Context: an optimization exercise on an open-source flow, tuned for small area and a short achievable clock period. The choices shown serve that exercise and are no tape-out recipe. At most, simulation tests tie the RTL to the original design; equivalence was not proved. The series may have gaps, and a smaller design here may also do less where the tests do not look. No functional check of the RTL was part of run 2. The clock port is modelled as an ideal driver; clocking choices that lean on that would not hold on a real chip.

===== run.sh =====
#!/bin/bash
# synth_recipe.tcl (not shown) runs the flow's synth.tcl, then flattens the netlist and writes it again
# the make line also repeats each setting of config.mk as NAME=value (left out here)
make -C /OpenROAD-flow-scripts/flow DESIGN_CONFIG=/design/flow/config.mk WORK_HOME=/design/flow/orfs CLKGATE_MAP_FILE= SYNTH_SCRIPT=/design/flow/synth_recipe.tcl finish

===== config.mk =====
export PLATFORM = sky130hd
export DESIGN_NAME = Converter
export DESIGN_NICKNAME = Converter
export VERILOG_FILES = /design/flow/design.v
export SDC_FILE = /design/flow/constraint.sdc
export NUM_CORES = 8
export LEC_CHECK = 0
export CAP_MARGIN = 20
export CORE_MARGIN = 2
export CORE_UTILIZATION = 40
export SLEW_MARGIN = 20

===== constraint.sdc =====
create_clock -name core_clock -period 8.5 [get_ports {clk}]
set_input_delay 1.7000 -clock core_clock [delete_from_list [all_inputs] [get_ports {clk}]]
set_output_delay 1.7000 -clock core_clock [all_outputs]
set_load 0.01 [all_outputs]

===== design.v =====
`timescale 1ns / 1ps
module Converter #(parameter INPUT_WIDTH = 16,
                   parameter OUTPUT_WIDTH = 64)(
    input[INPUT_WIDTH-1:0] data,
    input sop,
    input eop,
    input rst,
    input clk,
    output[OUTPUT_WIDTH-1:0] number,
    output valid,
    output error
    );
    localparam IDLE = 0;
    localparam WORKING = 1;
    localparam RESULT = 2;
    reg[INPUT_WIDTH-1:0] decimal_st1;
    reg[INPUT_WIDTH-1:0] base;
    reg sop_st1;
    reg eop_st1;
    reg rst_sync;
    reg err;
    reg err_next;
    reg[OUTPUT_WIDTH-1:0] result;
    wire[OUTPUT_WIDTH-1:0] result_next;
    reg[1:0] state;
    reg[1:0] state_next;
    always @(posedge clk or posedge rst)
        begin
            if (rst)
                rst_sync <= 1'b1;
            else
                rst_sync <= 1'b0;
        end
    always @(posedge clk or posedge rst_sync)
        begin
            if (rst_sync)
                begin
                    state <= IDLE;
                    sop_st1 <= 'b0;
                    eop_st1 <= 1'b0;
                    result <= 'd0;
                    err <= 1'b0;
                    base <= 'd0;
                    decimal_st1 <= 'd0;
                end
            else
                begin
                    state <= state_next;
                    result <= result_next;
                    sop_st1 <= sop;
                    eop_st1 <= eop;
                    err <= err_next;
                    if (sop)
                        decimal_st1 <= data;
                    else
                        decimal_st1 <= data - 48;
                    if (sop_st1)
                        base <= decimal_st1;
                end
        end
    always @(*)
        begin
            state_next = IDLE;
            case(state)
            IDLE: state_next = sop_st1?WORKING:IDLE;
            WORKING: state_next = eop_st1?RESULT:WORKING;
            RESULT: state_next = sop_st1?WORKING:IDLE;
            default: state_next = state;
            endcase
        end
    always @(*)
        begin
            err_next = err;
            if (state != WORKING)
                err_next = 'b0;
            else if (decimal_st1 >= base)
                err_next = 'b1;
            else
                err_next = err;
        end
    assign valid = (state==RESULT)?'b1:'b0;
    assign result_next = (state==WORKING)?result*base+decimal_st1:'d0;
    assign number = result;
    assign error = err;  
endmodule

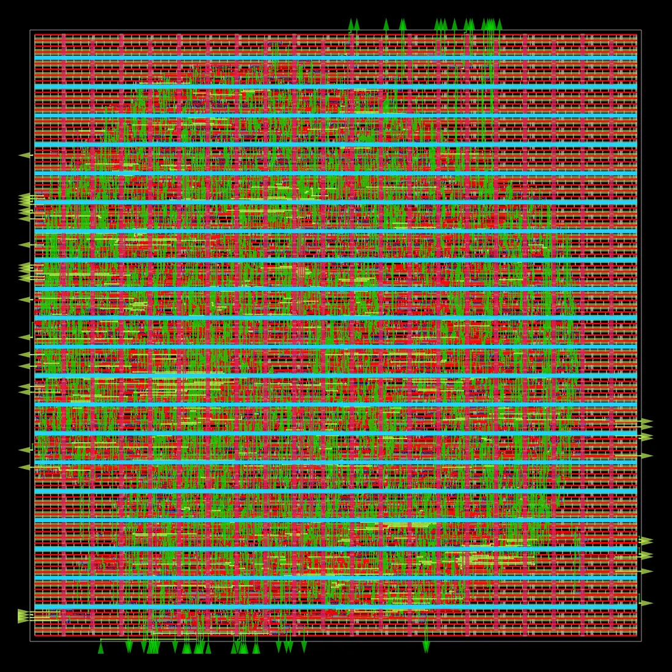
run_1/layout.png
row count: 104
Post-Layout Cell Count: 4713
I/O pin count: 86
die width: 288 um

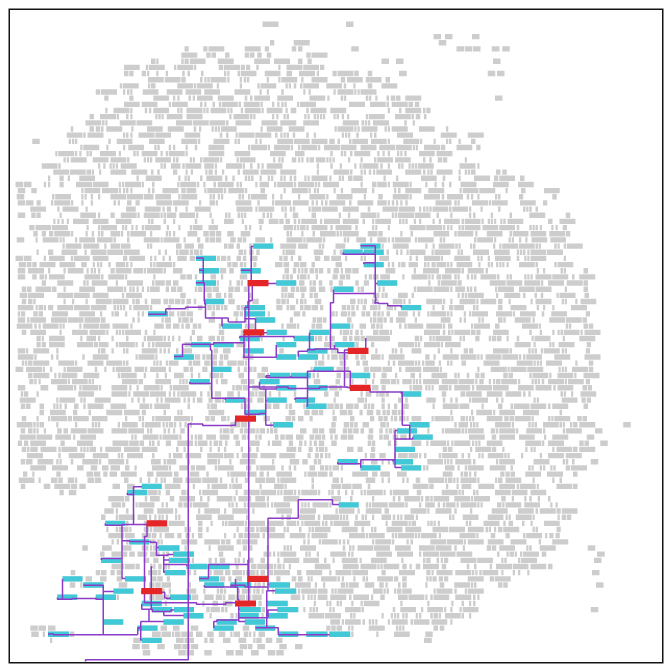
run_1/clk_routes.png
[clock drivers] red | count: 9
[flip-flops] cyan | count: 102
[clock wires] purple | length: 1780 um
routed clock nets	10

==> flow_metrics.tcl, run 1 <==
set metrics [dict create \
    gp_congestion 0.867 \
    nFlopsAndLatches 102 \
    status "timing/DRC/antenna clean" \
    vias_per_cell 5.00 \
    fin_crit_sh_pct 85.7 \
    buffer_area_share_pct 3.22 \
    synthFlopType "dfrtp_1" \
    cpLargestDelayFamily "adder cells" \
    wirelength_mm 85.9 \
    buffers 117 \
    syn_inst 3701 \
    seq_area_um2 2570 \
    fin_setup_tns_ns 0 \
    setup_viol 0 \
    timing.fmax_mhz 137 \
    maxSlewViolCount 0 \
    fin_nets 4599 \
    gr-usage-all-layers_pct 22.1 \
    multi_input_area_share_pct 73.7 \
    finish.instance_area_um2 34300 \
    nMultiInputCombCells 2426 \
    cp_max_fo 24 \
    synth_area_per_cell_um2 8.71 \
    syn_nets 4652 \
    report.final.hold_viol_count 0 \
    r2r-start "base[2]" \
    port_buffers 85 \
    whs_ns 0.289 \
    multi_input_area_um2 25200 \
    seq_share_pct 7.51 \
    yosysUniqueCellTypes 64 \
    cts.clk_slew.worst_paths_ns 0.08 \
    top_layer "met4" \
    ys_ff_latch 102 \
    min_path_type "reg -> async" \
    placed_area_um2 34000 \
    antenna_found_initial 0 \
    grt_pass1_vias 26000 \
    synth_edf_count 0 \
    crit_top_cell "fa_1" \
    drc 0 \
    route.met2.wl_mm 42.7 \
    yosysSeqAreaShare_pct 7.93 \
    drv_cap 0 \
    crit_path_top_delay_cell "dfrtp_2" \
    crit_path_end_kind "register" \
    n_all_inverters 992 \
    largest_cell_class "multi-input combinational cells" \
    cts_hold_buffers 0 \
    crit_arrival_ns 7.51 \
    htreeDepth 3 \
    critPathKind "reg -> reg" \
    vias 23500 \
    wl_met1_mm 37.1 \
    fin_util_pct 42.8 \
    cts_buffer_depth 2 \
    clk_share_pct 0.876 \
    dr.pass1.iters 6 \
    drtIter0Drc 1215 \
    detail_route.wl_per_cell_um 18.2 \
    crit_required_ns 8.73 \
    cp-start-kind "register" \
    async_reset_ff_share_pct 100 \
    final_common_cell "inv_1" \
    grt_overflow 0 \
    ctsResizeCount 0 \
    yosys_warnings 1 \
    clkLatencyLatePin_ns 0.37 \
    cts_sinks 102 \
    cts_setup_buffers 0 \
    layout_common_cells "inv_1, fa_1, nand2_1" \
    cts-root-buf "clkbuf_16" \
    crit_buf_inv 4 \
]
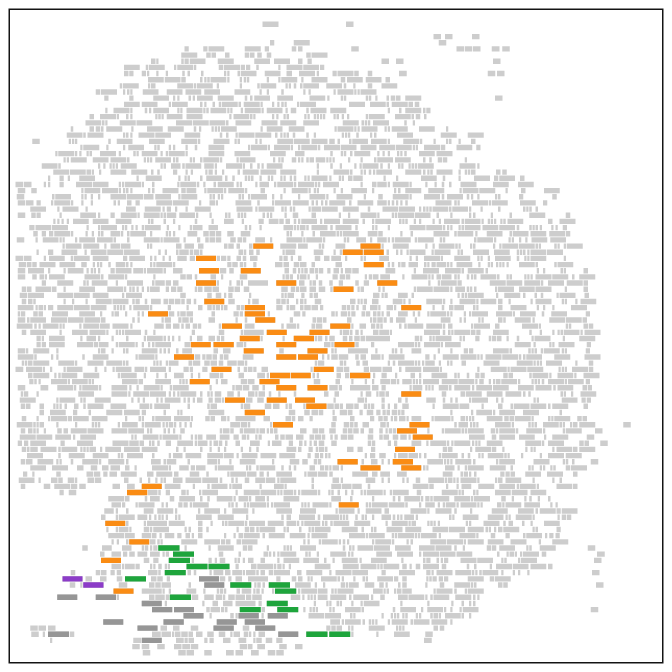
run_1/flops_by_reg.png
Other sequential cells in the stronger grey, the rest of the logic in the fainter grey.
signal	colour	placed flops
`base`	green	16
`state`	purple	2
`result`	orange	64

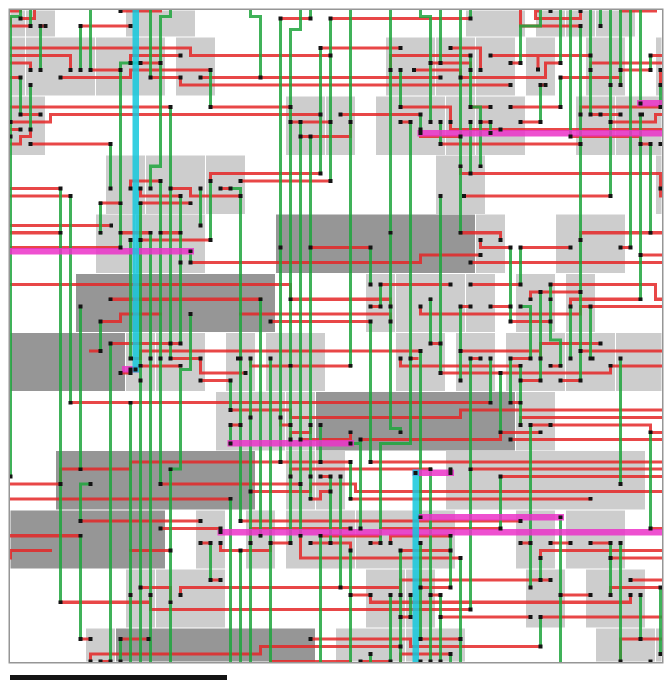
run_1/detail.png
Scale bar: 10 um. Window x 129 to 159, y 129 to 159 um. Cells in grey, sequential cells in the stronger grey; small squares are vias.
layer	colour
metal 2	green
metal 4	cyan
metal 3	magenta
metal 1	red
netlist names of flops here include	`result` (7)
cells with their middle in the window	66
sequential cells in the window	7
most frequent	nor2_1 (9), a21oi_1 (8), dfrtp_1 (7)

## run 1: cell families (layout without fill, tap and decap cells)
kind of cell,after synthesis,count (layout),share of synthesized area (%)
buffers and inverters,1173,1125,13.7
and+or+nand+nor,1158,1158,16.8
adders and majority gates,931,931,54.0
AOI/OAI and AO/OA,241,241,4.87
DFF,102,102,7.93
xor gates and xnor gates,90,90,2.45
muxes,5,5,0.163
other,1,1,0.0116
## run 1: sequential cells by signal (all words and copies together), names as in the netlist
register,cells
rst_sync,1
eop_st1,1
err,1
base,16
sop_st1,1
decimal_st1,16
state,2
result,64
## run 1: cell usage after synthesis, types with 3 or more instances
cell,instances,area [um2]
and2_1,325,2030
a211oi_1,5,37.5
nand2b_1,11,68.8
a21oi_1,72,360
a31oi_1,8,50.1
nor3b_1,6,45.0
a21o_1,49,368
or3_1,3,18.8
mux2i_1,3,30.0
nor3_1,16,80.1
o21ai_0,41,205
and4_1,5,43.8
dfrtp_1,101,2530
clkbuf_1,171,642
o21ai_1,6,30.0
nor4_1,4,25.0
ha_1,164,2050
o21a_1,10,75.1
nor2_1,75,282
a211o_1,5,43.8
nand4_1,16,100
buf_2,7,35.0
nand2_1,652,2450
nand3_1,14,70.1
o211ai_1,7,52.6
o21bai_1,12,90.1
xor2_1,35,307
inv_1,992,3720
xnor2_1,55,482
nor2b_1,8,50.1
fa_1,767,15400
and3_1,15,93.8
## run 1: through the flow
stage	worst slack, ns	instances
final	1.22	4713
after global routing	0.896	4713
after detailed placement	1.31	4697
after floorplan	2.19	3701
after global placement	1.35	4697
after CTS	1.25	4713
## run 1: path summary, 6_finish.rpt
check                                   to  slack [ns]  cells past startpoint
worst max-delay path            result[63]        1.22                     21
worst min register to register     eop_st1        0.29                      1
worst min-delay path               eop_st1        0.29                      1
max in group asynchronous         rst_sync        6.86                      2
min in group core_clock           state[1]        0.49                      1
worst max register to register  result[63]        1.22                     21
## run 1: layer usage
layer | up-vias | GRT usage [%]
met3 | 107 | 1.85
met5 | - | 0
met1 | 12300 | 29.8
met2 | 649 | 38.4
li1 | 10500 | -
met4 | 0 | 5.45
## Run 2: what changed since run 1
==> design.v (replaced) <==
`timescale 1ns / 1ps
module Converter #(parameter INPUT_WIDTH = 16,
                   parameter OUTPUT_WIDTH = 64)(
    input[INPUT_WIDTH-1:0] data,
    input sop,
    input eop,
    input rst,
    input clk,
    output[OUTPUT_WIDTH-1:0] number,
    output valid,
    output error
    );
    localparam W = OUTPUT_WIDTH;
    reg sop_d;       
    reg eop_d;       
    reg vld;         
    reg [3:0] base;
    reg t1_1, t1_2, t1_3;        
    reg t2_0, t2_1, t2_n;        
    reg first;                   
    reg [3:0] dig;
    reg dig_ok;
    reg [W-1:0] acc;
    reg err;
    wire hi_ok = (data[INPUT_WIDTH-1:4] == 3);
    wire ch_ok = hi_ok && (data[3:0] < base);
    always @(posedge clk or posedge rst)
        if (rst) begin
            sop_d <= 1'b0;
            eop_d <= 1'b0;
            vld <= 1'b0;
        end else begin
            sop_d <= sop;
            eop_d <= eop;
            vld <= eop_d;
        end
    always @(posedge clk) begin
        if (sop)
            base <= data[3:0];
        t1_1 <= !sop_d && (base == 2 || base == 3);
        t1_2 <= !sop_d && (base == 4 || base == 5 || base == 6);
        t1_3 <= !sop_d && (base == 7 || base == 8 || base == 9 || base == 10);
        t2_0 <= !sop_d && (base == 3 || base == 5 || base == 9);
        t2_1 <= !sop_d && (base == 6 || base == 10);
        t2_n <= !sop_d && (base == 7);
        first <= sop_d;
        dig <= data[3:0];
        dig_ok <= ch_ok;
    end
    wire [W-1:0] sh1 = {acc[W-2:0], 1'b0};
    wire [W-1:0] sh2 = {acc[W-3:0], 2'b0};
    wire [W-1:0] sh3 = {acc[W-4:0], 3'b0};
    wire [W-1:0] T1 = ({W{t1_1}} & sh1) | ({W{t1_2}} & sh2) | ({W{t1_3}} & sh3);
    wire [W-1:0] T2 = ({W{t2_0}} & acc) | ({W{t2_1}} & sh1) | ({W{t2_n}} & ~acc);
    always @(posedge clk) begin
        acc <= T1 + T2 + {{(W-4){1'b0}}, dig} + {{(W-1){1'b0}}, t2_n};
        err <= (!first && err) || !dig_ok;
    end
    assign number = acc;
    assign valid = vld;
    assign error = err;
endmodule
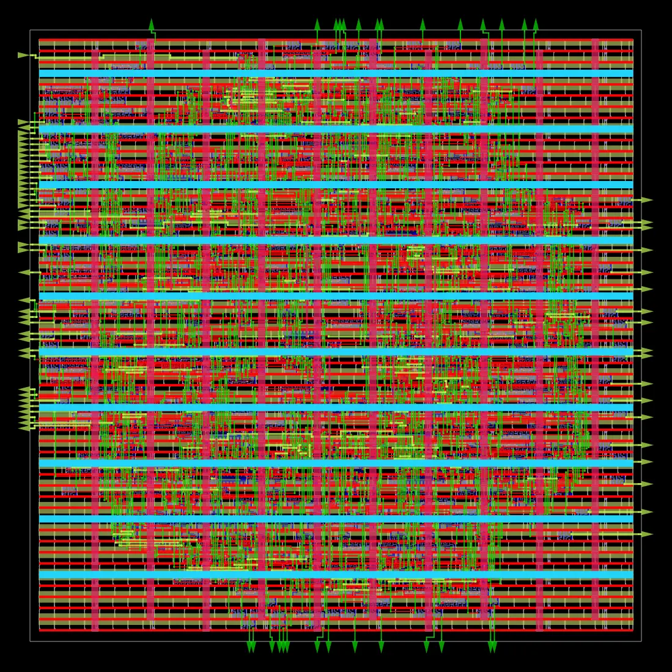
run_2/layout.png
Post-Layout Cell Count: 1397
fin area: 9720 um2
die span in y: 149 um
WL final: 23.0 mm

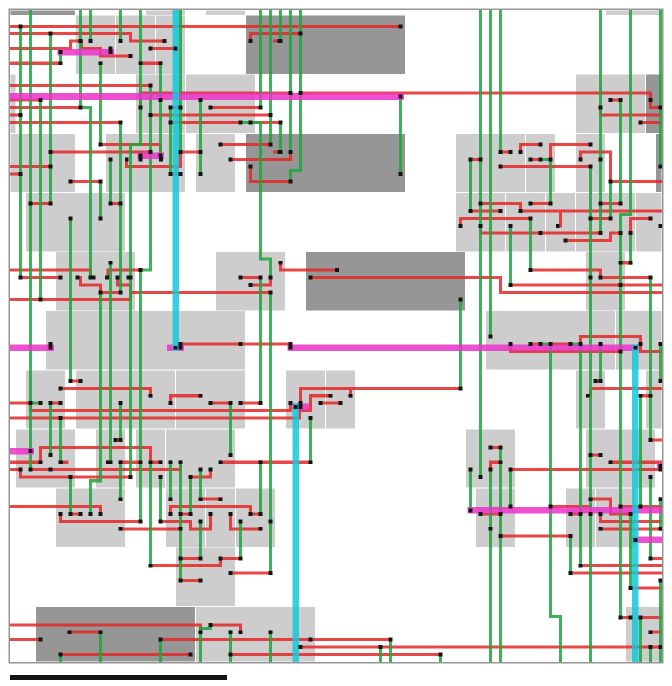
run_2/detail.png
Scale bar: 10 um. Window x 60 to 90, y 60 to 90 um. Cells in grey, sequential cells in the stronger grey; small squares are vias.
layer	colour
metal 4	cyan
metal 1	red
metal 2	green
metal 3	magenta
netlist names of flops here include	`acc` (4)
sequential cells in the window	4
most frequent	o21ai_0 (5)
cells with their middle in the window	49

==> flow_metrics.tcl, run 2 <==
set metrics [dict create \
    cts_hold_buffers 0 \
    fin_nets 1266 \
    cts_sinks 84 \
    num_rows 53 \
    top_regs "acc (64), base (4), dig (4)" \
    vias_per_cell 5.90 \
    cts_setup_buffers 0 \
    timing.fmax_mhz 216 \
    synth.most_common_cell "nand2_1" \
    cts_tree "yes" \
    r2r_end "acc[60]" \
    cts_buffers 9 \
    dr.pass1.iters 6 \
    insertedDiodeCount 0 \
    whs_ns 0.349 \
    fin_setup_tns_ns 0 \
    port_buffers 85 \
    min_path_type "reg -> reg" \
    grt_overflow 0 \
    crit_arrival_ns 4.85 \
    yosysUniqueCellTypes 71 \
    cp_max_fo 35 \
    ctsResizeCount 0 \
    die_w_um 149 \
    detail_route.wl_per_cell_um 16.5 \
    synth.top_cell.area_share_pct 18.4 \
    final_common_cell "nand2_1" \
    post-dp-hpwl_mm 16.9 \
    cts.clk_slew.worst_paths_ns 0.07 \
    htreeDepth 3 \
    fin_crit_ns 4.63 \
    synth_commonest_cells "nand2_1, ha_1, inv_1, dfxtp_1, a21oi_1" \
    yosysSeqAreaShare_pct 20.6 \
    max_slew.worst_pin.slew_ns 0.736 \
    dieArea_um2 22300 \
    drtIter0Drc 956 \
    antenna_found_initial 0 \
    ys_ff_latch 84 \
    initial_utilization_pct 40.4 \
    endpoint "acc[60]" \
    grt_pass1_wl_mm 38.6 \
    gr-usage-all-layers_pct 21.0 \
    async_reset_ff_share_pct 3.57 \
    yosys.area.top_type "ha_1" \
    grt_pass1_vias 7553 \
    status "timing/DRC/antenna clean" \
    synthTopCellsByArea "ha_1, dfxtp_1, nand2_1" \
    crit_path_end_kind "register" \
    area_delta_synth_final_pct 15.1 \
    synth_area_per_cell_um2 7.80 \
    cts-root-buf "clkbuf_16" \
    rsz0062_at_grt "false" \
    gp_congestion 0.885 \
    syn_inst 1082 \
    reg2reg_setup_slack_ns 3.87 \
    cts_buffer_depth 2 \
    vias 8245 \
    hold_depth 0 \
    maxSlewViolCount 0 \
    fin_crit_sh_pct 54.5 \
    skew_ns 0.00887 \
    crit_required_ns 8.72 \
    synthFlopType "dfxtp_1" \
    drive_gt1_share_pct 4.01 \
    drc 0 \
    synth_edf_count 4 \
    rr_worst_depth 16 \
    largest_reg_flops 64 \
    top_register "acc" \
    cp-start-kind "register" \
    max-slew-margin-rel_pct 50.9 \
    grt_max_degree 66 \
    yosys_warnings 1 \
    synth_area_um2 8440 \
    layout_common_cells "nand2_1, ha_1, inv_1" \
    ios 86 \
    r2r-start "t2_n" \
    clkLatencyLatePin_ns 0.35 \
    crit_start "t2_n" \
    syn_nets 1231 \
    core_area_um2 20900 \
    critPathKind "reg -> reg" \
    report.final.hold_viol_count 0 \
    drv_cap 0 \
    ant_nets 0 \
    setup_viol 0 \
]
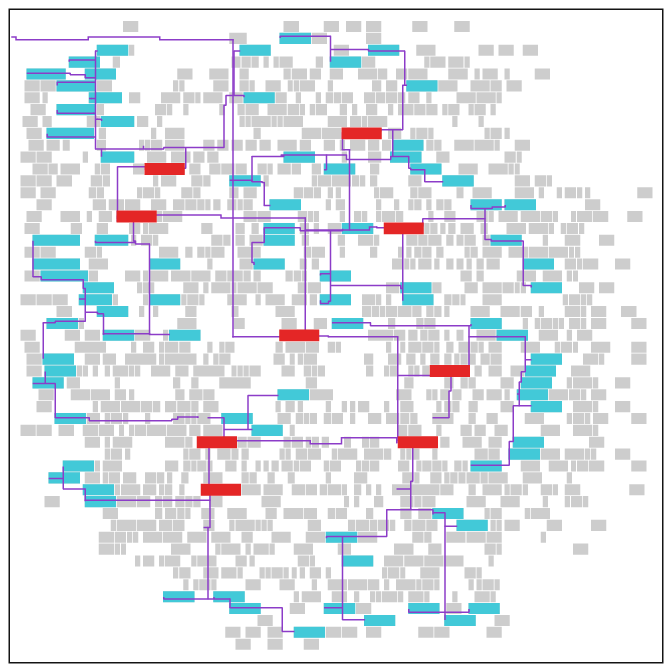
run_2/clk_routes.png
[clock wires] purple | length: 1370 um
[clock drivers] red | count: 9
[flip-flops] cyan | count: 84
routed clock nets	10
flops lie	spread over the die

-- run 2: cell types whose count changed after synthesis, sizes merged, moves of 13 or more --
cell	before	now
inv	992	92
fa	767	5
and3	15	2
o211ai	8	64
xnor2	55	36
and2	325	6
dfrtp	101	3
nand2	652	177
ha	164	124
a222oi	0	60
clkbuf	171	58
nor2	75	38
dfxtp	0	77
-- run 2: how the worst min path moves through the flow --
stage,from,to,slack (ns)
final,eop_d,vld,0.35
after CTS,eop_d,vld,0.35
after global routing,eop_d,vld,0.36
after detailed placement,eop_d,vld,0.34
after floorplan,eop_d,vld,0.33
after global placement,eop_d,vld,0.33
-- run 2: cell families after synthesis --
kind of cell,count (synthesis),synth area share (%)
xor gates and xnor gates,62,6.43
AOI/OAI and AO/OA,350,30.6
buffers and inverters,159,7.29
DFF,84,20.6
muxes,1,0.119
and+or+nand+nor,297,15.4
adders and majority gates,129,19.6
-- run 2: critical path, cell delays in order (launching register included) --
cell and delay [ns]:
dfxtp_1 0.32, inv_2 0.39, buf_4 0.46, nor2_1 0.09, a221oi_1 0.26, fa_1 0.51, inv_1 0.09, ha_1 0.26
a211oi_2 0.30, o211ai_1 0.20, a21o_1 0.24, a31o_2 0.28, a211oi_2 0.35, o21ai_2 0.14, a211oi_2 0.32, o41ai_1 0.12
xor2_1 0.15
-- run 2: layer usage --
layer	global-route usage [%]	vias to the layer above	share of wire (%)
li1	-	4097	-
met1	30.1	3824	48
met2	32.8	302	44
met3	3.73	22	6.5
met4	5.10	0	1.3
met5	0	-	0
-- run 2: metrics by stage --
stage                     setup WS (ns)  area, um2  std cells  utilization (%)
after floorplan                    4.78       8440       1082                -
after global placement             4.02       9420       1381             45.1
after detailed placement           3.93       9420       1381             45.1
after CTS                          3.85       9720       1397             46.5
after global routing               3.53       9720       1397             46.5
final                              3.87       9720       1397             46.5
-- run 2: final cells by class --
class / count / area (um2)
clock buffer: 13 / 250
fill: 2088 / 11200
sequential: 84 / 1740
timing repair buffer: 91 / 896
clock inverter: 3 / 46.3
inverter: 92 / 345
multi-input combinational: 839 / 6090
tap: 275 / 344
--- run 3 (changed files replaced; the others as in run 2) ---
==> design.v <==
`timescale 1ns / 1ps
module Converter #(parameter INPUT_WIDTH = 16,
                   parameter OUTPUT_WIDTH = 64)(
    input[INPUT_WIDTH-1:0] data,
    input sop,
    input eop,
    input rst,
    input clk,
    output[OUTPUT_WIDTH-1:0] number,
    output valid,
    output error
    );
    localparam W = 64;
    reg sop_d;       
    reg eop_d;       
    reg vld;         
    reg [3:0] base;
    reg t1_1, t1_2, t1_3;        
    reg t2_0, t2_1, t2_n;        
    reg first;                   
    reg [3:0] dig;
    reg dig_ok;
    reg [W-1:0] acc;
    reg err;
    wire hi_ok = (data[INPUT_WIDTH-1:4] == 3);
    wire ch_ok = hi_ok && (data[3:0] < base);
    always @(posedge clk or posedge rst)
        if (rst) begin
            sop_d <= 1'b0;
            eop_d <= 1'b0;
            vld <= 1'b0;
        end else begin
            sop_d <= sop;
            eop_d <= eop;
            vld <= eop_d;
        end
    always @(posedge clk) begin
        if (sop)
            base <= data[3:0];
        t1_1 <= !sop_d && (base == 2 || base == 3);
        t1_2 <= !sop_d && (base == 4 || base == 5 || base == 6);
        t1_3 <= !sop_d && (base == 7 || base == 8 || base == 9 || base == 10);
        t2_0 <= !sop_d && (base == 3 || base == 5 || base == 9);
        t2_1 <= !sop_d && (base == 6 || base == 10);
        t2_n <= !sop_d && (base == 7);
        first <= sop_d;
        dig <= data[3:0];
        dig_ok <= ch_ok;
    end
    wire [W-1:0] sh1 = {acc[W-2:0], 1'b0};
    wire [W-1:0] sh2 = {acc[W-3:0], 2'b0};
    wire [W-1:0] sh3 = {acc[W-4:0], 3'b0};
    wire [W-1:0] T1 = ({W{t1_1}} & sh1) | ({W{t1_2}} & sh2) | ({W{t1_3}} & sh3);
    wire [W-1:0] T2 = ({W{t2_0}} & acc) | ({W{t2_1}} & sh1) | ({W{t2_n}} & ~acc);
    wire [4:0] lo = T1[3:0] + T2[3:0] + dig + t2_n;
    wire [W-5:0] hi;
    wire [59:0] u_g0, u_p0;
    assign u_g0 = T1[63:4] & T2[63:4];
    assign u_p0 = T1[63:4] ^ T2[63:4];
    wire u_g1_1 = u_g0[1] | (u_p0[1] & u_g0[0]);
    wire u_p1_1 = u_p0[1] & u_p0[0];
    wire u_g1_3 = u_g0[3] | (u_p0[3] & u_g0[2]);
    wire u_p1_3 = u_p0[3] & u_p0[2];
    wire u_g1_5 = u_g0[5] | (u_p0[5] & u_g0[4]);
    wire u_p1_5 = u_p0[5] & u_p0[4];
    wire u_g1_7 = u_g0[7] | (u_p0[7] & u_g0[6]);
    wire u_p1_7 = u_p0[7] & u_p0[6];
    wire u_g1_9 = u_g0[9] | (u_p0[9] & u_g0[8]);
    wire u_p1_9 = u_p0[9] & u_p0[8];
    wire u_g1_11 = u_g0[11] | (u_p0[11] & u_g0[10]);
    wire u_p1_11 = u_p0[11] & u_p0[10];
    wire u_g1_13 = u_g0[13] | (u_p0[13] & u_g0[12]);
    wire u_p1_13 = u_p0[13] & u_p0[12];
    wire u_g1_15 = u_g0[15] | (u_p0[15] & u_g0[14]);
    wire u_p1_15 = u_p0[15] & u_p0[14];
    wire u_g1_17 = u_g0[17] | (u_p0[17] & u_g0[16]);
    wire u_p1_17 = u_p0[17] & u_p0[16];
    wire u_g1_19 = u_g0[19] | (u_p0[19] & u_g0[18]);
    wire u_p1_19 = u_p0[19] & u_p0[18];
    wire u_g1_21 = u_g0[21] | (u_p0[21] & u_g0[20]);
    wire u_p1_21 = u_p0[21] & u_p0[20];
    wire u_g1_23 = u_g0[23] | (u_p0[23] & u_g0[22]);
    wire u_p1_23 = u_p0[23] & u_p0[22];
    wire u_g1_25 = u_g0[25] | (u_p0[25] & u_g0[24]);
    wire u_p1_25 = u_p0[25] & u_p0[24];
    wire u_g1_27 = u_g0[27] | (u_p0[27] & u_g0[26]);
    wire u_p1_27 = u_p0[27] & u_p0[26];
    wire u_g1_29 = u_g0[29] | (u_p0[29] & u_g0[28]);
    wire u_p1_29 = u_p0[29] & u_p0[28];
    wire u_g1_31 = u_g0[31] | (u_p0[31] & u_g0[30]);
    wire u_p1_31 = u_p0[31] & u_p0[30];
    wire u_g1_33 = u_g0[33] | (u_p0[33] & u_g0[32]);
    wire u_p1_33 = u_p0[33] & u_p0[32];
    wire u_g1_35 = u_g0[35] | (u_p0[35] & u_g0[34]);
    wire u_p1_35 = u_p0[35] & u_p0[34];
    wire u_g1_37 = u_g0[37] | (u_p0[37] & u_g0[36]);
    wire u_p1_37 = u_p0[37] & u_p0[36];
    wire u_g1_39 = u_g0[39] | (u_p0[39] & u_g0[38]);
    wire u_p1_39 = u_p0[39] & u_p0[38];
    wire u_g1_41 = u_g0[41] | (u_p0[41] & u_g0[40]);
    wire u_p1_41 = u_p0[41] & u_p0[40];
    wire u_g1_43 = u_g0[43] | (u_p0[43] & u_g0[42]);
    wire u_p1_43 = u_p0[43] & u_p0[42];
    wire u_g1_45 = u_g0[45] | (u_p0[45] & u_g0[44]);
    wire u_p1_45 = u_p0[45] & u_p0[44];
    wire u_g1_47 = u_g0[47] | (u_p0[47] & u_g0[46]);
    wire u_p1_47 = u_p0[47] & u_p0[46];
    wire u_g1_49 = u_g0[49] | (u_p0[49] & u_g0[48]);
    wire u_p1_49 = u_p0[49] & u_p0[48];
    wire u_g1_51 = u_g0[51] | (u_p0[51] & u_g0[50]);
    wire u_p1_51 = u_p0[51] & u_p0[50];
    wire u_g1_53 = u_g0[53] | (u_p0[53] & u_g0[52]);
    wire u_p1_53 = u_p0[53] & u_p0[52];
    wire u_g1_55 = u_g0[55] | (u_p0[55] & u_g0[54]);
    wire u_p1_55 = u_p0[55] & u_p0[54];
    wire u_g1_57 = u_g0[57] | (u_p0[57] & u_g0[56]);
    wire u_p1_57 = u_p0[57] & u_p0[56];
    wire u_g1_59 = u_g0[59] | (u_p0[59] & u_g0[58]);
    wire u_p1_59 = u_p0[59] & u_p0[58];
    wire u_g2_3 = u_g1_3 | (u_p1_3 & u_g1_1);
    wire u_p2_3 = u_p1_3 & u_p1_1;
    wire u_g2_7 = u_g1_7 | (u_p1_7 & u_g1_5);
    wire u_p2_7 = u_p1_7 & u_p1_5;
    wire u_g2_11 = u_g1_11 | (u_p1_11 & u_g1_9);
    wire u_p2_11 = u_p1_11 & u_p1_9;
    wire u_g2_15 = u_g1_15 | (u_p1_15 & u_g1_13);
    wire u_p2_15 = u_p1_15 & u_p1_13;
    wire u_g2_19 = u_g1_19 | (u_p1_19 & u_g1_17);
    wire u_p2_19 = u_p1_19 & u_p1_17;
    wire u_g2_23 = u_g1_23 | (u_p1_23 & u_g1_21);
    wire u_p2_23 = u_p1_23 & u_p1_21;
    wire u_g2_27 = u_g1_27 | (u_p1_27 & u_g1_25);
    wire u_p2_27 = u_p1_27 & u_p1_25;
    wire u_g2_31 = u_g1_31 | (u_p1_31 & u_g1_29);
    wire u_p2_31 = u_p1_31 & u_p1_29;
    wire u_g2_35 = u_g1_35 | (u_p1_35 & u_g1_33);
    wire u_p2_35 = u_p1_35 & u_p1_33;
    wire u_g2_39 = u_g1_39 | (u_p1_39 & u_g1_37);
    wire u_p2_39 = u_p1_39 & u_p1_37;
    wire u_g2_43 = u_g1_43 | (u_p1_43 & u_g1_41);
    wire u_p2_43 = u_p1_43 & u_p1_41;
    wire u_g2_47 = u_g1_47 | (u_p1_47 & u_g1_45);
    wire u_p2_47 = u_p1_47 & u_p1_45;
    wire u_g2_51 = u_g1_51 | (u_p1_51 & u_g1_49);
    wire u_p2_51 = u_p1_51 & u_p1_49;
    wire u_g2_55 = u_g1_55 | (u_p1_55 & u_g1_53);
    wire u_p2_55 = u_p1_55 & u_p1_53;
    wire u_g2_59 = u_g1_59 | (u_p1_59 & u_g1_57);
    wire u_p2_59 = u_p1_59 & u_p1_57;
    wire u_g3_7 = u_g2_7 | (u_p2_7 & u_g2_3);
    wire u_p3_7 = u_p2_7 & u_p2_3;
    wire u_g3_15 = u_g2_15 | (u_p2_15 & u_g2_11);
    wire u_p3_15 = u_p2_15 & u_p2_11;
    wire u_g3_23 = u_g2_23 | (u_p2_23 & u_g2_19);
    wire u_p3_23 = u_p2_23 & u_p2_19;
    wire u_g3_31 = u_g2_31 | (u_p2_31 & u_g2_27);
    wire u_p3_31 = u_p2_31 & u_p2_27;
    wire u_g3_39 = u_g2_39 | (u_p2_39 & u_g2_35);
    wire u_p3_39 = u_p2_39 & u_p2_35;
    wire u_g3_47 = u_g2_47 | (u_p2_47 & u_g2_43);
    wire u_p3_47 = u_p2_47 & u_p2_43;
    wire u_g3_55 = u_g2_55 | (u_p2_55 & u_g2_51);
    wire u_p3_55 = u_p2_55 & u_p2_51;
    wire u_g4_15 = u_g3_15 | (u_p3_15 & u_g3_7);
    wire u_p4_15 = u_p3_15 & u_p3_7;
    wire u_g4_31 = u_g3_31 | (u_p3_31 & u_g3_23);
    wire u_p4_31 = u_p3_31 & u_p3_23;
    wire u_g4_47 = u_g3_47 | (u_p3_47 & u_g3_39);
    wire u_p4_47 = u_p3_47 & u_p3_39;
    wire u_g5_31 = u_g4_31 | (u_p4_31 & u_g4_15);
    wire u_p5_31 = u_p4_31 & u_p4_15;
    wire u_g7_47 = u_g4_47 | (u_p4_47 & u_g5_31);
    wire u_p7_47 = u_p4_47 & u_p5_31;
    wire u_g8_23 = u_g3_23 | (u_p3_23 & u_g4_15);
    wire u_p8_23 = u_p3_23 & u_p4_15;
    wire u_g8_39 = u_g3_39 | (u_p3_39 & u_g5_31);
    wire u_p8_39 = u_p3_39 & u_p5_31;
    wire u_g8_55 = u_g3_55 | (u_p3_55 & u_g7_47);
    wire u_p8_55 = u_p3_55 & u_p7_47;
    wire u_g9_11 = u_g2_11 | (u_p2_11 & u_g3_7);
    wire u_p9_11 = u_p2_11 & u_p3_7;
    wire u_g9_19 = u_g2_19 | (u_p2_19 & u_g4_15);
    wire u_p9_19 = u_p2_19 & u_p4_15;
    wire u_g9_27 = u_g2_27 | (u_p2_27 & u_g8_23);
    wire u_p9_27 = u_p2_27 & u_p8_23;
    wire u_g9_35 = u_g2_35 | (u_p2_35 & u_g5_31);
    wire u_p9_35 = u_p2_35 & u_p5_31;
    wire u_g9_43 = u_g2_43 | (u_p2_43 & u_g8_39);
    wire u_p9_43 = u_p2_43 & u_p8_39;
    wire u_g9_51 = u_g2_51 | (u_p2_51 & u_g7_47);
    wire u_p9_51 = u_p2_51 & u_p7_47;
    wire u_g9_59 = u_g2_59 | (u_p2_59 & u_g8_55);
    wire u_p9_59 = u_p2_59 & u_p8_55;
    wire u_g10_5 = u_g1_5 | (u_p1_5 & u_g2_3);
    wire u_p10_5 = u_p1_5 & u_p2_3;
    wire u_g10_9 = u_g1_9 | (u_p1_9 & u_g3_7);
    wire u_p10_9 = u_p1_9 & u_p3_7;
    wire u_g10_13 = u_g1_13 | (u_p1_13 & u_g9_11);
    wire u_p10_13 = u_p1_13 & u_p9_11;
    wire u_g10_17 = u_g1_17 | (u_p1_17 & u_g4_15);
    wire u_p10_17 = u_p1_17 & u_p4_15;
    wire u_g10_21 = u_g1_21 | (u_p1_21 & u_g9_19);
    wire u_p10_21 = u_p1_21 & u_p9_19;
    wire u_g10_25 = u_g1_25 | (u_p1_25 & u_g8_23);
    wire u_p10_25 = u_p1_25 & u_p8_23;
    wire u_g10_29 = u_g1_29 | (u_p1_29 & u_g9_27);
    wire u_p10_29 = u_p1_29 & u_p9_27;
    wire u_g10_33 = u_g1_33 | (u_p1_33 & u_g5_31);
    wire u_p10_33 = u_p1_33 & u_p5_31;
    wire u_g10_37 = u_g1_37 | (u_p1_37 & u_g9_35);
    wire u_p10_37 = u_p1_37 & u_p9_35;
    wire u_g10_41 = u_g1_41 | (u_p1_41 & u_g8_39);
    wire u_p10_41 = u_p1_41 & u_p8_39;
    wire u_g10_45 = u_g1_45 | (u_p1_45 & u_g9_43);
    wire u_p10_45 = u_p1_45 & u_p9_43;
    wire u_g10_49 = u_g1_49 | (u_p1_49 & u_g7_47);
    wire u_p10_49 = u_p1_49 & u_p7_47;
    wire u_g10_53 = u_g1_53 | (u_p1_53 & u_g9_51);
    wire u_p10_53 = u_p1_53 & u_p9_51;
    wire u_g10_57 = u_g1_57 | (u_p1_57 & u_g8_55);
    wire u_p10_57 = u_p1_57 & u_p8_55;
    wire u_g11_2 = u_g0[2] | (u_p0[2] & u_g1_1);
    wire u_p11_2 = u_p0[2] & u_p1_1;
    wire u_g11_4 = u_g0[4] | (u_p0[4] & u_g2_3);
    wire u_p11_4 = u_p0[4] & u_p2_3;
    wire u_g11_6 = u_g0[6] | (u_p0[6] & u_g10_5);
    wire u_p11_6 = u_p0[6] & u_p10_5;
    wire u_g11_8 = u_g0[8] | (u_p0[8] & u_g3_7);
    wire u_p11_8 = u_p0[8] & u_p3_7;
    wire u_g11_10 = u_g0[10] | (u_p0[10] & u_g10_9);
    wire u_p11_10 = u_p0[10] & u_p10_9;
    wire u_g11_12 = u_g0[12] | (u_p0[12] & u_g9_11);
    wire u_p11_12 = u_p0[12] & u_p9_11;
    wire u_g11_14 = u_g0[14] | (u_p0[14] & u_g10_13);
    wire u_p11_14 = u_p0[14] & u_p10_13;
    wire u_g11_16 = u_g0[16] | (u_p0[16] & u_g4_15);
    wire u_p11_16 = u_p0[16] & u_p4_15;
    wire u_g11_18 = u_g0[18] | (u_p0[18] & u_g10_17);
    wire u_p11_18 = u_p0[18] & u_p10_17;
    wire u_g11_20 = u_g0[20] | (u_p0[20] & u_g9_19);
    wire u_p11_20 = u_p0[20] & u_p9_19;
    wire u_g11_22 = u_g0[22] | (u_p0[22] & u_g10_21);
    wire u_p11_22 = u_p0[22] & u_p10_21;
    wire u_g11_24 = u_g0[24] | (u_p0[24] & u_g8_23);
    wire u_p11_24 = u_p0[24] & u_p8_23;
    wire u_g11_26 = u_g0[26] | (u_p0[26] & u_g10_25);
    wire u_p11_26 = u_p0[26] & u_p10_25;
    wire u_g11_28 = u_g0[28] | (u_p0[28] & u_g9_27);
    wire u_p11_28 = u_p0[28] & u_p9_27;
    wire u_g11_30 = u_g0[30] | (u_p0[30] & u_g10_29);
    wire u_p11_30 = u_p0[30] & u_p10_29;
    wire u_g11_32 = u_g0[32] | (u_p0[32] & u_g5_31);
    wire u_p11_32 = u_p0[32] & u_p5_31;
    wire u_g11_34 = u_g0[34] | (u_p0[34] & u_g10_33);
    wire u_p11_34 = u_p0[34] & u_p10_33;
    wire u_g11_36 = u_g0[36] | (u_p0[36] & u_g9_35);
    wire u_p11_36 = u_p0[36] & u_p9_35;
    wire u_g11_38 = u_g0[38] | (u_p0[38] & u_g10_37);
    wire u_p11_38 = u_p0[38] & u_p10_37;
    wire u_g11_40 = u_g0[40] | (u_p0[40] & u_g8_39);
    wire u_p11_40 = u_p0[40] & u_p8_39;
    wire u_g11_42 = u_g0[42] | (u_p0[42] & u_g10_41);
    wire u_p11_42 = u_p0[42] & u_p10_41;
    wire u_g11_44 = u_g0[44] | (u_p0[44] & u_g9_43);
    wire u_p11_44 = u_p0[44] & u_p9_43;
    wire u_g11_46 = u_g0[46] | (u_p0[46] & u_g10_45);
    wire u_p11_46 = u_p0[46] & u_p10_45;
    wire u_g11_48 = u_g0[48] | (u_p0[48] & u_g7_47);
    wire u_p11_48 = u_p0[48] & u_p7_47;
    wire u_g11_50 = u_g0[50] | (u_p0[50] & u_g10_49);
    wire u_p11_50 = u_p0[50] & u_p10_49;
    wire u_g11_52 = u_g0[52] | (u_p0[52] & u_g9_51);
    wire u_p11_52 = u_p0[52] & u_p9_51;
    wire u_g11_54 = u_g0[54] | (u_p0[54] & u_g10_53);
    wire u_p11_54 = u_p0[54] & u_p10_53;
    wire u_g11_56 = u_g0[56] | (u_p0[56] & u_g8_55);
    wire u_p11_56 = u_p0[56] & u_p8_55;
    wire u_g11_58 = u_g0[58] | (u_p0[58] & u_g10_57);
    wire u_p11_58 = u_p0[58] & u_p10_57;
    wire [59:0] u_c = {(u_g11_58 | (u_p11_58 & lo[4])), (u_g10_57 | (u_p10_57 & lo[4])), (u_g11_56 | (u_p11_56 & lo[4])), (u_g8_55 | (u_p8_55 & lo[4])), (u_g11_54 | (u_p11_54 & lo[4])), (u_g10_53 | (u_p10_53 & lo[4])), (u_g11_52 | (u_p11_52 & lo[4])), (u_g9_51 | (u_p9_51 & lo[4])), (u_g11_50 | (u_p11_50 & lo[4])), (u_g10_49 | (u_p10_49 & lo[4])), (u_g11_48 | (u_p11_48 & lo[4])), (u_g7_47 | (u_p7_47 & lo[4])), (u_g11_46 | (u_p11_46 & lo[4])), (u_g10_45 | (u_p10_45 & lo[4])), (u_g11_44 | (u_p11_44 & lo[4])), (u_g9_43 | (u_p9_43 & lo[4])), (u_g11_42 | (u_p11_42 & lo[4])), (u_g10_41 | (u_p10_41 & lo[4])), (u_g11_40 | (u_p11_40 & lo[4])), (u_g8_39 | (u_p8_39 & lo[4])), (u_g11_38 | (u_p11_38 & lo[4])), (u_g10_37 | (u_p10_37 & lo[4])), (u_g11_36 | (u_p11_36 & lo[4])), (u_g9_35 | (u_p9_35 & lo[4])), (u_g11_34 | (u_p11_34 & lo[4])), (u_g10_33 | (u_p10_33 & lo[4])), (u_g11_32 | (u_p11_32 & lo[4])), (u_g5_31 | (u_p5_31 & lo[4])), (u_g11_30 | (u_p11_30 & lo[4])), (u_g10_29 | (u_p10_29 & lo[4])), (u_g11_28 | (u_p11_28 & lo[4])), (u_g9_27 | (u_p9_27 & lo[4])), (u_g11_26 | (u_p11_26 & lo[4])), (u_g10_25 | (u_p10_25 & lo[4])), (u_g11_24 | (u_p11_24 & lo[4])), (u_g8_23 | (u_p8_23 & lo[4])), (u_g11_22 | (u_p11_22 & lo[4])), (u_g10_21 | (u_p10_21 & lo[4])), (u_g11_20 | (u_p11_20 & lo[4])), (u_g9_19 | (u_p9_19 & lo[4])), (u_g11_18 | (u_p11_18 & lo[4])), (u_g10_17 | (u_p10_17 & lo[4])), (u_g11_16 | (u_p11_16 & lo[4])), (u_g4_15 | (u_p4_15 & lo[4])), (u_g11_14 | (u_p11_14 & lo[4])), (u_g10_13 | (u_p10_13 & lo[4])), (u_g11_12 | (u_p11_12 & lo[4])), (u_g9_11 | (u_p9_11 & lo[4])), (u_g11_10 | (u_p11_10 & lo[4])), (u_g10_9 | (u_p10_9 & lo[4])), (u_g11_8 | (u_p11_8 & lo[4])), (u_g3_7 | (u_p3_7 & lo[4])), (u_g11_6 | (u_p11_6 & lo[4])), (u_g10_5 | (u_p10_5 & lo[4])), (u_g11_4 | (u_p11_4 & lo[4])), (u_g2_3 | (u_p2_3 & lo[4])), (u_g11_2 | (u_p11_2 & lo[4])), (u_g1_1 | (u_p1_1 & lo[4])), (u_g0[0] | (u_p0[0] & lo[4])), lo[4]};
    assign hi = u_p0 ^ u_c;
    always @(posedge clk) begin
        acc <= {hi, lo[3:0]};
        err <= (!first && err) || !dig_ok;
    end
    assign number = acc;
    assign valid = vld;
    assign error = err;
endmodule
==> config.mk <==
export PLATFORM = sky130hd
export DESIGN_NAME = Converter
export DESIGN_NICKNAME = Converter
export VERILOG_FILES = /design/flow/design.v
export SDC_FILE = /design/flow/constraint.sdc
export NUM_CORES = 8
export LEC_CHECK = 0
export CAP_MARGIN = 20
export CORE_MARGIN = 2
export CORE_UTILIZATION = 40
export SETUP_SLACK_MARGIN = 5
export SLEW_MARGIN = 20
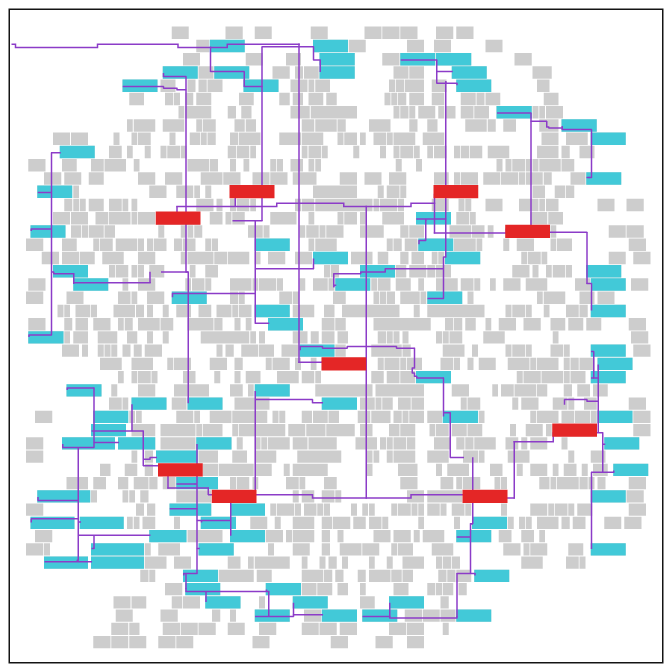
run_3/clk_routes.png
[clock wires] purple | length: 1340 um
[clock drivers] red | count: 9
[flip-flops] cyan | count: 84
routed clock nets	10
flops lie	spread over the die
skew final: 0.0162 ns
clock latency (worst-skew pair): 0.36 ns

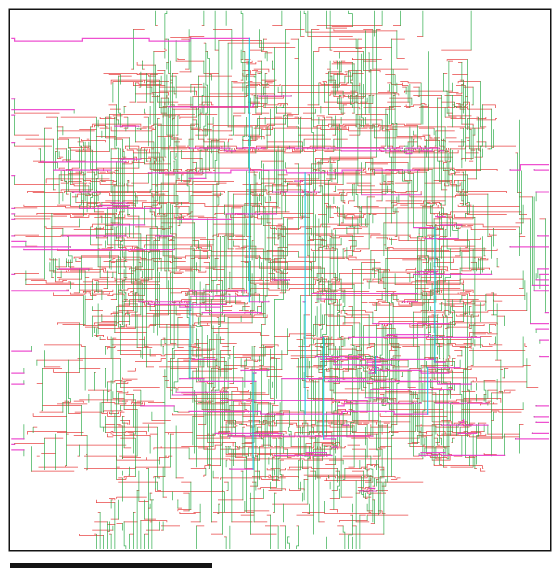
run_3/wires.png
Scale bar: 50 um.
layer	colour	wire length
metal 3	magenta	1340 um
metal 2	green	9120 um
metal 4	cyan	242 um
metal 1	red	8600 um

==> flow_metrics.tcl, run 3 <==
set metrics [dict create \
    final_common_cell "nand2_1" \
    cts_buffer_depth 2 \
    grt_util_met2_pct 35.6 \
    cp-start-kind "register" \
    status "timing/DRC/antenna clean" \
    synth.most_common_cell "nand2_1" \
    grt_busiest_layer "met2" \
    cts_hold_buffers 0 \
    top_regs "acc (64), base (4), dig (4)" \
    crit_path_end_kind "register" \
    synthFlopType "dfxtp_1" \
    cts_sinks 84 \
    min_path_type "reg -> reg" \
    syn_nets 942 \
    ant_nets 0 \
    layout_common_cells "nand2_1, inv_1, clkdlybuf4s50_1" \
    die_h_um 134 \
    synth_edf_count 4 \
    crit_path_top_delay_cell "or4b_1" \
    drtIter0Drc 806 \
    drv_cap 0 \
    cts_setup_buffers 12 \
    drive_gt1_share_pct 9.69 \
    finish.instance_area_um2 8640 \
    fin_nets 1025 \
    synth_commonest_cells "nand2_1, inv_1, dfxtp_1, ha_1, a222oi_1" \
    fin_setup_tns_ns 0 \
    yosysUniqueCellTypes 68 \
    insertedDiodeCount 0 \
    ys_ff_latch 84 \
    multi_input_area_um2 4660 \
    largest_reg_flops 64 \
    yosysSeqAreaShare_pct 25.7 \
    report.final.hold_viol_count 0 \
    cts_buffers 9 \
    grt_max_degree 64 \
    vias_per_cell 5.77 \
    fin_crit_sh_pct 41.2 \
    detail_route.wl_per_cell_um 16.7 \
    max-slew-margin-rel_pct 55.4 \
    grt_pass1_wl_mm 31.0 \
    syn_inst 851 \
    cp_max_fo 31 \
    met1_usage_pct 28.7 \
    maxSlewViolCount 0 \
    max_slew.worst_pin.slew_ns 0.664 \
    gp_congestion 0.834 \
    initial_utilization_pct 40.8 \
    die_w_um 134 \
    critPathKind "reg -> reg" \
    ctsResizeCount 22 \
    crit_chain "buf_12 -> bufbuf_16 -> a222oi_1 -> inv_1 -> ha_1 -> a21o_1 -> a31o_2 -> nor3_1 -> a21oi_1 -> nand4_1 -> and3_1 -> a21oi_2 -> or4b_1 -> o311ai_1" \
    synth_area_um2 6750 \
]
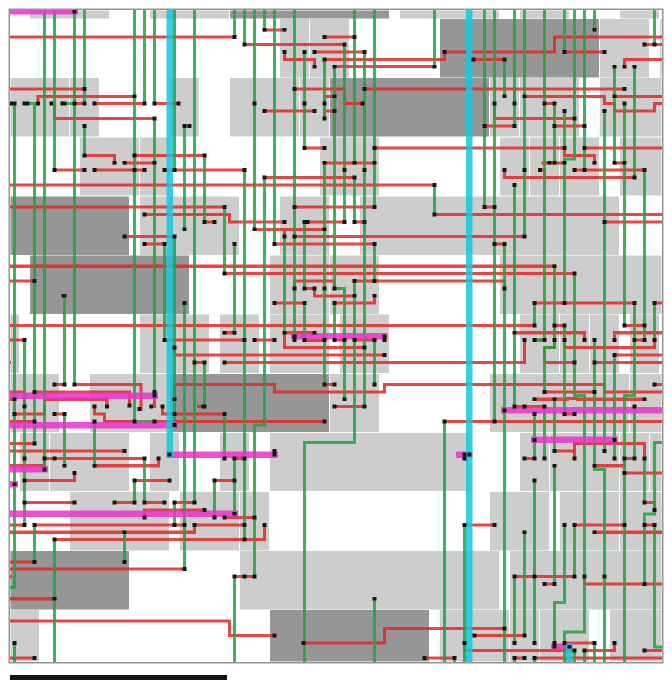
run_3/detail.png
Scale bar: 10 um. Window x 52 to 82, y 52 to 82 um. Cells in grey, sequential cells in the stronger grey; small squares are vias.
layer	colour
metal 2	green
metal 3	magenta
metal 4	cyan
metal 1	red
sequential cells in the window	7
cells with their middle in the window	63
netlist names of flops here include	`acc` (7)
most frequent	nor2_1 (9), dfxtp_1 (7), nand2_1 (6)

[run 3: cell types whose count changed in the layout (fill, tap and decap cells not counted), moves of 7 or more]
cell	delta
o21ai_0	-24
a21oi_2	+10
a21oi_1	-29
a21o_1	-29
buf_4	+7
o21bai_1	-9
ha_1	-61
nand4_1	-16
nor2_1	+8
xnor2_1	-7
nand2_1	-34
[run 3: cell type report]
type	instances	area share, %
Clock buffer	10	2.77
Clock inverter	6	0.623
Inverter	92	4.05
Multi-Input combinational cell	633	54.0
Sequential cell	84	20.3
Tap cell	220	3.19
Timing Repair Buffer	114	15.1
[run 3: logic make-up after synthesis]
| kind of cell | count (synthesis) | share of synthesized area, % |
|---|---|---|
| compound gates | 249 | 28.5 |
| buf+inv | 134 | 7.57 |
| mux | 5 | 0.742 |
| fa+ha+maj | 71 | 13.8 |
| simple gates | 257 | 17.0 |
| xor+xnor | 51 | 6.62 |
| flops | 84 | 25.7 |
[run 3: path summary, 6_finish.rpt]
check,startpoint,to,slack (ns),cells past startpoint
worst max-delay path,t1_2,acc[62],5.00,14
worst min-delay path,eop_d,vld,0.36,0
worst max register to register,t1_2,acc[62],5.00,14
worst min register to register,eop_d,vld,0.36,0
max in group asynchronous,rst,sop_d,6.87,2
min in group asynchronous,rst,vld,1.50,2
[run 3: layer usage]
| metal | up-vias | share of wire (%) |
|---|---|---|
| met2 | 245 | 47 |
| li1 | 3332 | - |
| met5 | - | 0 |
| met1 | 3091 | 45 |
| met3 | 17 | 6.9 |
| met4 | 0 | 1.3 |
[run 3: worst max-delay path: cells and delay by family (launching register included)]
| family | cells | cell delay, ns |
|---|---|---|
| compound gates | 6 | 1.14 |
| simple gates | 4 | 1.07 |
| buf+inv | 3 | 0.51 |
| flops | 1 | 0.36 |
| fa+ha+maj | 1 | 0.33 |
[run 3: metrics by stage]
step	utilization (%)	setup slack (ns)	hold WS, ns
after floorplan	-	4.99	0.331
after global placement	47.0	4.44	0.336
after detailed placement	47.0	4.41	0.347
after CTS	51.1	5.00	0.368
after global routing	52.3	4.81	0.381
final	52.3	5.00	0.362
## Run 4: large edit since run 3, in outline
design.v: 289 -> 1611 lines; modules unchanged: 0
  Converter: edited, 288 -> 1583 lines
  Converter_a21oi: new, 3 lines
  Converter_a222oi: new, 3 lines
  Converter_inv: new, 3 lines
  Converter_nand2: new, 3 lines
  Converter_nor2: new, 3 lines
  Converter_nor2b: new, 3 lines
  Converter_o21ai: new, 3 lines
  Converter_xnor2: new, 3 lines
  Converter_xor2: new, 3 lines
==> module Converter_o21ai as of run 4 <==
module Converter_o21ai (input a1, input a2, input b, output y);
    assign y = ~((a1 | a2) & b);
endmodule
==> module Converter_xor2 as of run 4 <==
module Converter_xor2 (input a, input b, output y);
    assign y = a ^ b;
endmodule
==> module Converter_a222oi as of run 4 <==
module Converter_a222oi (input a1, input a2, input b1, input b2, input c1, input c2, output y);
    assign y = ~((a1 & a2) | (b1 & b2) | (c1 & c2));
endmodule
==> module Converter_inv as of run 4 <==
module Converter_inv (input a, output y);
    assign y = ~a;
endmodule
==> module Converter_nor2b as of run 4 <==
module Converter_nor2b (input a, input bn, output y);
    assign y = ~(a | ~bn);
endmodule
==> module Converter_a21oi as of run 4 <==
module Converter_a21oi (input a1, input a2, input b, output y);
    assign y = ~((a1 & a2) | b);
endmodule
==> module Converter_nand2 as of run 4 <==
module Converter_nand2 (input a, input b, output y);
    assign y = ~(a & b);
endmodule
==> module Converter_xnor2 as of run 4 <==
module Converter_xnor2 (input a, input b, output y);
    assign y = ~(a ^ b);
endmodule
==> module Converter_nor2 as of run 4 <==
module Converter_nor2 (input a, input b, output y);
    assign y = ~(a | b);
endmodule
==> flow/run.sh (new file) <==
#!/bin/bash
# Own layout flow: the standard synthesis unchanged, then the standard ORFS
# layout steps with one difference: the port buffers are buf_1 cells instead
# of the default choice. Each tool's output goes to a log file here.
set -euo pipefail
W=$(pwd)
R=$W/orfs/results/$FLOW_PLATFORM/Converter/base

bash standard.sh synth > synth.log 2>&1

# the flow settings from config.mk, passed on make's command line as standard.sh does
args=()
while read -r kw k eq v; do
  [[ "$kw" == export && "$eq" == "=" ]] || continue
  case "$k" in
    PLATFORM|DESIGN_NAME|DESIGN_NICKNAME|VERILOG_FILES|SDC_FILE|NUM_CORES|LEC_CHECK) ;;
    *) args+=("$k=$v") ;;
  esac
done < config.mk

make -C "$FLOW_HOME" DESIGN_CONFIG="$W/config.mk" WORK_HOME="$W/orfs" CLKGATE_MAP_FILE= \
  SYNTH_SCRIPT="$W/synth_recipe.tcl" "${args[@]}" \
  "BUFFER_PORTS_ARGS=-buffer_cell sky130_fd_sc_hd__buf_1" finish > layout.log 2>&1

: # left out here: write the final layout as DEF
==> standard.sh (new file) <==
#!/bin/bash
# synth_recipe.tcl (not shown) runs the flow's synth.tcl, then flattens the netlist and writes it again
# the make line also repeats each setting of config.mk as NAME=value (left out here)
make -C /OpenROAD-flow-scripts/flow DESIGN_CONFIG=/design/flow/config.mk WORK_HOME=/design/flow/orfs CLKGATE_MAP_FILE= SYNTH_SCRIPT=/design/flow/synth_recipe.tcl "${@:-finish}"
--- a/config.mk
+++ b/config.mk
@@ -9,4 +9,6 @@
 export CORE_MARGIN = 2
 export CORE_UTILIZATION = 40
+export CTS_BUF_LIST = sky130_fd_sc_hd__clkbuf_4 sky130_fd_sc_hd__clkbuf_8
 export SETUP_SLACK_MARGIN = 5
 export SLEW_MARGIN = 20
+export SYNTH_HIERARCHICAL = 1
removed: run.sh
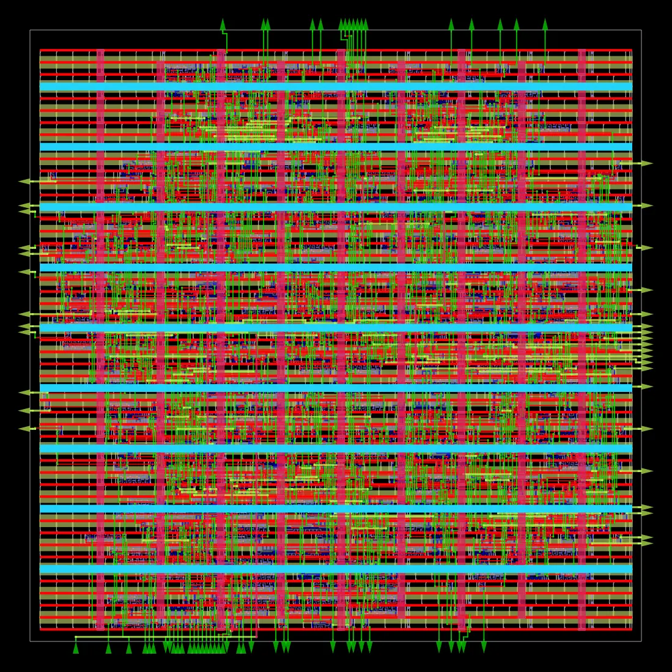
run_4/layout.png
Post-Layout Cell Count: 1211
die width: 138 um
WL final: 19.5 mm

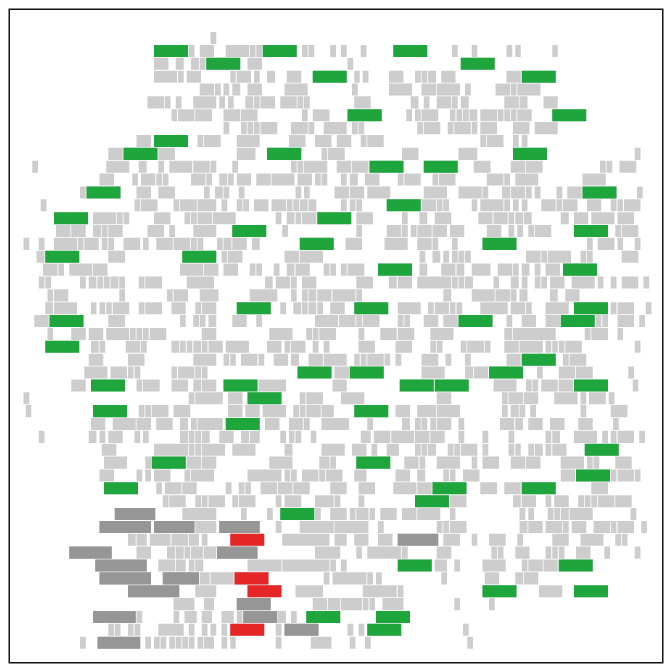
run_4/flops_by_reg.png
Other sequential cells in the stronger grey, the rest of the logic in the fainter grey.
signal	colour	placed flops
`dig`	red	4
`acc`	green	64
not coloured	16
register area: 1760 um2
Core Util, Final: 47.7%
sequential cell area share: 21.2%

==> flow_metrics.tcl, run 4 <==
set metrics [dict create \
    min_path_type "reg -> reg" \
    synth_area_um2 7170 \
    largest_reg_flops 64 \
    drc 0 \
    crit_arrival_ns 3.63 \
    max_stage_delay_ns 0.36 \
    port_buffers 85 \
    num_rows 48 \
    layout_common_cells "nand2_1, a222oi_1, inv_1" \
    vias_per_cell 5.70 \
    synthFlopType "dfxtp_1" \
    top_regs "acc (64), base (4), dig (4)" \
    drv_cap 0 \
    max-slew-margin-rel_pct 66.9 \
    yosysUniqueCellTypes 33 \
    synth.top_cell.area_share_pct 21.5 \
    grt_max_degree 63 \
    drive_gt1_share_pct 20.9 \
    maxSlewViolCount 0 \
    final_common_cell "nand2_1" \
    ctsResizeCount 11 \
    fin_nets 1012 \
    post-dp-hpwl_mm 12.5 \
    cts.clk_slew.worst_paths_ns 0.10 \
    report.final.hold_viol_count 0 \
    cts_tree "yes" \
    dp_cells 1187 \
    status "timing/DRC/antenna clean" \
    ios 86 \
    cts_buffers 9 \
    cts_sinks 84 \
    cts-root-buf "clkbuf_8" \
    grt_pass1_wl_mm 31.6 \
    gp_congestion 0.783 \
    dr.pass1.iters 11 \
    grt_pass1_vias 6465 \
    fin_crit_ns 3.30 \
    async_reset_ff_share_pct 3.57 \
    insertedDiodeCount 0 \
    rsz0062_at_grt "true" \
    finish.instance_area_um2 8300 \
    crit_chain "buf_8 -> a222oi_1 -> buf_4 -> nor2_2 -> a21oi_4 -> o21ai_4 -> a21oi_4 -> o21ai_4 -> a21oi_4 -> inv_2 -> a21oi_4 -> o21ai_2 -> inv_1 -> o21ai_1 -> a21oi_2 -> o21ai_1 -> xor2_1" \
    antenna_found_initial 0 \
    synthTopCellsByArea "dfxtp_1, a222oi_1, nor2b_4" \
    setup_viol 0 \
    whs_ns 0.382 \
    fin_crit_sh_pct 38.9 \
    initial_utilization_pct 41.1 \
    gr-usage-all-layers_pct 20.7 \
    fin_setup_tns_ns 0 \
    syn_nets 903 \
    cp_max_fo 62 \
    synth_commonest_cells "nand2_1, a222oi_1, inv_1, nor2_1, a21oi_2" \
    crit_required_ns 8.83 \
    clkLatencyLatePin_ns 0.39 \
    area_delta_synth_final_pct 15.8 \
    syn_inst 872 \
    fillerInstances 1753 \
    htreeDepth 3 \
    yosys_warnings 7 \
    cts_setup_buffers 3 \
    skew_ns 0.00743 \
    detail_route.wl_per_cell_um 16.1 \
    synth_area_per_cell_um2 8.22 \
    grt_overflow 0 \
    ys_ff_latch 84 \
    cts_hold_buffers 0 \
    yosys.area.top_type "dfxtp_1" \
    placed_area_um2 7860 \
    crit_top_cell "a21oi_4" \
    dieArea_um2 19000 \
    top_register "acc" \
    vias 6903 \
    finalWorstSetupSlack_ns 5.20 \
    core_area_um2 17400 \
    ant_nets 0 \
    crit_path_top_delay_cell "dfxtp_2" \
    synth.most_common_cell "nand2_1" \
    cp-start-kind "register" \
    drtIter0Drc 1013 \
    post-place-ws_ns 4.28 \
    critPathKind "reg -> reg" \
    yosysSeqAreaShare_pct 24.2 \
]
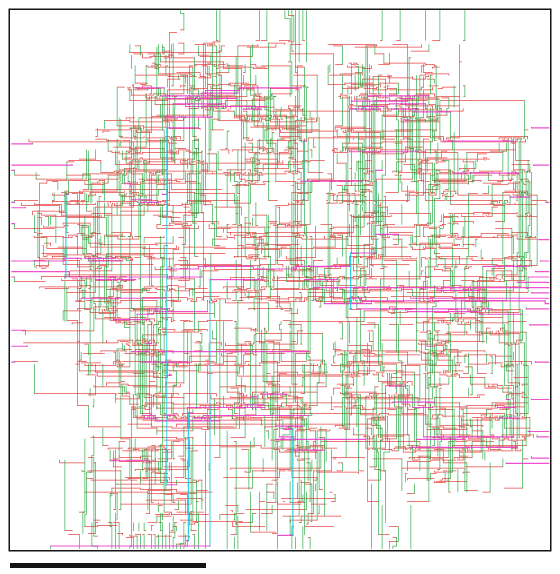
run_4/wires.png
Scale bar: 50 um.
layer	colour	wire length
metal 3	magenta	1220 um
metal 2	green	9110 um
metal 1	red	8910 um
metal 4	cyan	290 um

==> run 4: cell count changes in the layout (fill, tap and decap cells not counted), moves of 60 or more <==
cell | previous run | this run
a222oi_1 | 61 | 121
o21ai_1 | 7 | 70
nor2b_4 | 0 | 60
a21oi_2 | 11 | 89
clkdlybuf4s50_1 | 85 | 0
buf_1 | 0 | 85
==> run 4: cell families (layout without fill, tap and decap cells) <==
| group | count (synthesis) | count (layout) | synth area share, % |
|---|---|---|---|
| AND/OR/NAND/NOR | 303 | 303 | 24.9 |
| flip-flops | 84 | 84 | 24.2 |
| adder cells (fa/ha/maj) | 11 | 11 | 2.44 |
| XOR/XNOR | 64 | 64 | 7.82 |
| AO/OA/AOI/OAI | 302 | 302 | 34.9 |
| buffers and inverters | 107 | 221 | 5.60 |
| multiplexers | 1 | 1 | 0.140 |
==> run 4: worst paths after layout <==
path / end / from / cells after the start
hold / removal: vld / eop_d / 0
min in group asynchronous: vld / rst / 2
setup / recovery: acc[63] / t1_2 / 17
hold reg to reg: vld / eop_d / 0
max in group asynchronous: eop_d / rst / 2
setup reg to reg: acc[63] / t1_2 / 17
==> run 4: per-layer routing <==
metal / global-route usage (%) / routed length (um)
met1: 27.0 / 8910
met2: 34.9 / 9110
met3: 2.67 / 1220
met4: 7.54 / 290
met5: 0 / 0
==> run 4: critical path, delay by kind of cell (launching register included) <==
kind	cells	cell delay (ns)
compound gates	11	1.76
buf+inv	4	0.69
flops	1	0.36
simple gates	1	0.20
xor+xnor	1	0.14
==> run 4: cell type report <==
| type | instances | area [um2] | share of cell area [%] |
|---|---|---|---|
| Inverter | 107 | 402 | 4.84 |
| Clock buffer | 9 | 124 | 1.49 |
| Sequential cell | 84 | 1760 | 21.2 |
| Multi-Input combinational cell | 681 | 5150 | 62.0 |
| Tap cell | 225 | 282 | 3.39 |
| Clock inverter | 7 | 73.8 | 0.889 |
| Timing Repair Buffer | 98 | 515 | 6.21 |
==> run 4: per-module statistics from Yosys (local to each module, per instance) <==
module	flip-flops and latches	copies in the design
Converter	84	1
Converter_nor2b	0	60
Converter_a222oi	0	120
Converter_a21oi	0	93
Converter_xnor2	0	20
Converter_xor2	0	40
Converter_o21ai	0	73
Converter_inv	0	90
Converter_nand2	0	133
Converter_nor2	0	94
## Run 5: what changed since run 4
==> flow/run.sh (replaced) <==
#!/bin/bash
# Own layout flow. Differences from the standard layout:
#  1. synthesis reads design_gates.v, a copy of design.v in which each one-gate
#     cell module (Converter_<gate>) instantiates the matching sky130 cell
#     (flow/gatemap.py), so the adder keeps the gate structure the RTL spells
#     out; the rest goes through the standard flow's synthesis script (synth_recipe.tcl)
#     unchanged, so the registers and their names are the standard ones;
#  2. the port buffers are buf_1 cells;
set -euo pipefail
W=$(pwd)
R=$W/orfs/results/$FLOW_PLATFORM/Converter/base

python3 flow/gatemap.py design.v design_gates.v > gatemap.log 2>&1

# the flow settings from config.mk, passed on make's command line as standard.sh does
args=()
while read -r kw k eq v; do
  [[ "$kw" == export && "$eq" == "=" ]] || continue
  case "$k" in
    PLATFORM|DESIGN_NAME|DESIGN_NICKNAME|VERILOG_FILES|SDC_FILE|NUM_CORES|LEC_CHECK) ;;
    *) args+=("$k=$v") ;;
  esac
done < config.mk

make -C "$FLOW_HOME" DESIGN_CONFIG="$W/config.mk" WORK_HOME="$W/orfs" CLKGATE_MAP_FILE= \
  SYNTH_SCRIPT="$W/synth_recipe.tcl" "${args[@]}" VERILOG_FILES="$W/design_gates.v" \
  synth > synth.log 2>&1

make -C "$FLOW_HOME" DESIGN_CONFIG="$W/config.mk" WORK_HOME="$W/orfs" CLKGATE_MAP_FILE= \
  SYNTH_SCRIPT="$W/synth_recipe.tcl" "${args[@]}" VERILOG_FILES="$W/design_gates.v" \
  "BUFFER_PORTS_ARGS=-buffer_cell sky130_fd_sc_hd__buf_1" SETUP_SLACK_MARGIN=5.3 finish > layout.log 2>&1

: # left out here: write the final layout as DEF
==> flow/gatemap.py (new file) <==
#!/usr/bin/env python3
"""Rewrite design.v for synthesis: each one-gate cell module Converter_<gate>
(assign y = <function>;) gets the matching sky130 cell instead of its assign,
so synthesis keeps exactly the gate netlist the RTL spells out.
usage: gatemap.py IN OUT"""
import re, sys

P = 'sky130_fd_sc_hd__'
MAP = {
    'inv':    ('inv_1',    {'a': 'A', 'y': 'Y'}),
    'nand2':  ('nand2_1',  {'a': 'A', 'b': 'B', 'y': 'Y'}),
    'nor2':   ('nor2_1',   {'a': 'A', 'b': 'B', 'y': 'Y'}),
    'nor2b':  ('nor2b_1',  {'a': 'A', 'bn': 'B_N', 'y': 'Y'}),
    'xor2':   ('xor2_1',   {'a': 'A', 'b': 'B', 'y': 'X'}),
    'xnor2':  ('xnor2_1',  {'a': 'A', 'b': 'B', 'y': 'Y'}),
    'a21oi':  ('a21oi_1',  {'a1': 'A1', 'a2': 'A2', 'b': 'B1', 'y': 'Y'}),
    'o21ai':  ('o21ai_1',  {'a1': 'A1', 'a2': 'A2', 'b': 'B1', 'y': 'Y'}),
    'a222oi': ('a222oi_1', {'a1': 'A1', 'a2': 'A2', 'b1': 'B1', 'b2': 'B2',
                            'c1': 'C1', 'c2': 'C2', 'y': 'Y'}),
}

src = open(sys.argv[1]).read()
n = [0]

def sub(m):
    kind, ports, body = m.group(1), m.group(2), m.group(3)
    if kind not in MAP:
        return m.group(0)
    cell, pins = MAP[kind]
    names = re.findall(r'(?:input|output)\s+(\w+)', ports)
    assert sorted(names) == sorted(pins), (kind, names)
    conns = ', '.join(f'.{pins[p]}({p})' for p in names)
    n[0] += 1
    return f'module Converter_{kind} ({ports});\n    {P}{cell} g ({conns});\nendmodule'

out = re.sub(r'module Converter_(\w+) \(([^)]*)\);\n(.*?)\nendmodule', sub, src, flags=re.S)
open(sys.argv[2], 'w').write(out)
print(f'gatemap: {n[0]} cell modules mapped')
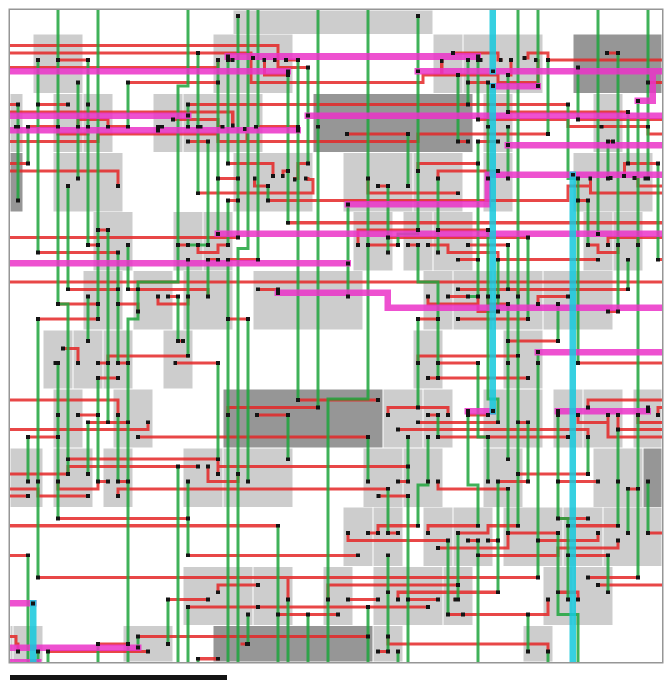
run_5/detail.png
Scale bar: 10 um. Window x 50 to 80, y 50 to 80 um. Cells in grey, sequential cells in the stronger grey; small squares are vias.
layer	colour
metal 1	red
metal 3	magenta
metal 2	green
metal 4	cyan
cells with their middle in the window	77
sequential cells in the window	4
netlist names of flops here include	`acc` (4)
most frequent	nand2_1 (14), nor2_1 (11), a21oi_1 (11)

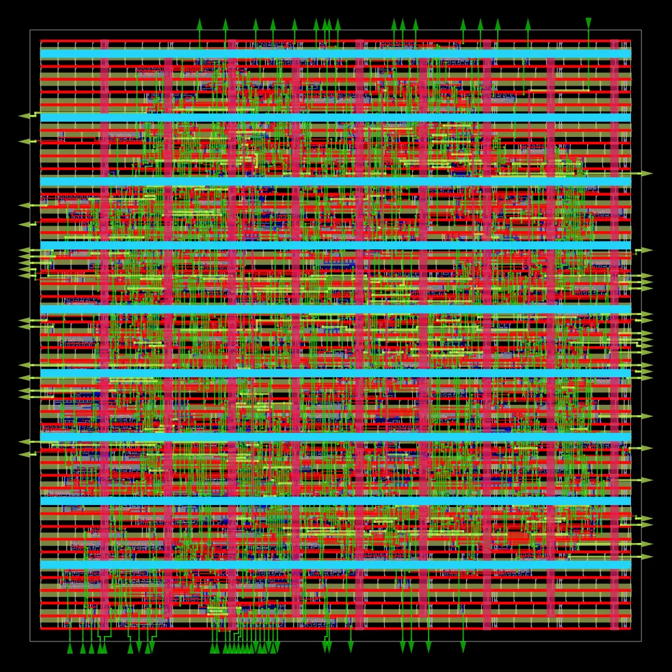
run_5/layout.png
die span in y: 130 um
Die Footprint: 16900 um2
row count: 46
die width: 130 um

==> flow_metrics.tcl, run 5 <==
set metrics [dict create \
    critPathKind "reg -> reg" \
    whs_ns 0.368 \
    synth.top_cell.area_share_pct 24.2 \
    synth_commonest_cells "nand2_1, a222oi_1, inv_1, nor2_1, a21oi_1" \
    drv_cap 0 \
    drc 0 \
    syn_inst 872 \
    synthMuxAreaShare_pct 0.157 \
    r2r-start "t1_1" \
    synth_xor_area_share_pct 8.80 \
    core_area_um2 15700 \
    fin_setup_tns_ns 0 \
    syn_nets 903 \
    cts_buffers 9 \
    r2r_end "acc[11]" \
    grt_max_degree 43 \
    post-place-ws_ns 4.63 \
    dp_cells 1176 \
    ant_nets 0 \
    min_path_type "reg -> reg" \
    yosysSeqAreaShare_pct 27.3 \
    rr_worst_depth 12 \
    setup_viol 0 \
    status "timing/DRC/antenna clean" \
    fin_crit_sh_pct 36.5 \
    area_delta_synth_final_pct 21.9 \
    port_buffers 85 \
    hold_depth 0 \
    crit_arrival_ns 3.38 \
    maxSlewViolCount 0 \
    vias 7003 \
    yosysUniqueCellTypes 33 \
    max_slew.worst_pin.slew_ns 0.430 \
    final-instance-count-excl-fill 1222 \
    yosys_warnings 7 \
    cp_max_fo 19 \
    grt_overflow 0 \
    crit_path_end_kind "register" \
    worst_hold_path.endpoint "vld" \
    ios 86 \
    final_common_cell "nand2_1" \
    async_reset_ff_share_pct 3.57 \
    vias_per_cell 5.73 \
]
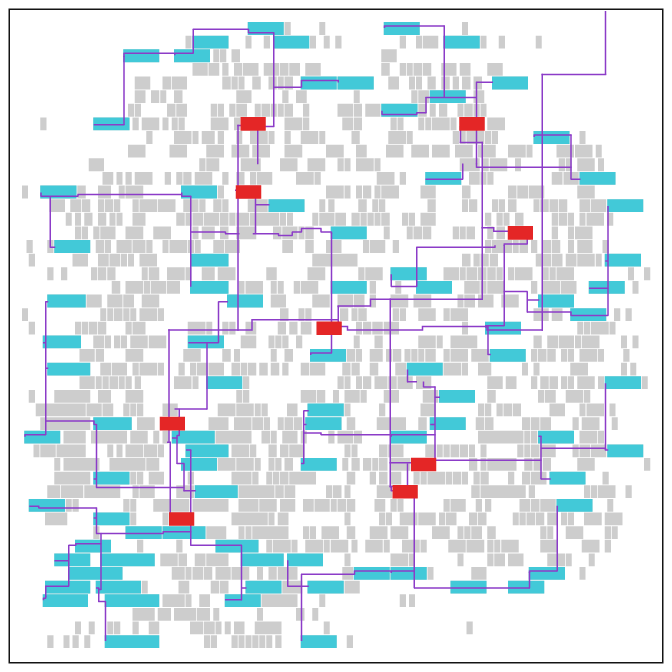
run_5/clk_routes.png
[clock drivers] red | count: 9
[flip-flops] cyan | count: 84
[clock wires] purple | length: 1330 um
routed clock nets	10

## run 5: cell count changes after synthesis
| cell | delta |
|---|---|
| a21oi_1 | +93 |
| a21oi_2 | -93 |
| nor2b_1 | +60 |
| nor2b_4 | -60 |
## run 5: Yosys stat by module, one instance, submodules excluded, excerpt
module / times used / cells / cell area, um2 / flip-flops and latches
Converter_xnor2: 20 / 1 / 8.76 / 0
Converter_a222oi: 120 / 1 / 10.0 / 0
Converter_a21oi: 93 / 1 / 5.00 / 0
Converter_nand2: 133 / 1 / 3.75 / 0
Converter_inv: 90 / 1 / 3.75 / 0
Converter_xor2: 40 / 1 / 8.76 / 0
Converter_nor2: 94 / 1 / 3.75 / 0
Converter_o21ai: 73 / 1 / 5.00 / 0
## run 5: per-layer routing
metal / GRT usage (%) / part of all wire, % / up-vias
li1: - / - / 3509
met2: 35.6 / 46 / 282
met1: 29.6 / 45 / 3183
met3: 3.08 / 6.8 / 29
met4: 8.22 / 2.0 / 0
met5: 0 / 0 / -
## run 5: how the worst max path moves through the flow
stage,from,end,slack (ns),depth (start not counted)
after detailed placement,t2_0,acc[59],4.63,15
after global placement,t2_0,acc[59],4.68,15
after CTS,t1_3,acc[50],5.32,10
after floorplan,t1_3,acc[59],5.34,15
after global routing,t2_0,acc[59],5.23,16
final,t1_1,acc[11],5.40,12
## run 5: cell families after synthesis
family	Yosys count
flops	84
fa+ha+maj	11
xor+xnor	64
compound gates	302
buf+inv	107
simple gates	303
mux	1
## run 5: repair_timing
item / 4_1_cts / 5_1_grt
pin swaps: 3 / 33
gates resized for setup: 10 / 36
setup buffers: 10 / 17
gates cloned: 0 / 3
setup endpoints to repair: 59 / 52
## run 5: layout make-up
class                      instances  area, um2
fill                            1561       7950
multi-input combinational        681       4370
sequential                        84       1770
timing repair buffer             118        757
inverter                         107        402
tap                              216        270
clock buffer                       9        124
clock inverter                     7       73.8
## run 5: critical path, stage by stage (launching register included)
cell and delay, ns:
dfxtp_4 0.42, buf_6 0.19, buf_12 0.17, a22oi_1 0.11, fa_1 0.52, inv_1 0.07
ha_1 0.29, a21o_1 0.21, a21oi_4 0.22, xor2_4 0.28, clkbuf_16 0.26, o21ai_1 0.09
xor2_1 0.14
## Run 6: large edit since run 5, in outline
design.v: 1611 -> 1660 lines; modules unchanged: 9
  Converter: edited, 1583 -> 1626 lines
  Converter_a22oi: new, 3 lines
  Converter_maj3: new, 3 lines
==> module Converter_a22oi as of run 6 <==
module Converter_a22oi (input a1, input a2, input b1, input b2, output y);
    assign y = ~((a1 & a2) | (b1 & b2));
endmodule
==> module Converter_maj3 as of run 6 <==
module Converter_maj3 (input a, input b, input c, output y);
    assign y = (a & b) | (a & c) | (b & c);
endmodule
--- a/flow/gatemap.py
+++ b/flow/gatemap.py
@@ -16,4 +16,6 @@
     'a21oi':  ('a21oi_1',  {'a1': 'A1', 'a2': 'A2', 'b': 'B1', 'y': 'Y'}),
     'o21ai':  ('o21ai_1',  {'a1': 'A1', 'a2': 'A2', 'b': 'B1', 'y': 'Y'}),
+    'a22oi':  ('a22oi_1',  {'a1': 'A1', 'a2': 'A2', 'b1': 'B1', 'b2': 'B2', 'y': 'Y'}),
+    'maj3':   ('maj3_1',   {'a': 'A', 'b': 'B', 'c': 'C', 'y': 'X'}),
     'a222oi': ('a222oi_1', {'a1': 'A1', 'a2': 'A2', 'b1': 'B1', 'b2': 'B2',
                             'c1': 'C1', 'c2': 'C2', 'y': 'Y'}),
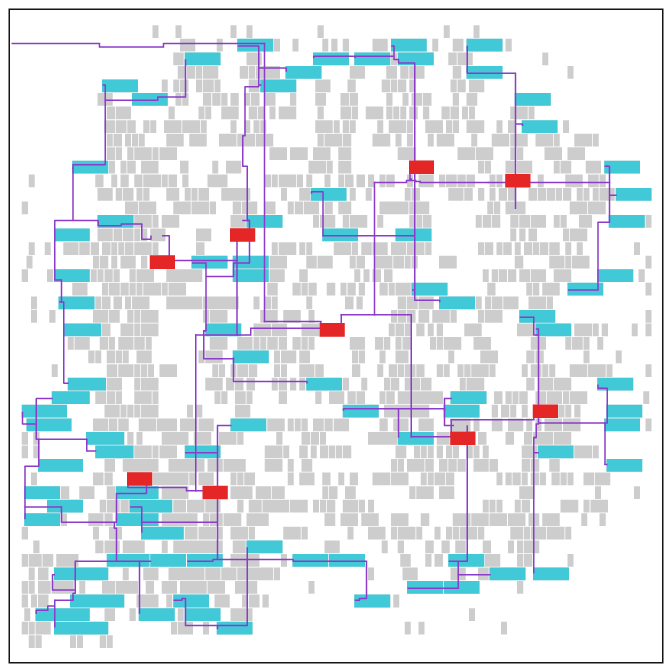
run_6/clk_routes.png
[clock wires] purple | length: 1300 um
[flip-flops] cyan | count: 84
[clock drivers] red | count: 9
routed clock nets	10

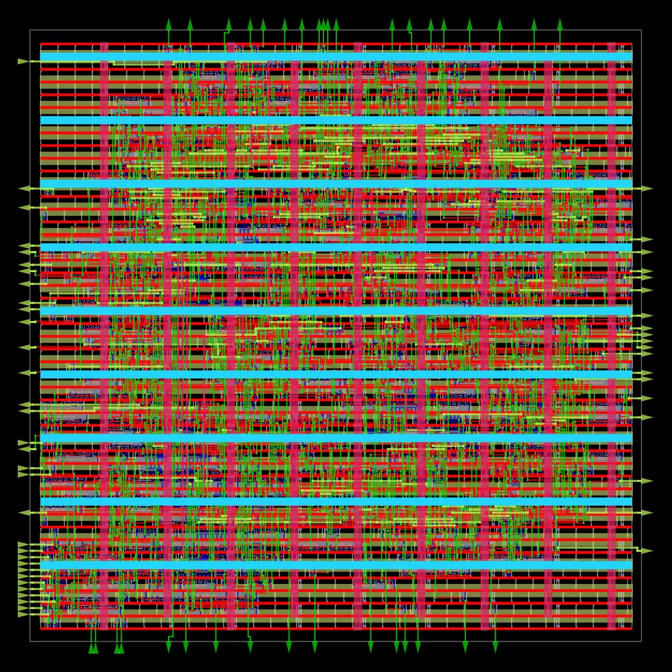
run_6/layout.png
Die Footprint: 17100 um2
Post-Layout Cell Count: 1228
WL final: 19.0 mm
fin area: 7740 um2
die width: 131 um

==> flow_metrics.tcl, run 6 <==
set metrics [dict create \
    final_common_cell "nand2_1" \
    cts_tree "yes" \
    cts.clk_slew.worst_paths_ns 0.11 \
    cp_max_fo 32 \
    async_reset_ff_share_pct 3.57 \
    top_register "acc" \
    layout_common_cells "nand2_1, a222oi_1, inv_1" \
    crit_top_cell "inv_1" \
    fin_nets 1038 \
    reg2reg_setup_slack_ns 5.49 \
    synth.top_cell.area_share_pct 24.0 \
    post-place-ws_ns 4.47 \
    vias_per_cell 5.77 \
    ant_nets 0 \
    crit_path_end_kind "register" \
    fin_util_pct 48.9 \
    cts_buffers 9 \
    antenna_found_initial 0 \
    initial_utilization_pct 40.6 \
    largest_reg_flops 64 \
    fin_crit_sh_pct 35.4 \
    crit_chain "buf_8 -> buf_12 -> a222oi_1 -> xor2_1 -> xnor2_2 -> inv_1 -> ha_1 -> inv_1 -> a31oi_1 -> o21ai_2 -> buf_4 -> a21oi_1 -> xnor2_1" \
    htreeDepth 3 \
    insertedDiodeCount 0 \
    syn_nets 914 \
    placed_area_um2 7060 \
    rr_worst_depth 13 \
    rsz0062_at_grt "true" \
    maxSlewViolCount 0 \
    drc 0 \
    crit_required_ns 8.80 \
    port_buffers 85 \
    multi_input_area_um2 4390 \
    syn_inst 883 \
    max_slew.worst_pin.slew_ns 0.493 \
    gr-usage-all-layers_pct 21.0 \
    top_regs "acc (64), base (4), dign (4)" \
    grt_max_degree 64 \
    fin_setup_tns_ns 0 \
    report.final.hold_viol_count 0 \
    fillerInstances 1593 \
    gp_congestion 0.820 \
    synth.most_common_cell "nand2_1" \
    synth_area_per_cell_um2 7.29 \
    dr.pass1.iters 9 \
    hold_depth 0 \
    post-dp-hpwl_mm 11.3 \
    cp-start-kind "register" \
    drv_cap 0 \
    min_path_type "reg -> reg" \
    grt_overflow 0 \
    setup_viol 0 \
    vias 7087 \
    drtIter0Drc 1366 \
    whs_ns 0.370 \
    finalWorstSetupSlack_ns 5.49 \
    detail_route.wl_per_cell_um 15.5 \
    status "timing/DRC/antenna clean" \
    num_rows 46 \
    ios 86 \
    timing.fmax_mhz 332 \
    crit_path_top_delay_cell "a222oi_1" \
    max_stage_delay_ns 0.45 \
    cts_sinks 84 \
    fin_crit_ns 3.01 \
    drive_gt1_share_pct 7.61 \
    synth_commonest_cells "nand2_1, a222oi_1, inv_1, nor2_1, a21oi_1" \
    yosys.area.top_type "dfxtp_1" \
    synth_edf_count 4 \
    synthFlopType "dfxtp_1" \
    yosysSeqAreaShare_pct 27.0 \
    area_delta_synth_final_pct 20.2 \
    core_area_um2 15800 \
    skew_ns 0.0120 \
    synthTopCellsByArea "dfxtp_1, a222oi_1, nand2_1" \
    ys_ff_latch 84 \
    cts-root-buf "clkbuf_8" \
    dp_cells 1187 \
    crit_arrival_ns 3.31 \
    cts_hold_buffers 0 \
    clkLatencyLatePin_ns 0.39 \
    yosys_warnings 7 \
    grt_pass1_vias 5937 \
    cts_buffer_depth 2 \
]
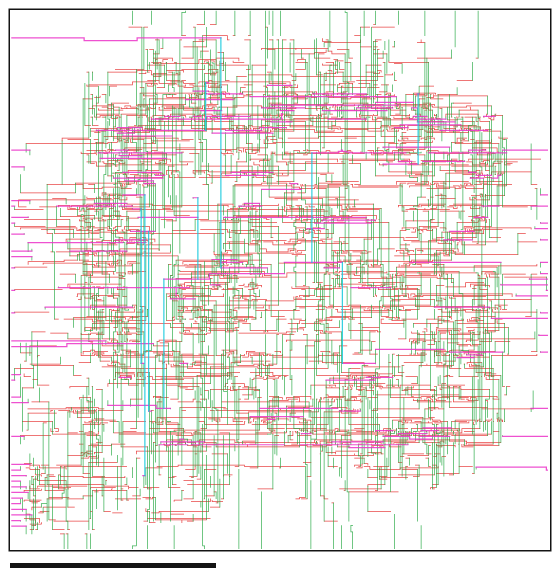
run_6/wires.png
Scale bar: 50 um.
layer	colour	wire length
metal 3	magenta	1490 um
metal 4	cyan	335 um
metal 1	red	8560 um
metal 2	green	8600 um

## run 6: cells by family after synthesis
family                   share of synthesized area, %
adder cells (fa/ha/maj)                          2.72
buffers and inverters                            6.42
AO/OA/AOI/OAI                                    33.4
XOR/XNOR                                         9.67
flip-flops                                       27.0
AND/OR/NAND/NOR                                  20.8
## run 6: final cells by class
| class | count | area share (%) |
|---|---|---|
| clock buffers | 9 | 1.60 |
| well taps | 216 | 3.49 |
| repair buffers | 114 | 9.38 |
| flip-flops and latches | 84 | 22.8 |
| multi-input cells | 692 | 56.7 |
| clock inverters | 7 | 0.922 |
| inverters | 106 | 5.14 |
## run 6: worst paths after layout
check                       from       to
setup / recovery            t2_0  acc[28]
setup reg to reg            t2_0  acc[28]
min in group asynchronous    rst    eop_d
hold reg to reg            eop_d      vld
hold / removal             eop_d      vld
max in group asynchronous    rst    sop_d
## run 6: worst max-delay path: cells and delay by family (launching register included)
kind / cells / cell delay [ns]
buffers and inverters: 5 / 0.81
xor gates and xnor gates: 3 / 0.68
AOI/OAI and AO/OA: 4 / 0.82
adders and majority gates: 1 / 0.19
DFF: 1 / 0.40
## run 6: per-module statistics from Yosys, one instance, submodules excluded, excerpt
module	cells	cell area (um2)	times used	flops+latches
Converter	138	2140	1	84
Converter_maj3	1	10.0	3	0
Converter_a222oi	1	10.0	124	0
Converter_xnor2	1	8.76	23	0
Converter_xor2	1	8.76	44	0
Converter_a22oi	1	7.51	2	0
Converter_inv	1	3.75	94	0
Converter_nor2	1	3.75	95	0
## run 6: metal layers
layer | GRT usage, % | vias to the layer above | wire (um)
li1 | - | 3537 | -
met1 | 28.4 | 3211 | 8560
met2 | 34.8 | 318 | 8600
met3 | 3.79 | 21 | 1490
met4 | 4.88 | 0 | 335
met5 | 0 | - | 0
## run 6: timing repair
item	4_1_cts	5_1_grt
buffers inserted	6	17
gates cloned	0	2
pin swaps	3	22
endpoints found under the setup margin	31	46
resized for setup	9	29
## Run 7: what changed since run 6
--- a/flow/run.sh
+++ b/flow/run.sh
@@ -6,6 +6,11 @@
 #     out; the rest goes through the standard flow's synthesis script (synth_recipe.tcl)
 #     unchanged, so the registers and their names are the standard ones;
 #  2. the port buffers are buf_1 cells;
+#  4. after clock tree synthesis, flow/skew.tcl gives the six multiplier-select
+#     registers their own clock buffer off the clock port, one buffer level
+#     earlier than the other registers (skew on register-to-register paths
+#     only: these registers neither read inputs nor drive outputs).
+# Each tool's output goes to a log file in this folder.
 set -euo pipefail
 W=$(pwd)
 R=$W/orfs/results/$FLOW_PLATFORM/Converter/base
@@ -28,6 +33,7 @@
 
 make -C "$FLOW_HOME" DESIGN_CONFIG="$W/config.mk" WORK_HOME="$W/orfs" CLKGATE_MAP_FILE= \
   SYNTH_SCRIPT="$W/synth_recipe.tcl" "${args[@]}" VERILOG_FILES="$W/design_gates.v" \
-  "BUFFER_PORTS_ARGS=-buffer_cell sky130_fd_sc_hd__buf_1" SETUP_SLACK_MARGIN=5.3 finish > layout.log 2>&1
+  "BUFFER_PORTS_ARGS=-buffer_cell sky130_fd_sc_hd__buf_1" SETUP_SLACK_MARGIN=5.3 \
+  POST_CTS_TCL="$W/flow/skew.tcl" finish > layout.log 2>&1
 
 : # left out here: write the final layout as DEF
==> flow/skew.tcl (new file) <==
# After clock tree synthesis: clock the six multiplier-select registers
# (t1_1 .. t2_n) from their own clock buffer, driven by the clock port, so
# that their clock arrives one buffer level earlier than the other
# registers'.  These registers are loaded only from other registers and
# drive only the accumulator datapath, so this skew acts only on paths
# between registers.
set block [ord::get_db_block]
set db [ord::get_db]
set clk_net [[$block findBTerm clk] getNet]
set master [$db findMaster sky130_fd_sc_hd__clkbuf_4]
set buf [odb::dbInst_create $block $master selck_buf]
set net [odb::dbNet_create $block selck_net]
$net setSigType CLOCK
[$buf findITerm A] connect $clk_net
[$buf findITerm X] connect $net
set xs 0
set ys 0
set n 0
foreach name {t1_1 t1_2 t1_3 t2_0 t2_1 t2_n} {
  set inst [$block findInst "${name}\$_DFF_P_"]
  set it [$inst findITerm CLK]
  $it disconnect
  $it connect $net
  lassign [$inst getLocation] x y
  incr xs $x
  incr ys $y
  incr n
}
$buf setLocation [expr {$xs / $n}] [expr {$ys / $n}]
$buf setPlacementStatus PLACED
global_connect
detailed_placement
check_placement -verbose
puts "skew.tcl: select registers moved to selck_net"
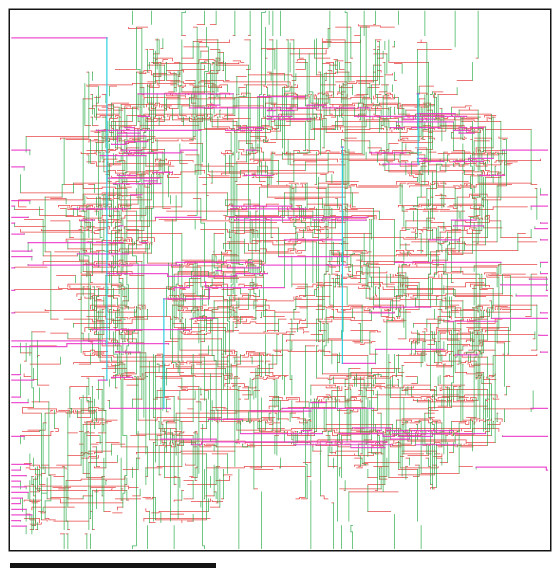
run_7/wires.png
Scale bar: 50 um.
layer	colour	wire length
metal 2	green	8310 um
metal 3	magenta	1420 um
metal 1	red	8150 um
metal 4	cyan	179 um

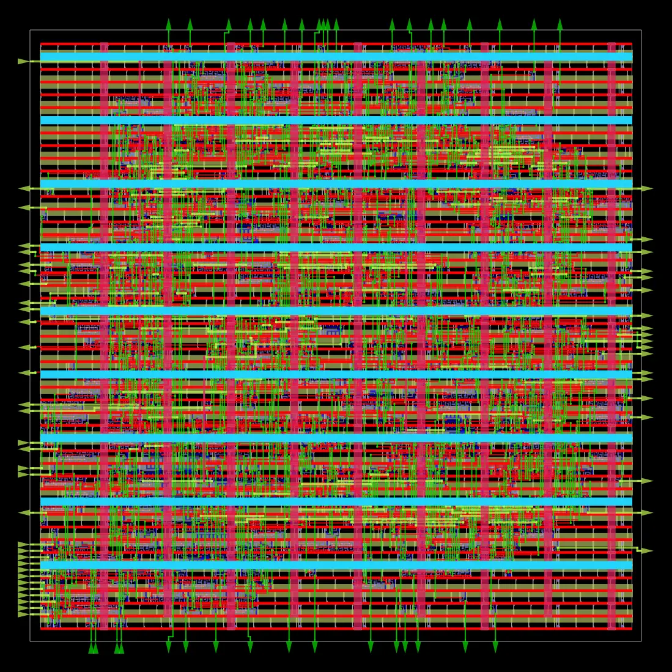
run_7/layout.png
Core Util, Final: 47.2%
Post-Layout Cell Count: 1211
WL final: 18.1 mm
die span in y: 131 um
fin area: 7480 um2

==> flow_metrics.tcl, run 7 <==
set metrics [dict create \
    status "timing/DRC/antenna clean" \
    min_path_type "reg -> reg" \
    min_from "eop_d" \
    cts_tree "yes" \
    vias_per_cell 5.74 \
    crit_path_end_kind "register" \
    crit_chain "inv_1 -> a222oi_1 -> nand2_1 -> a21oi_2 -> o21ai_2 -> a21oi_2 -> o21ai_4 -> a21oi_4 -> inv_2 -> a21oi_4 -> inv_1 -> a21oi_2 -> o21ai_1 -> a21oi_1 -> o21ai_1 -> xor2_1" \
    synthTopCellsByArea "dfxtp_1, a222oi_1, nand2_1" \
    drv_cap 0 \
    insertedDiodeCount 0 \
    grt_pass1_vias 5948 \
    async_reset_ff_share_pct 3.57 \
    max-slew-margin-rel_pct 65.9 \
    max_stage_delay_ns 0.41 \
    cts_sinks 84 \
    post-dp-hpwl_mm 11.3 \
    yosysUniqueCellTypes 31 \
    setup_viol 0 \
    dieArea_um2 17100 \
    top_register "acc" \
    skew_ns 0.251 \
    fin_setup_tns_ns 0 \
    top_regs "acc (64), base (4), dign (4)" \
    port_buffers 85 \
    timing.fmax_mhz 338 \
    fin_crit_ns 2.96 \
    yosys_warnings 7 \
    grt_max_degree 64 \
    multi_input_area_um2 4350 \
    report.final.hold_viol_count 0 \
    largest_reg_flops 64 \
    synth.most_common_cell "nand2_1" \
    fin_nets 1021 \
    area_delta_synth_final_pct 16.2 \
    r2r-start "acc[5]" \
    crit_arrival_ns 3.23 \
    dr.pass1.iters 13 \
    cp_max_fo 7 \
    max_slew.worst_pin.slew_ns 0.512 \
    detail_route.wl_per_cell_um 14.9 \
    rr_worst_depth 16 \
    yosysSeqAreaShare_pct 27.0 \
    syn_inst 883 \
    crit_buf_inv 3 \
    gr-usage-all-layers_pct 21.1 \
    crit_start "acc[5]" \
    cts.clk_slew.worst_paths_ns 0.09 \
    synthFlopType "dfxtp_1" \
    yosys.area.top_type "dfxtp_1" \
    crit_required_ns 8.77 \
    synth.top_cell.area_share_pct 24.0 \
    initial_utilization_pct 40.6 \
    num_rows 46 \
    core_area_um2 15800 \
    antenna_found_initial 0 \
    fin_crit_sh_pct 34.8 \
    worst_hold_path.endpoint "vld" \
    drtIter0Drc 1245 \
    gp_congestion 0.820 \
    syn_nets 914 \
    synth_area_per_cell_um2 7.29 \
    cp-start-kind "register" \
    layout_common_cells "nand2_1, a222oi_1, inv_1" \
    final_common_cell "nand2_1" \
    grt_pass1_wl_mm 29.3 \
    reg2reg_setup_slack_ns 5.54 \
    synth_area_um2 6430 \
    ios 86 \
    die_w_um 131 \
    rsz0062_at_grt "true" \
    drive_gt1_share_pct 6.93 \
    maxSlewViolCount 0 \
    fillerInstances 1612 \
    ys_ff_latch 84 \
    synth_edf_count 4 \
    seq_area_um2 1780 \
    clkLatencyLatePin_ns 0.38 \
    crit_path_top_delay_cell "dfxtp_2" \
    r2r_end "acc[59]" \
    crit_top_cell "a21oi_2" \
    vias 6954 \
    grt_overflow 0 \
    critPathKind "reg -> reg" \
    synth_commonest_cells "nand2_1, a222oi_1, inv_1, nor2_1, a21oi_1" \
    drc 0 \
    hold_depth 0 \
    cpLargestDelayFamily "compound AO/OA/AOI/OAI gates" \
    ant_nets 0 \
]
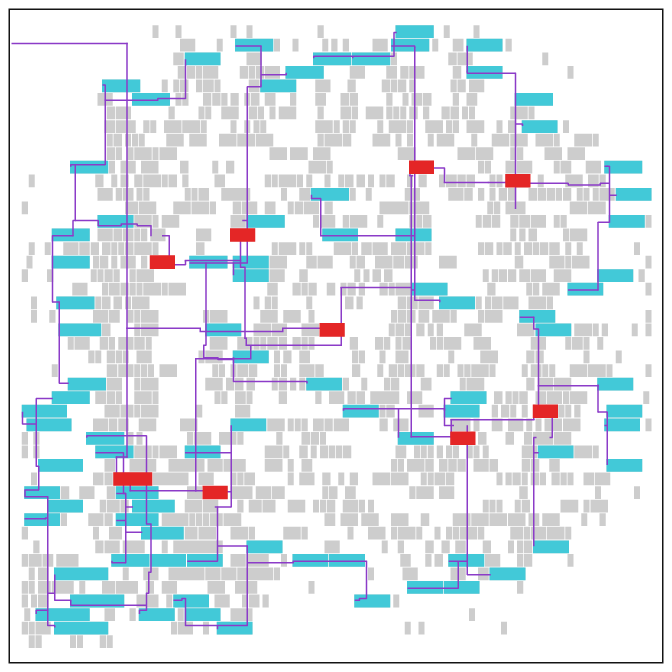
run_7/clk_routes.png
[clock drivers] red | count: 10
[clock wires] purple | length: 1350 um
[flip-flops] cyan | count: 84
flops lie	spread over the die
routed clock nets	11

==> run 7: cell count changes in the layout (fill, tap and decap cells not counted), moves of 2 or more <==
cell,previous run,this run
dfxtp_1,67,50
dfxtp_2,5,22
buf_4,13,5
a21oi_1,81,86
a21oi_2,11,6
buf_12,8,3
buf_8,4,2
clkbuf_16,2,0
==> run 7: worst register-to-register path, cell delays in order, from the launching register on <==
cell,delay [ns]
dfxtp_2,0.41
inv_1,0.06
a222oi_1,0.35
nand2_1,0.16
a21oi_2,0.22
o21ai_2,0.11
a21oi_2,0.25
o21ai_4,0.12
a21oi_4,0.19
inv_2,0.08
a21oi_4,0.17
inv_1,0.08
a21oi_2,0.19
o21ai_1,0.10
a21oi_1,0.14
o21ai_1,0.08
xor2_1,0.15
==> run 7: worst max-delay path by stage <==
stage,end,slack [ns],depth (start not counted)
final,acc[59],5.54,16
after global routing,acc[59],5.27,16
after detailed placement,acc[59],4.47,15
after global placement,acc[59],4.57,15
after floorplan,acc[59],5.32,15
==> run 7: per-stage QoR <==
step                      setup WS [ns]  hold slack [ns]  cells  instance area, um2
after floorplan                    5.32            0.331    883                6450
after global placement             4.57            0.336   1187                7060
after detailed placement           4.47            0.336   1187                7060
after global routing               5.27            0.384   1211                7480
final                              5.54            0.367   1211                7480
==> run 7: final cells by class, clock buffers not listed <==
type / count / area share, %
clock inverter: 7 / 0.954
inverter: 106 / 5.32
sequential: 84 / 23.8
buffer: 1 / 0.100
timing repair buffer: 96 / 6.34
multi-input combinational: 692 / 58.2
tap: 216 / 3.61
==> run 7: kinds of logic (layout without fill, tap and decap cells) <==
logic type / Yosys count / count (layout) / synth area share (%)
AOI/OAI and AO/OA: 302 / 302 / 33.4
and+or+nand+nor: 305 / 305 / 20.8
xor gates and xnor gates: 71 / 71 / 9.67
DFF: 84 / 84 / 27.0
buffers and inverters: 107 / 219 / 6.42
adders and majority gates: 14 / 14 / 2.72
==> run 7: routing by layer <==
metal  track usage, %  routed length, um  up-vias
met1             28.4               8150     3130
met3             3.79               1420       10
met5                0                  0        -
met4             5.63                178        0
li1                 -                  -     3513
met2             34.9               8310      301
## Run 8: large edit since run 7, in outline
design.v: 1660 -> 1460 lines; modules unchanged: 11
  Converter: edited, 1626 -> 1423 lines
  Converter_or2: new, 3 lines
==> module Converter_or2 as of run 8 <==
module Converter_or2 (input a, input b, output y);
    assign y = a | b;
endmodule
--- a/flow/gatemap.py
+++ b/flow/gatemap.py
@@ -17,4 +17,6 @@
     'o21ai':  ('o21ai_1',  {'a1': 'A1', 'a2': 'A2', 'b': 'B1', 'y': 'Y'}),
     'a22oi':  ('a22oi_1',  {'a1': 'A1', 'a2': 'A2', 'b1': 'B1', 'b2': 'B2', 'y': 'Y'}),
+    'or2':    ('or2_1',    {'a': 'A', 'b': 'B', 'y': 'X'}),
+    'and2':   ('and2_1',   {'a': 'A', 'b': 'B', 'y': 'X'}),
     'maj3':   ('maj3_1',   {'a': 'A', 'b': 'B', 'c': 'C', 'y': 'X'}),
     'a222oi': ('a222oi_1', {'a1': 'A1', 'a2': 'A2', 'b1': 'B1', 'b2': 'B2',
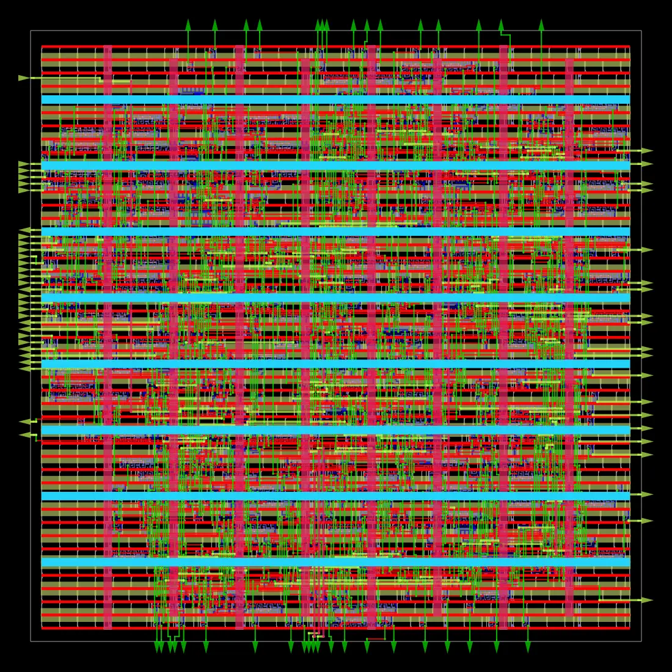
run_8/layout.png
die span in y: 126 um
Die Footprint: 15800 um2
Core Util, Final: 47.9%

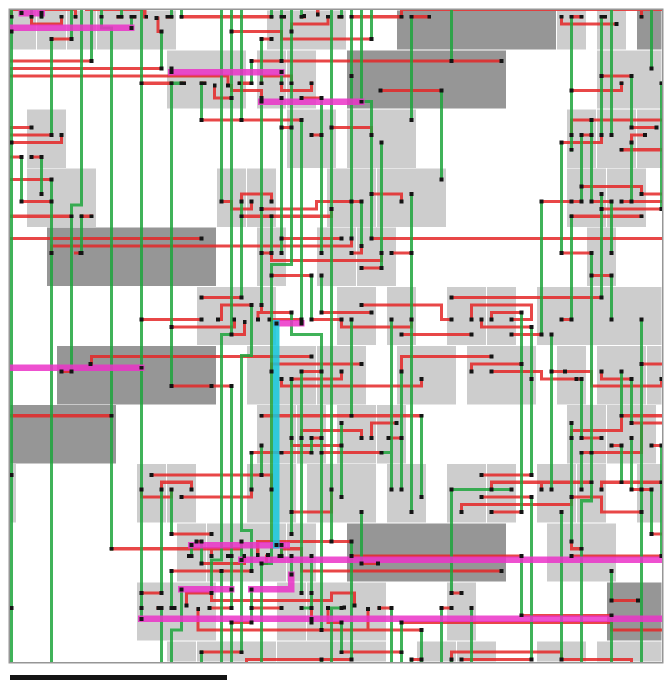
run_8/detail.png
Scale bar: 10 um. Window x 48 to 78, y 48 to 78 um. Cells in grey, sequential cells in the stronger grey; small squares are vias.
layer	colour
metal 4	cyan
metal 2	green
metal 3	magenta
metal 1	red
most frequent	nand2_1 (11), nor2_1 (9), a21oi_1 (8)
cells with their middle in the window	70
netlist names of flops here include	`acc` (6)
sequential cells in the window	6

==> flow_metrics.tcl, run 8 <==
set metrics [dict create \
    min_path_type "reg -> reg" \
    wirelength_mm 16.2 \
    crit_buf_inv 2 \
    async_reset_ff_share_pct 3.61 \
    synth_edf_count 5 \
    grt_pass1_vias 5460 \
    drive_gt1_share_pct 8.12 \
    crit_top_cell "a21oi_2" \
    gp_congestion 0.802 \
    fin_crit_sh_pct 35.3 \
    grt_pass1_wl_mm 26.4 \
    drc 0 \
    yosysSeqAreaShare_pct 29.1 \
    worst_hold_path.endpoint "vld" \
    cpLargestDelayFamily "compound AO/OA/AOI/OAI gates" \
    max-slew-margin-rel_pct 65.3 \
    ys_ff_latch 83 \
    rsz0062_at_grt "true" \
    max_slew.worst_pin.slew_ns 0.520 \
    rr_worst_depth 14 \
    dr.pass1.iters 12 \
    crit_arrival_ns 3.30 \
    die_w_um 126 \
    synth_area_per_cell_um2 7.64 \
    syn_inst 775 \
    crit_path_top_delay_cell "dfxtp_2" \
    core_area_um2 14500 \
    reg2reg_setup_slack_ns 5.50 \
    critPathKind "reg -> reg" \
    yosysUniqueCellTypes 30 \
    r2r-start "acc[1]" \
    synthMuxAreaShare_pct 0 \
    synth.top_cell.area_share_pct 25.3 \
    top_regs "acc (64), base (4), dign (4)" \
    crit_chain "inv_1 -> a222oi_1 -> xor2_1 -> xor2_1 -> nor2_1 -> a21oi_2 -> o21ai_1 -> or2_4 -> a21oi_2 -> inv_1 -> a21oi_2 -> o21ai_1 -> a21oi_2 -> xnor2_1" \
    grt_busiest_layer "met2" \
    grt_max_degree 64 \
    synth-simple-area-share_pct 20.1 \
    drv_cap 0 \
    detail_route.wl_per_cell_um 15.1 \
    min_from "eop_d" \
    cp_max_fo 7 \
    syn_nets 800 \
    grt_overflow 0 \
    num_rows 44 \
    met1_usage_pct 25.4 \
    status "timing/DRC/antenna clean" \
    synth_xor_area_share_pct 11.2 \
    vias 6280 \
    cts_sinks 83 \
    r2r_end "acc[27]" \
    grt_util_met2_pct 33.5 \
    fin_crit_ns 3.00 \
    setup_viol 0 \
    grt_util_met3_pct 3.44 \
    ant_nets 0 \
    port_buffers 85 \
    post-dp-hpwl_mm 10.2 \
    final_common_cell "a222oi_1" \
    synth.most_common_cell "a222oi_1" \
    antenna_found_initial 0 \
    crit_required_ns 8.80 \
    synth_area_um2 5920 \
    synthFlopType "dfxtp_1" \
    vias_per_cell 5.86 \
]
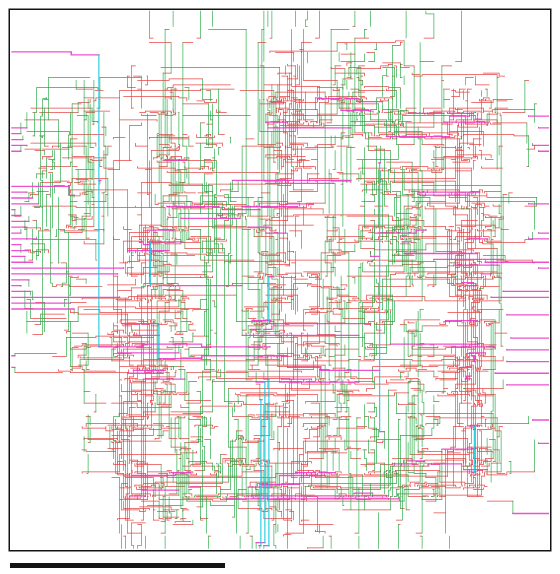
run_8/wires.png
Scale bar: 50 um.
layer	colour	wire length
metal 3	magenta	1170 um
metal 4	cyan	280 um
metal 2	green	7620 um
metal 1	red	7130 um

-- run 8: layout make-up, clock buffers not listed --
type	instances	area (um2)
clock inverter	7	67.6
buffer	1	7.51
inverter	92	345
multi-input combinational	599	3940
sequential	83	1760
timing repair buffer	96	454
fill	1466	7550
tap	184	230
-- run 8: logic make-up (layout without fill, tap and decap cells) --
logic type	count (synthesis)	count (layout)
compound gates	252	252
xor+xnor	76	76
fa+ha+maj	8	8
buf+inv	93	205
flops	83	83
simple gates	263	263
-- run 8: worst max path at each step --
stage	from	slack, ns	to	depth (start not counted)
3_3_place_gp	t2_0	4.98	acc[35]	13
3_5_place_dp	t2_1	4.94	acc[35]	14
6_report	acc[1]	5.50	acc[27]	14
2_1_floorplan	t2_1	5.31	acc[35]	13
5_1_grt	acc[2]	5.26	acc[35]	14
-- run 8: per-module statistics from Yosys (local to each module, per instance), a selection --
module / flip-flops and latches / times used / area [um2] / cells inside
Converter_maj3: 0 / 3 / 10.0 / 1
Converter_xor2: 0 / 25 / 8.76 / 1
Converter_a22oi: 0 / 2 / 7.51 / 1
Converter_or2: 0 / 2 / 6.26 / 1
Converter_nor2b: 0 / 60 / 6.26 / 1
Converter_o21ai: 0 / 39 / 5.00 / 1
Converter_a21oi: 0 / 80 / 5.00 / 1
Converter_inv: 0 / 84 / 3.75 / 1
Converter_nand2: 0 / 101 / 3.75 / 1
-- run 8: metrics by stage --
| step | setup slack (ns) | utilization (%) | hold slack, ns | instance area [um2] |
|---|---|---|---|---|
| floorplan | 5.31 | - | 0.354 | 5940 |
| global placement | 4.98 | 44.9 | 0.371 | 6510 |
| detailed placement | 4.94 | 44.9 | 0.363 | 6510 |
| global route | 5.26 | 47.9 | 0.410 | 6930 |
| finish | 5.50 | 47.9 | 0.388 | 6930 |
-- run 8: metal layers --
metal  wire length (um)  vias up
li1                   -     3136
met1               7130     2866
met2               7620      256
met3               1170       22
met4                280        0
met5                  0        -
## Run 9: what changed since run 8
--- a/flow/run.sh
+++ b/flow/run.sh
@@ -9,7 +9,9 @@
 #  4. after clock tree synthesis, flow/skew.tcl gives the six multiplier-select
 #     registers their own clock buffer off the clock port, one buffer level
 #     earlier than the other registers (skew on register-to-register paths
-#     only: these registers neither read inputs nor drive outputs).
+#     only: these registers neither read inputs nor drive outputs);
+#  5. clock tree synthesis inserts no dummy loads (CTS_ARGS below is ORFS's
+#     default argument list plus -dont_use_dummy_load).
 # Each tool's output goes to a log file in this folder.
 set -euo pipefail
 W=$(pwd)
@@ -34,6 +36,8 @@
 make -C "$FLOW_HOME" DESIGN_CONFIG="$W/config.mk" WORK_HOME="$W/orfs" CLKGATE_MAP_FILE= \
   SYNTH_SCRIPT="$W/synth_recipe.tcl" "${args[@]}" VERILOG_FILES="$W/design_gates.v" \
   "BUFFER_PORTS_ARGS=-buffer_cell sky130_fd_sc_hd__buf_1" SETUP_SLACK_MARGIN=5.3 \
-  POST_CTS_TCL="$W/flow/skew.tcl" finish > layout.log 2>&1
+  POST_CTS_TCL="$W/flow/skew.tcl" \
+  "CTS_ARGS=-sink_clustering_enable -repair_clock_nets -buf_list {sky130_fd_sc_hd__clkbuf_4 sky130_fd_sc_hd__clkbuf_8} -dont_use_dummy_load" \
+  finish > layout.log 2>&1
 
 : # left out here: write the final layout as DEF
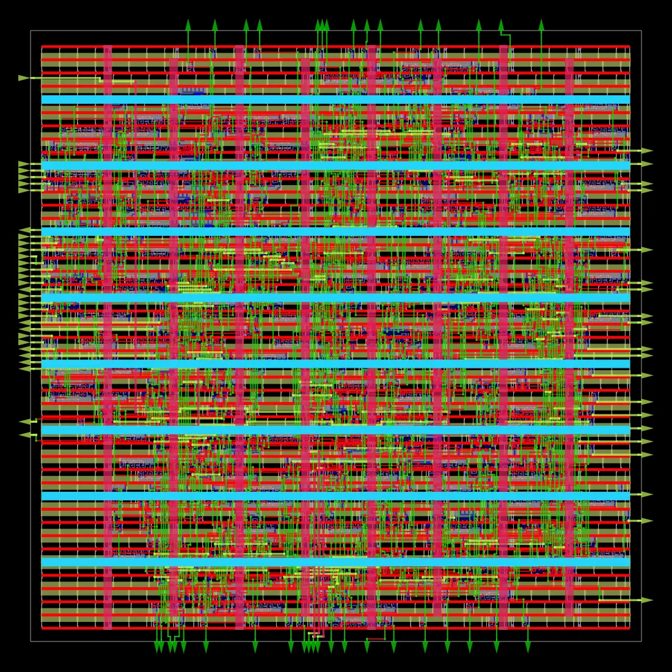
run_9/layout.png
fin area: 6860 um2
row count: 44
Post-Layout Cell Count: 1063

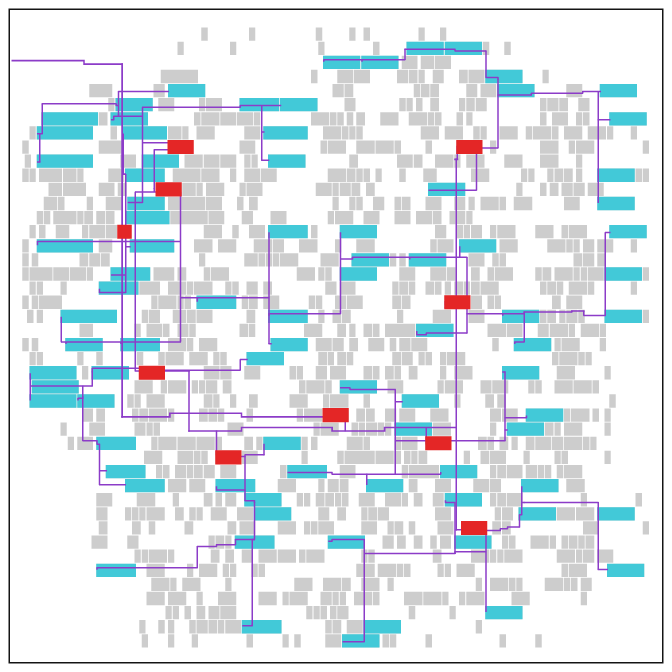
run_9/clk_routes.png
[flip-flops] cyan | count: 83
[clock wires] purple | length: 1290 um
[clock drivers] red | count: 10
routed clock nets	11
flops lie	spread over the die
skew final: 0.233 ns
clock latency (worst-skew pair): 0.37 ns

==> flow_metrics.tcl, run 9 <==
set metrics [dict create \
    status "timing/DRC/antenna clean" \
    grt_pass1_vias 5437 \
    synth_edf_count 5 \
    wirelength_mm 16.1 \
    min_from "eop_d" \
    synth_area_per_cell_um2 7.64 \
    ios 86 \
    async_reset_ff_share_pct 3.61 \
    grt_pass1_wl_mm 26.3 \
    antenna_found_initial 0 \
    rr_worst_depth 13 \
    ant_nets 0 \
    vias_per_cell 5.86 \
    insertedDiodeCount 0 \
    area_delta_synth_final_pct 15.8 \
    min_path_type "reg -> reg" \
    setup_viol 0 \
    max_slew.worst_pin.slew_ns 0.513 \
    synth_compound_area_share_pct 32.0 \
    yosys.area.top_type "dfxtp_1" \
    gr-usage-all-layers_pct 19.8 \
    crit_path_end_kind "register" \
    dr.pass1.iters 13 \
    synth.most_common_cell "a222oi_1" \
    crit_path_top_delay_cell "dfxtp_2" \
    max-slew-margin-rel_pct 65.8 \
    report.final.hold_viol_count 0 \
    placed_area_um2 6510 \
    cp_max_fo 7 \
    cpLargestDelayFamily "compound AO/OA/AOI/OAI gates" \
    synth_top_family_by_area "compound AO/OA/AOI/OAI gates" \
    drc 0 \
    crit_chain "inv_1 -> a222oi_1 -> xor2_1 -> xor2_1 -> nor2_1 -> a21oi_2 -> o21ai_1 -> or2_4 -> buf_4 -> a21oi_1 -> o21ai_1 -> a21oi_1 -> xnor2_1" \
    core_area_um2 14500 \
    syn_nets 800 \
    cp-start-kind "register" \
    synth_area_um2 5920 \
    detail_route.wl_per_cell_um 15.1 \
    crit_buf_inv 2 \
    crit_required_ns 8.78 \
    synth_fa_ha_area_share_pct 1.56 \
    initial_utilization_pct 40.9 \
    synthFlopType "dfxtp_1" \
    hold_depth 0 \
    yosys_warnings 7 \
    drv_cap 0 \
    fin_setup_tns_ns 0 \
    reg2reg_setup_slack_ns 5.51 \
    synth.top_cell.area_share_pct 25.3 \
    port_buffers 85 \
    fin_nets 906 \
    dieArea_um2 15800 \
    r2r_end "acc[11]" \
    yosysSeqAreaShare_pct 29.1 \
    post-dp-hpwl_mm 10.2 \
    maxSlewViolCount 0 \
    syn_inst 775 \
    largest_reg_flops 64 \
    drtIter0Drc 889 \
]
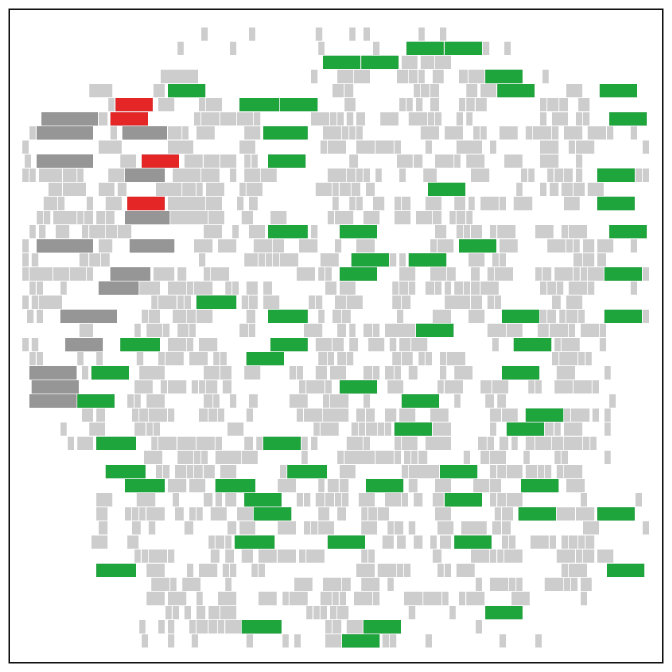
run_9/flops_by_reg.png
Other sequential cells in the stronger grey, the rest of the logic in the fainter grey.
signal	colour	placed flops	where
`acc`	green	64	spread over the die
`dign`	red	4	top left
not coloured	15
sequential cell area share: 25.7%
register area: 1760 um2

run 9: layout make-up, clock buffers not listed:
class,count,area [um2],area share (%)
Multi-Input combinational cell,599,3940,57.5
Timing Repair Buffer,95,447,6.51
Inverter,92,345,5.04
Buffer,1,7.51,0.109
Tap cell,184,230,3.36
Sequential cell,83,1760,25.7
run 9: worst max-delay path by stage:
stage | slack, ns | endpoint
global placement | 4.98 | acc[35]
floorplan | 5.31 | acc[35]
detailed placement | 4.94 | acc[35]
finish | 5.51 | acc[11]
global route | 5.29 | acc[59]
run 9: stage by stage:
stage                     hold slack, ns  setup WS, ns  util (%)  cells
after floorplan                    0.354          5.31         -    775
after global routing               0.406          5.29      47.4   1063
final                              0.383          5.51      47.4   1063
after global placement             0.371          4.98      44.9   1046
after detailed placement           0.363          4.94      44.9   1046
run 9: routing by layer:
layer  part of all wire [%]  vias up  wire length (um)  track usage, %
met5                      0        -                 0               0
met4                    1.6        0               257            8.30
met3                    6.9       15              1110            3.48
met2                     47      262              7540            33.0
met1                     45     2820              7150            25.3
li1                       -     3127                 -               -
run 9: Yosys stat by module (local to each module, per instance), excerpt:
| module | area (um2) | flops+latches | times used |
|---|---|---|---|
| Converter_xor2 | 8.76 | 0 | 25 |
| Converter_o21ai | 5.00 | 0 | 39 |
| Converter_a21oi | 5.00 | 0 | 80 |
| Converter_nor2b | 6.26 | 0 | 60 |
| Converter_xnor2 | 8.76 | 0 | 42 |
| Converter_or2 | 6.26 | 0 | 2 |
| Converter_a22oi | 7.51 | 0 | 2 |
| Converter_a222oi | 10.0 | 0 | 124 |
| Converter_maj3 | 10.0 | 0 | 3 |
| Converter | 2060 | 83 | 1 |
run 9: cell families after synthesis:
logic type,count (synthesis)
AO/OA/AOI/OAI,252
flip-flops,83
AND/OR/NAND/NOR,263
XOR/XNOR,76
buffers and inverters,93
adder cells (fa/ha/maj),8

==> gallery <==
Sequential cells grouped by signal name.
Other sequential cells in the stronger grey, the rest of the logic in the fainter grey.
panel A
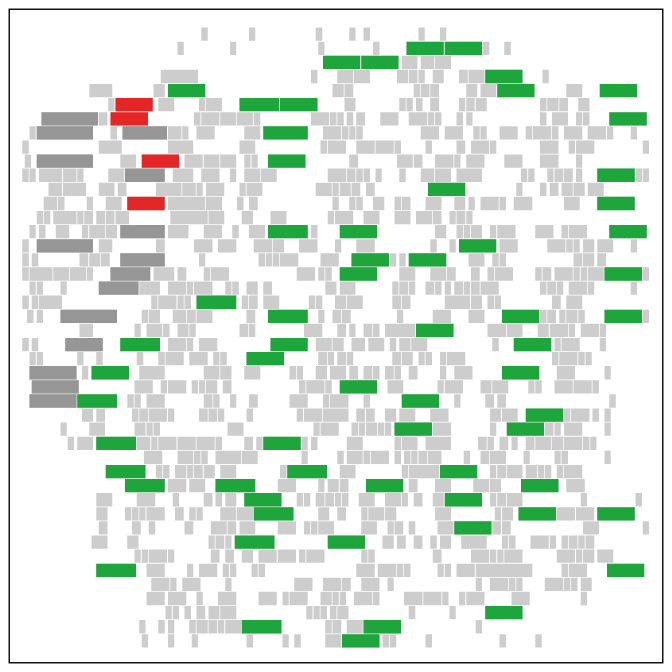
panel B
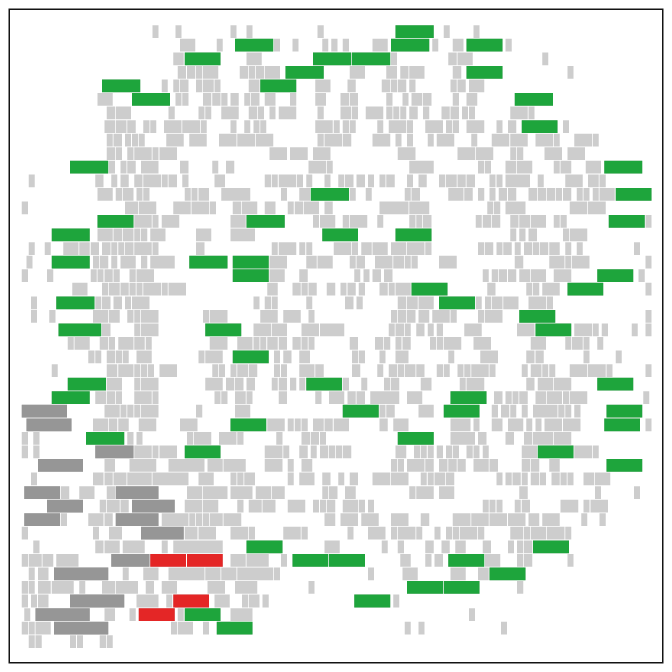
panel C
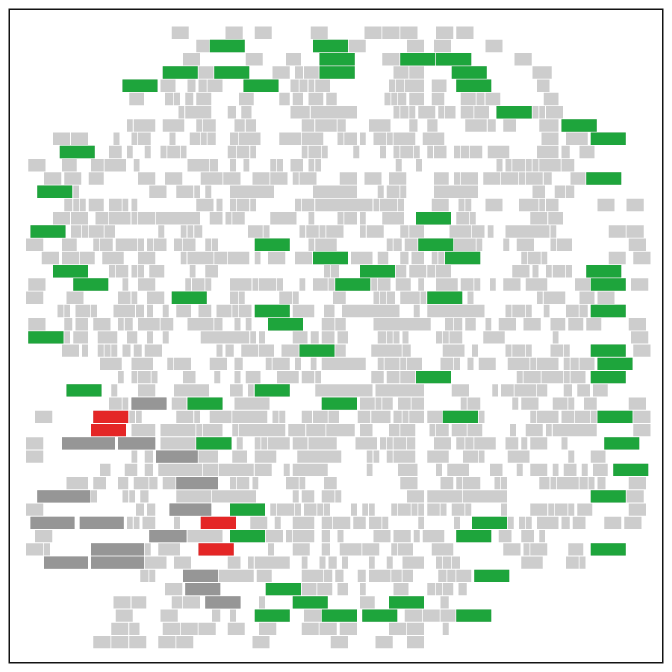
panel D
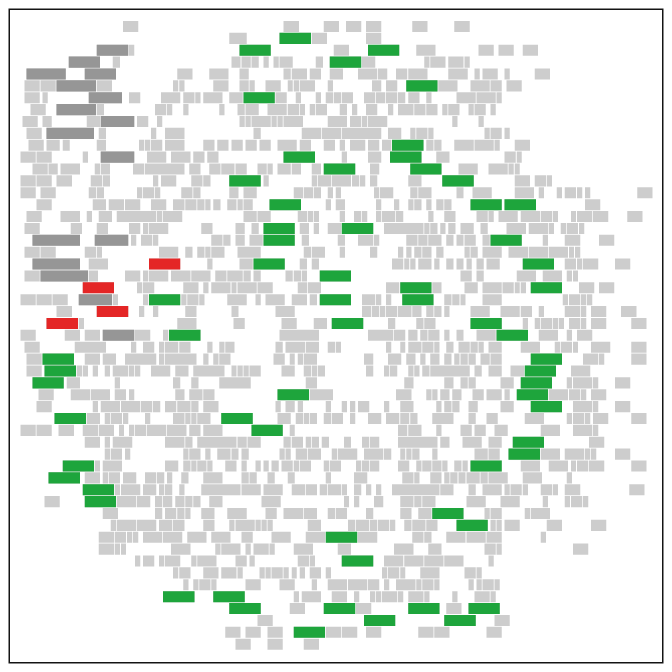
panel E
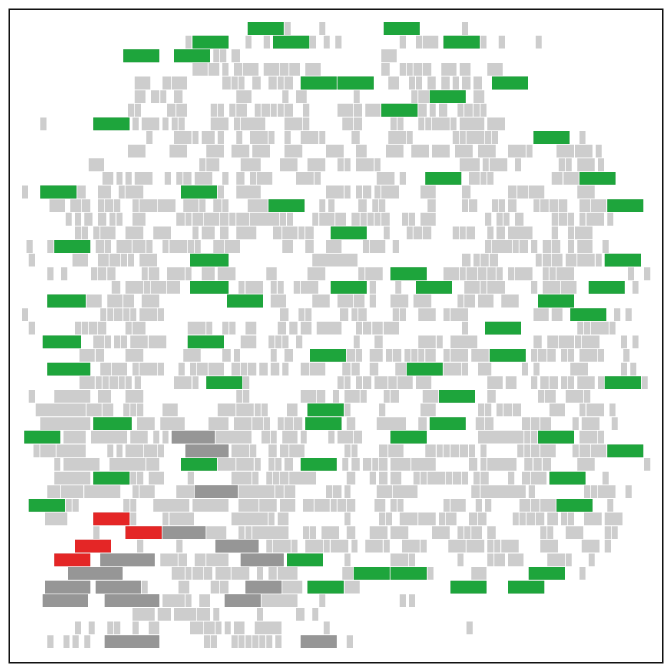
| picture | from |
|---|---|
| panel A | run 8 |
| panel E | run 5 |
| panel D | run 2 |
| panel B | run 7 |
| panel C | run 3 |

Key to panel D:
signal	colour	placed flops	where
`dig`	red	4	left middle
`acc`	green	64	spread over the die


==> notes/layouts.md <==
Pictures saved along the way, in no particular order.

Close-up of the layout.
picture 1
Scale bar: 10 um. Window x 50 to 80, y 50 to 80 um. Cells in grey, sequential cells in the stronger grey; small squares are vias.
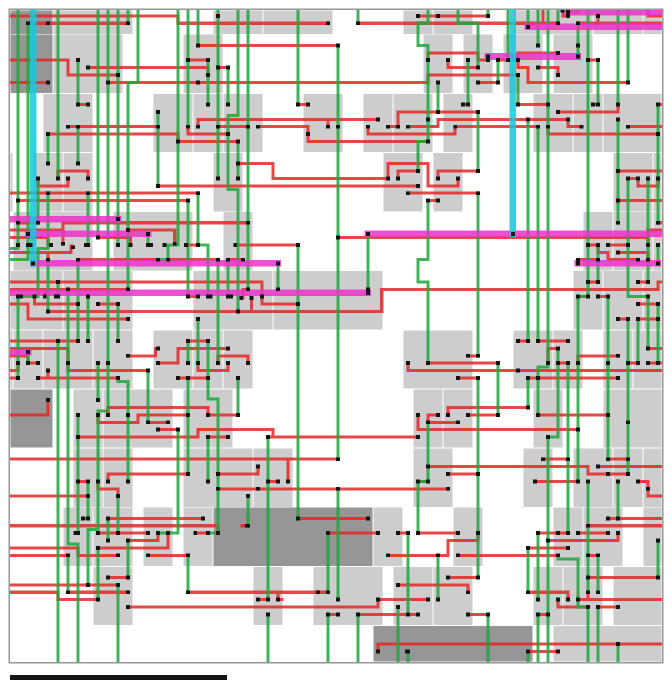
picture 2
Scale bar: 10 um. Window x 54 to 84, y 54 to 84 um. Cells in grey, sequential cells in the stronger grey; small squares are vias.
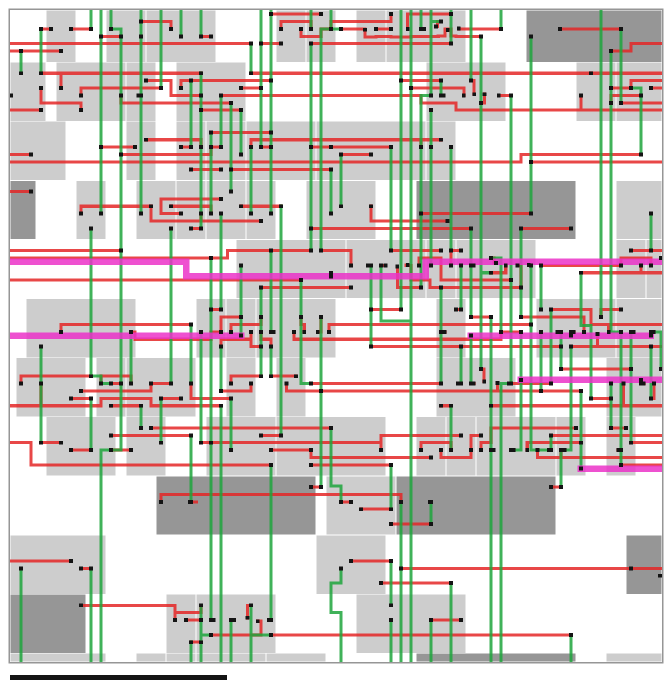
picture 3
Scale bar: 10 um. Window x 48 to 78, y 48 to 78 um. Cells in grey, sequential cells in the stronger grey; small squares are vias.
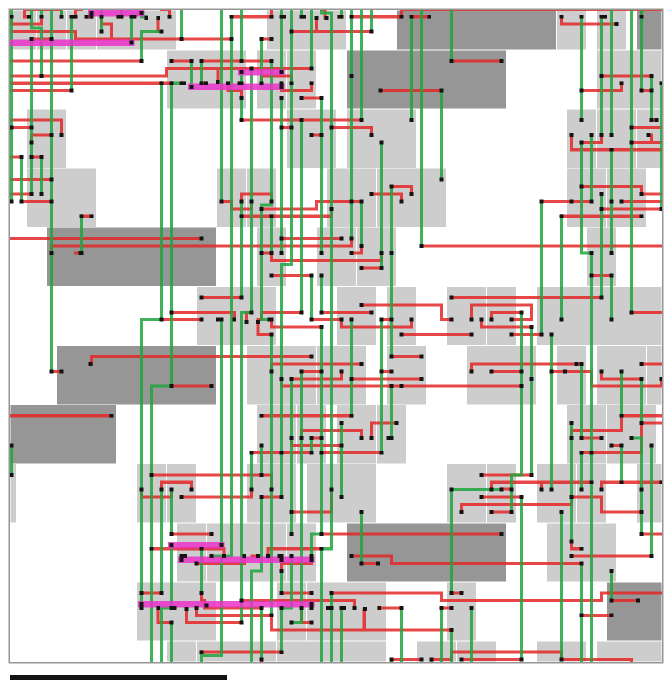
Picture 2 is run 4.
Picture 3 is run 9.
Picture 1 is run 6.

Key to picture 2:
layer	colour
metal 1	red
metal 3	magenta
metal 2	green
sequential cells in the window	4
netlist names of flops here include	`acc` (4)
cells with their middle in the window	65
most frequent	a222oi_1 (11), nand2_1 (10), inv_1 (8)

what the ideal ports hide:
How much do the figures lean on ideal ports? The routed layouts below were timed once more, with nothing changed but the port constraints.
Step 1, drivers: a clkbuf_16 drives clk and a buf_2 each remaining input, both assumed.
Step 2 times the ports against the registers' clock, not the clock port: input delays grow and output delays shrink by t, the midpoint of the rising clock arrivals with the driver on.
Three values: ideal, step 1, step 2; two values: the first two.
run | t, ns | setup slack, ns | worst register clock-pin slew, ns | worst data-port slew with drivers (ns) | pins driven straight from the clock port
run 1 | 0.415 | 1.217 / 1.217 / 1.217 | 0.08 / 0.08 | 0.03 | 1
run 2 | 0.393 | 3.871 / 3.871 / 3.871 | 0.07 / 0.07 | 0.03 | 1
run 3 | 0.395 | 5.001 / 5.001 / 5.001 | 0.07 / 0.07 | 0.03 | 1
run 4 | 0.421 | 5.197 / 5.197 / 5.197 | 0.11 / 0.11 | 0.03 | 1
run 5 | 0.424 | 5.402 / 5.402 / 5.402 | 0.11 / 0.11 | 0.03 | 1
run 6 | 0.419 | 5.489 / 5.489 / 5.489 | 0.11 / 0.11 | 0.03 | 1
run 7 | 0.306 | 5.540 / 5.540 / 5.540 | 0.10 / 0.10 | 0.03 | 2
run 8 | 0.292 | 5.502 / 5.502 / 5.295 | 0.09 / 0.09 | 0.03 | 2
run 9 | 0.290 | 5.507 / 5.507 / 5.303 | 0.09 / 0.09 | 0.03 | 2
After both steps setup and hold are still met in every run listed. For run 8, which loses most, drivers alone change the setup slack by 0.000 ns; drivers and shift together by -0.207 ns.
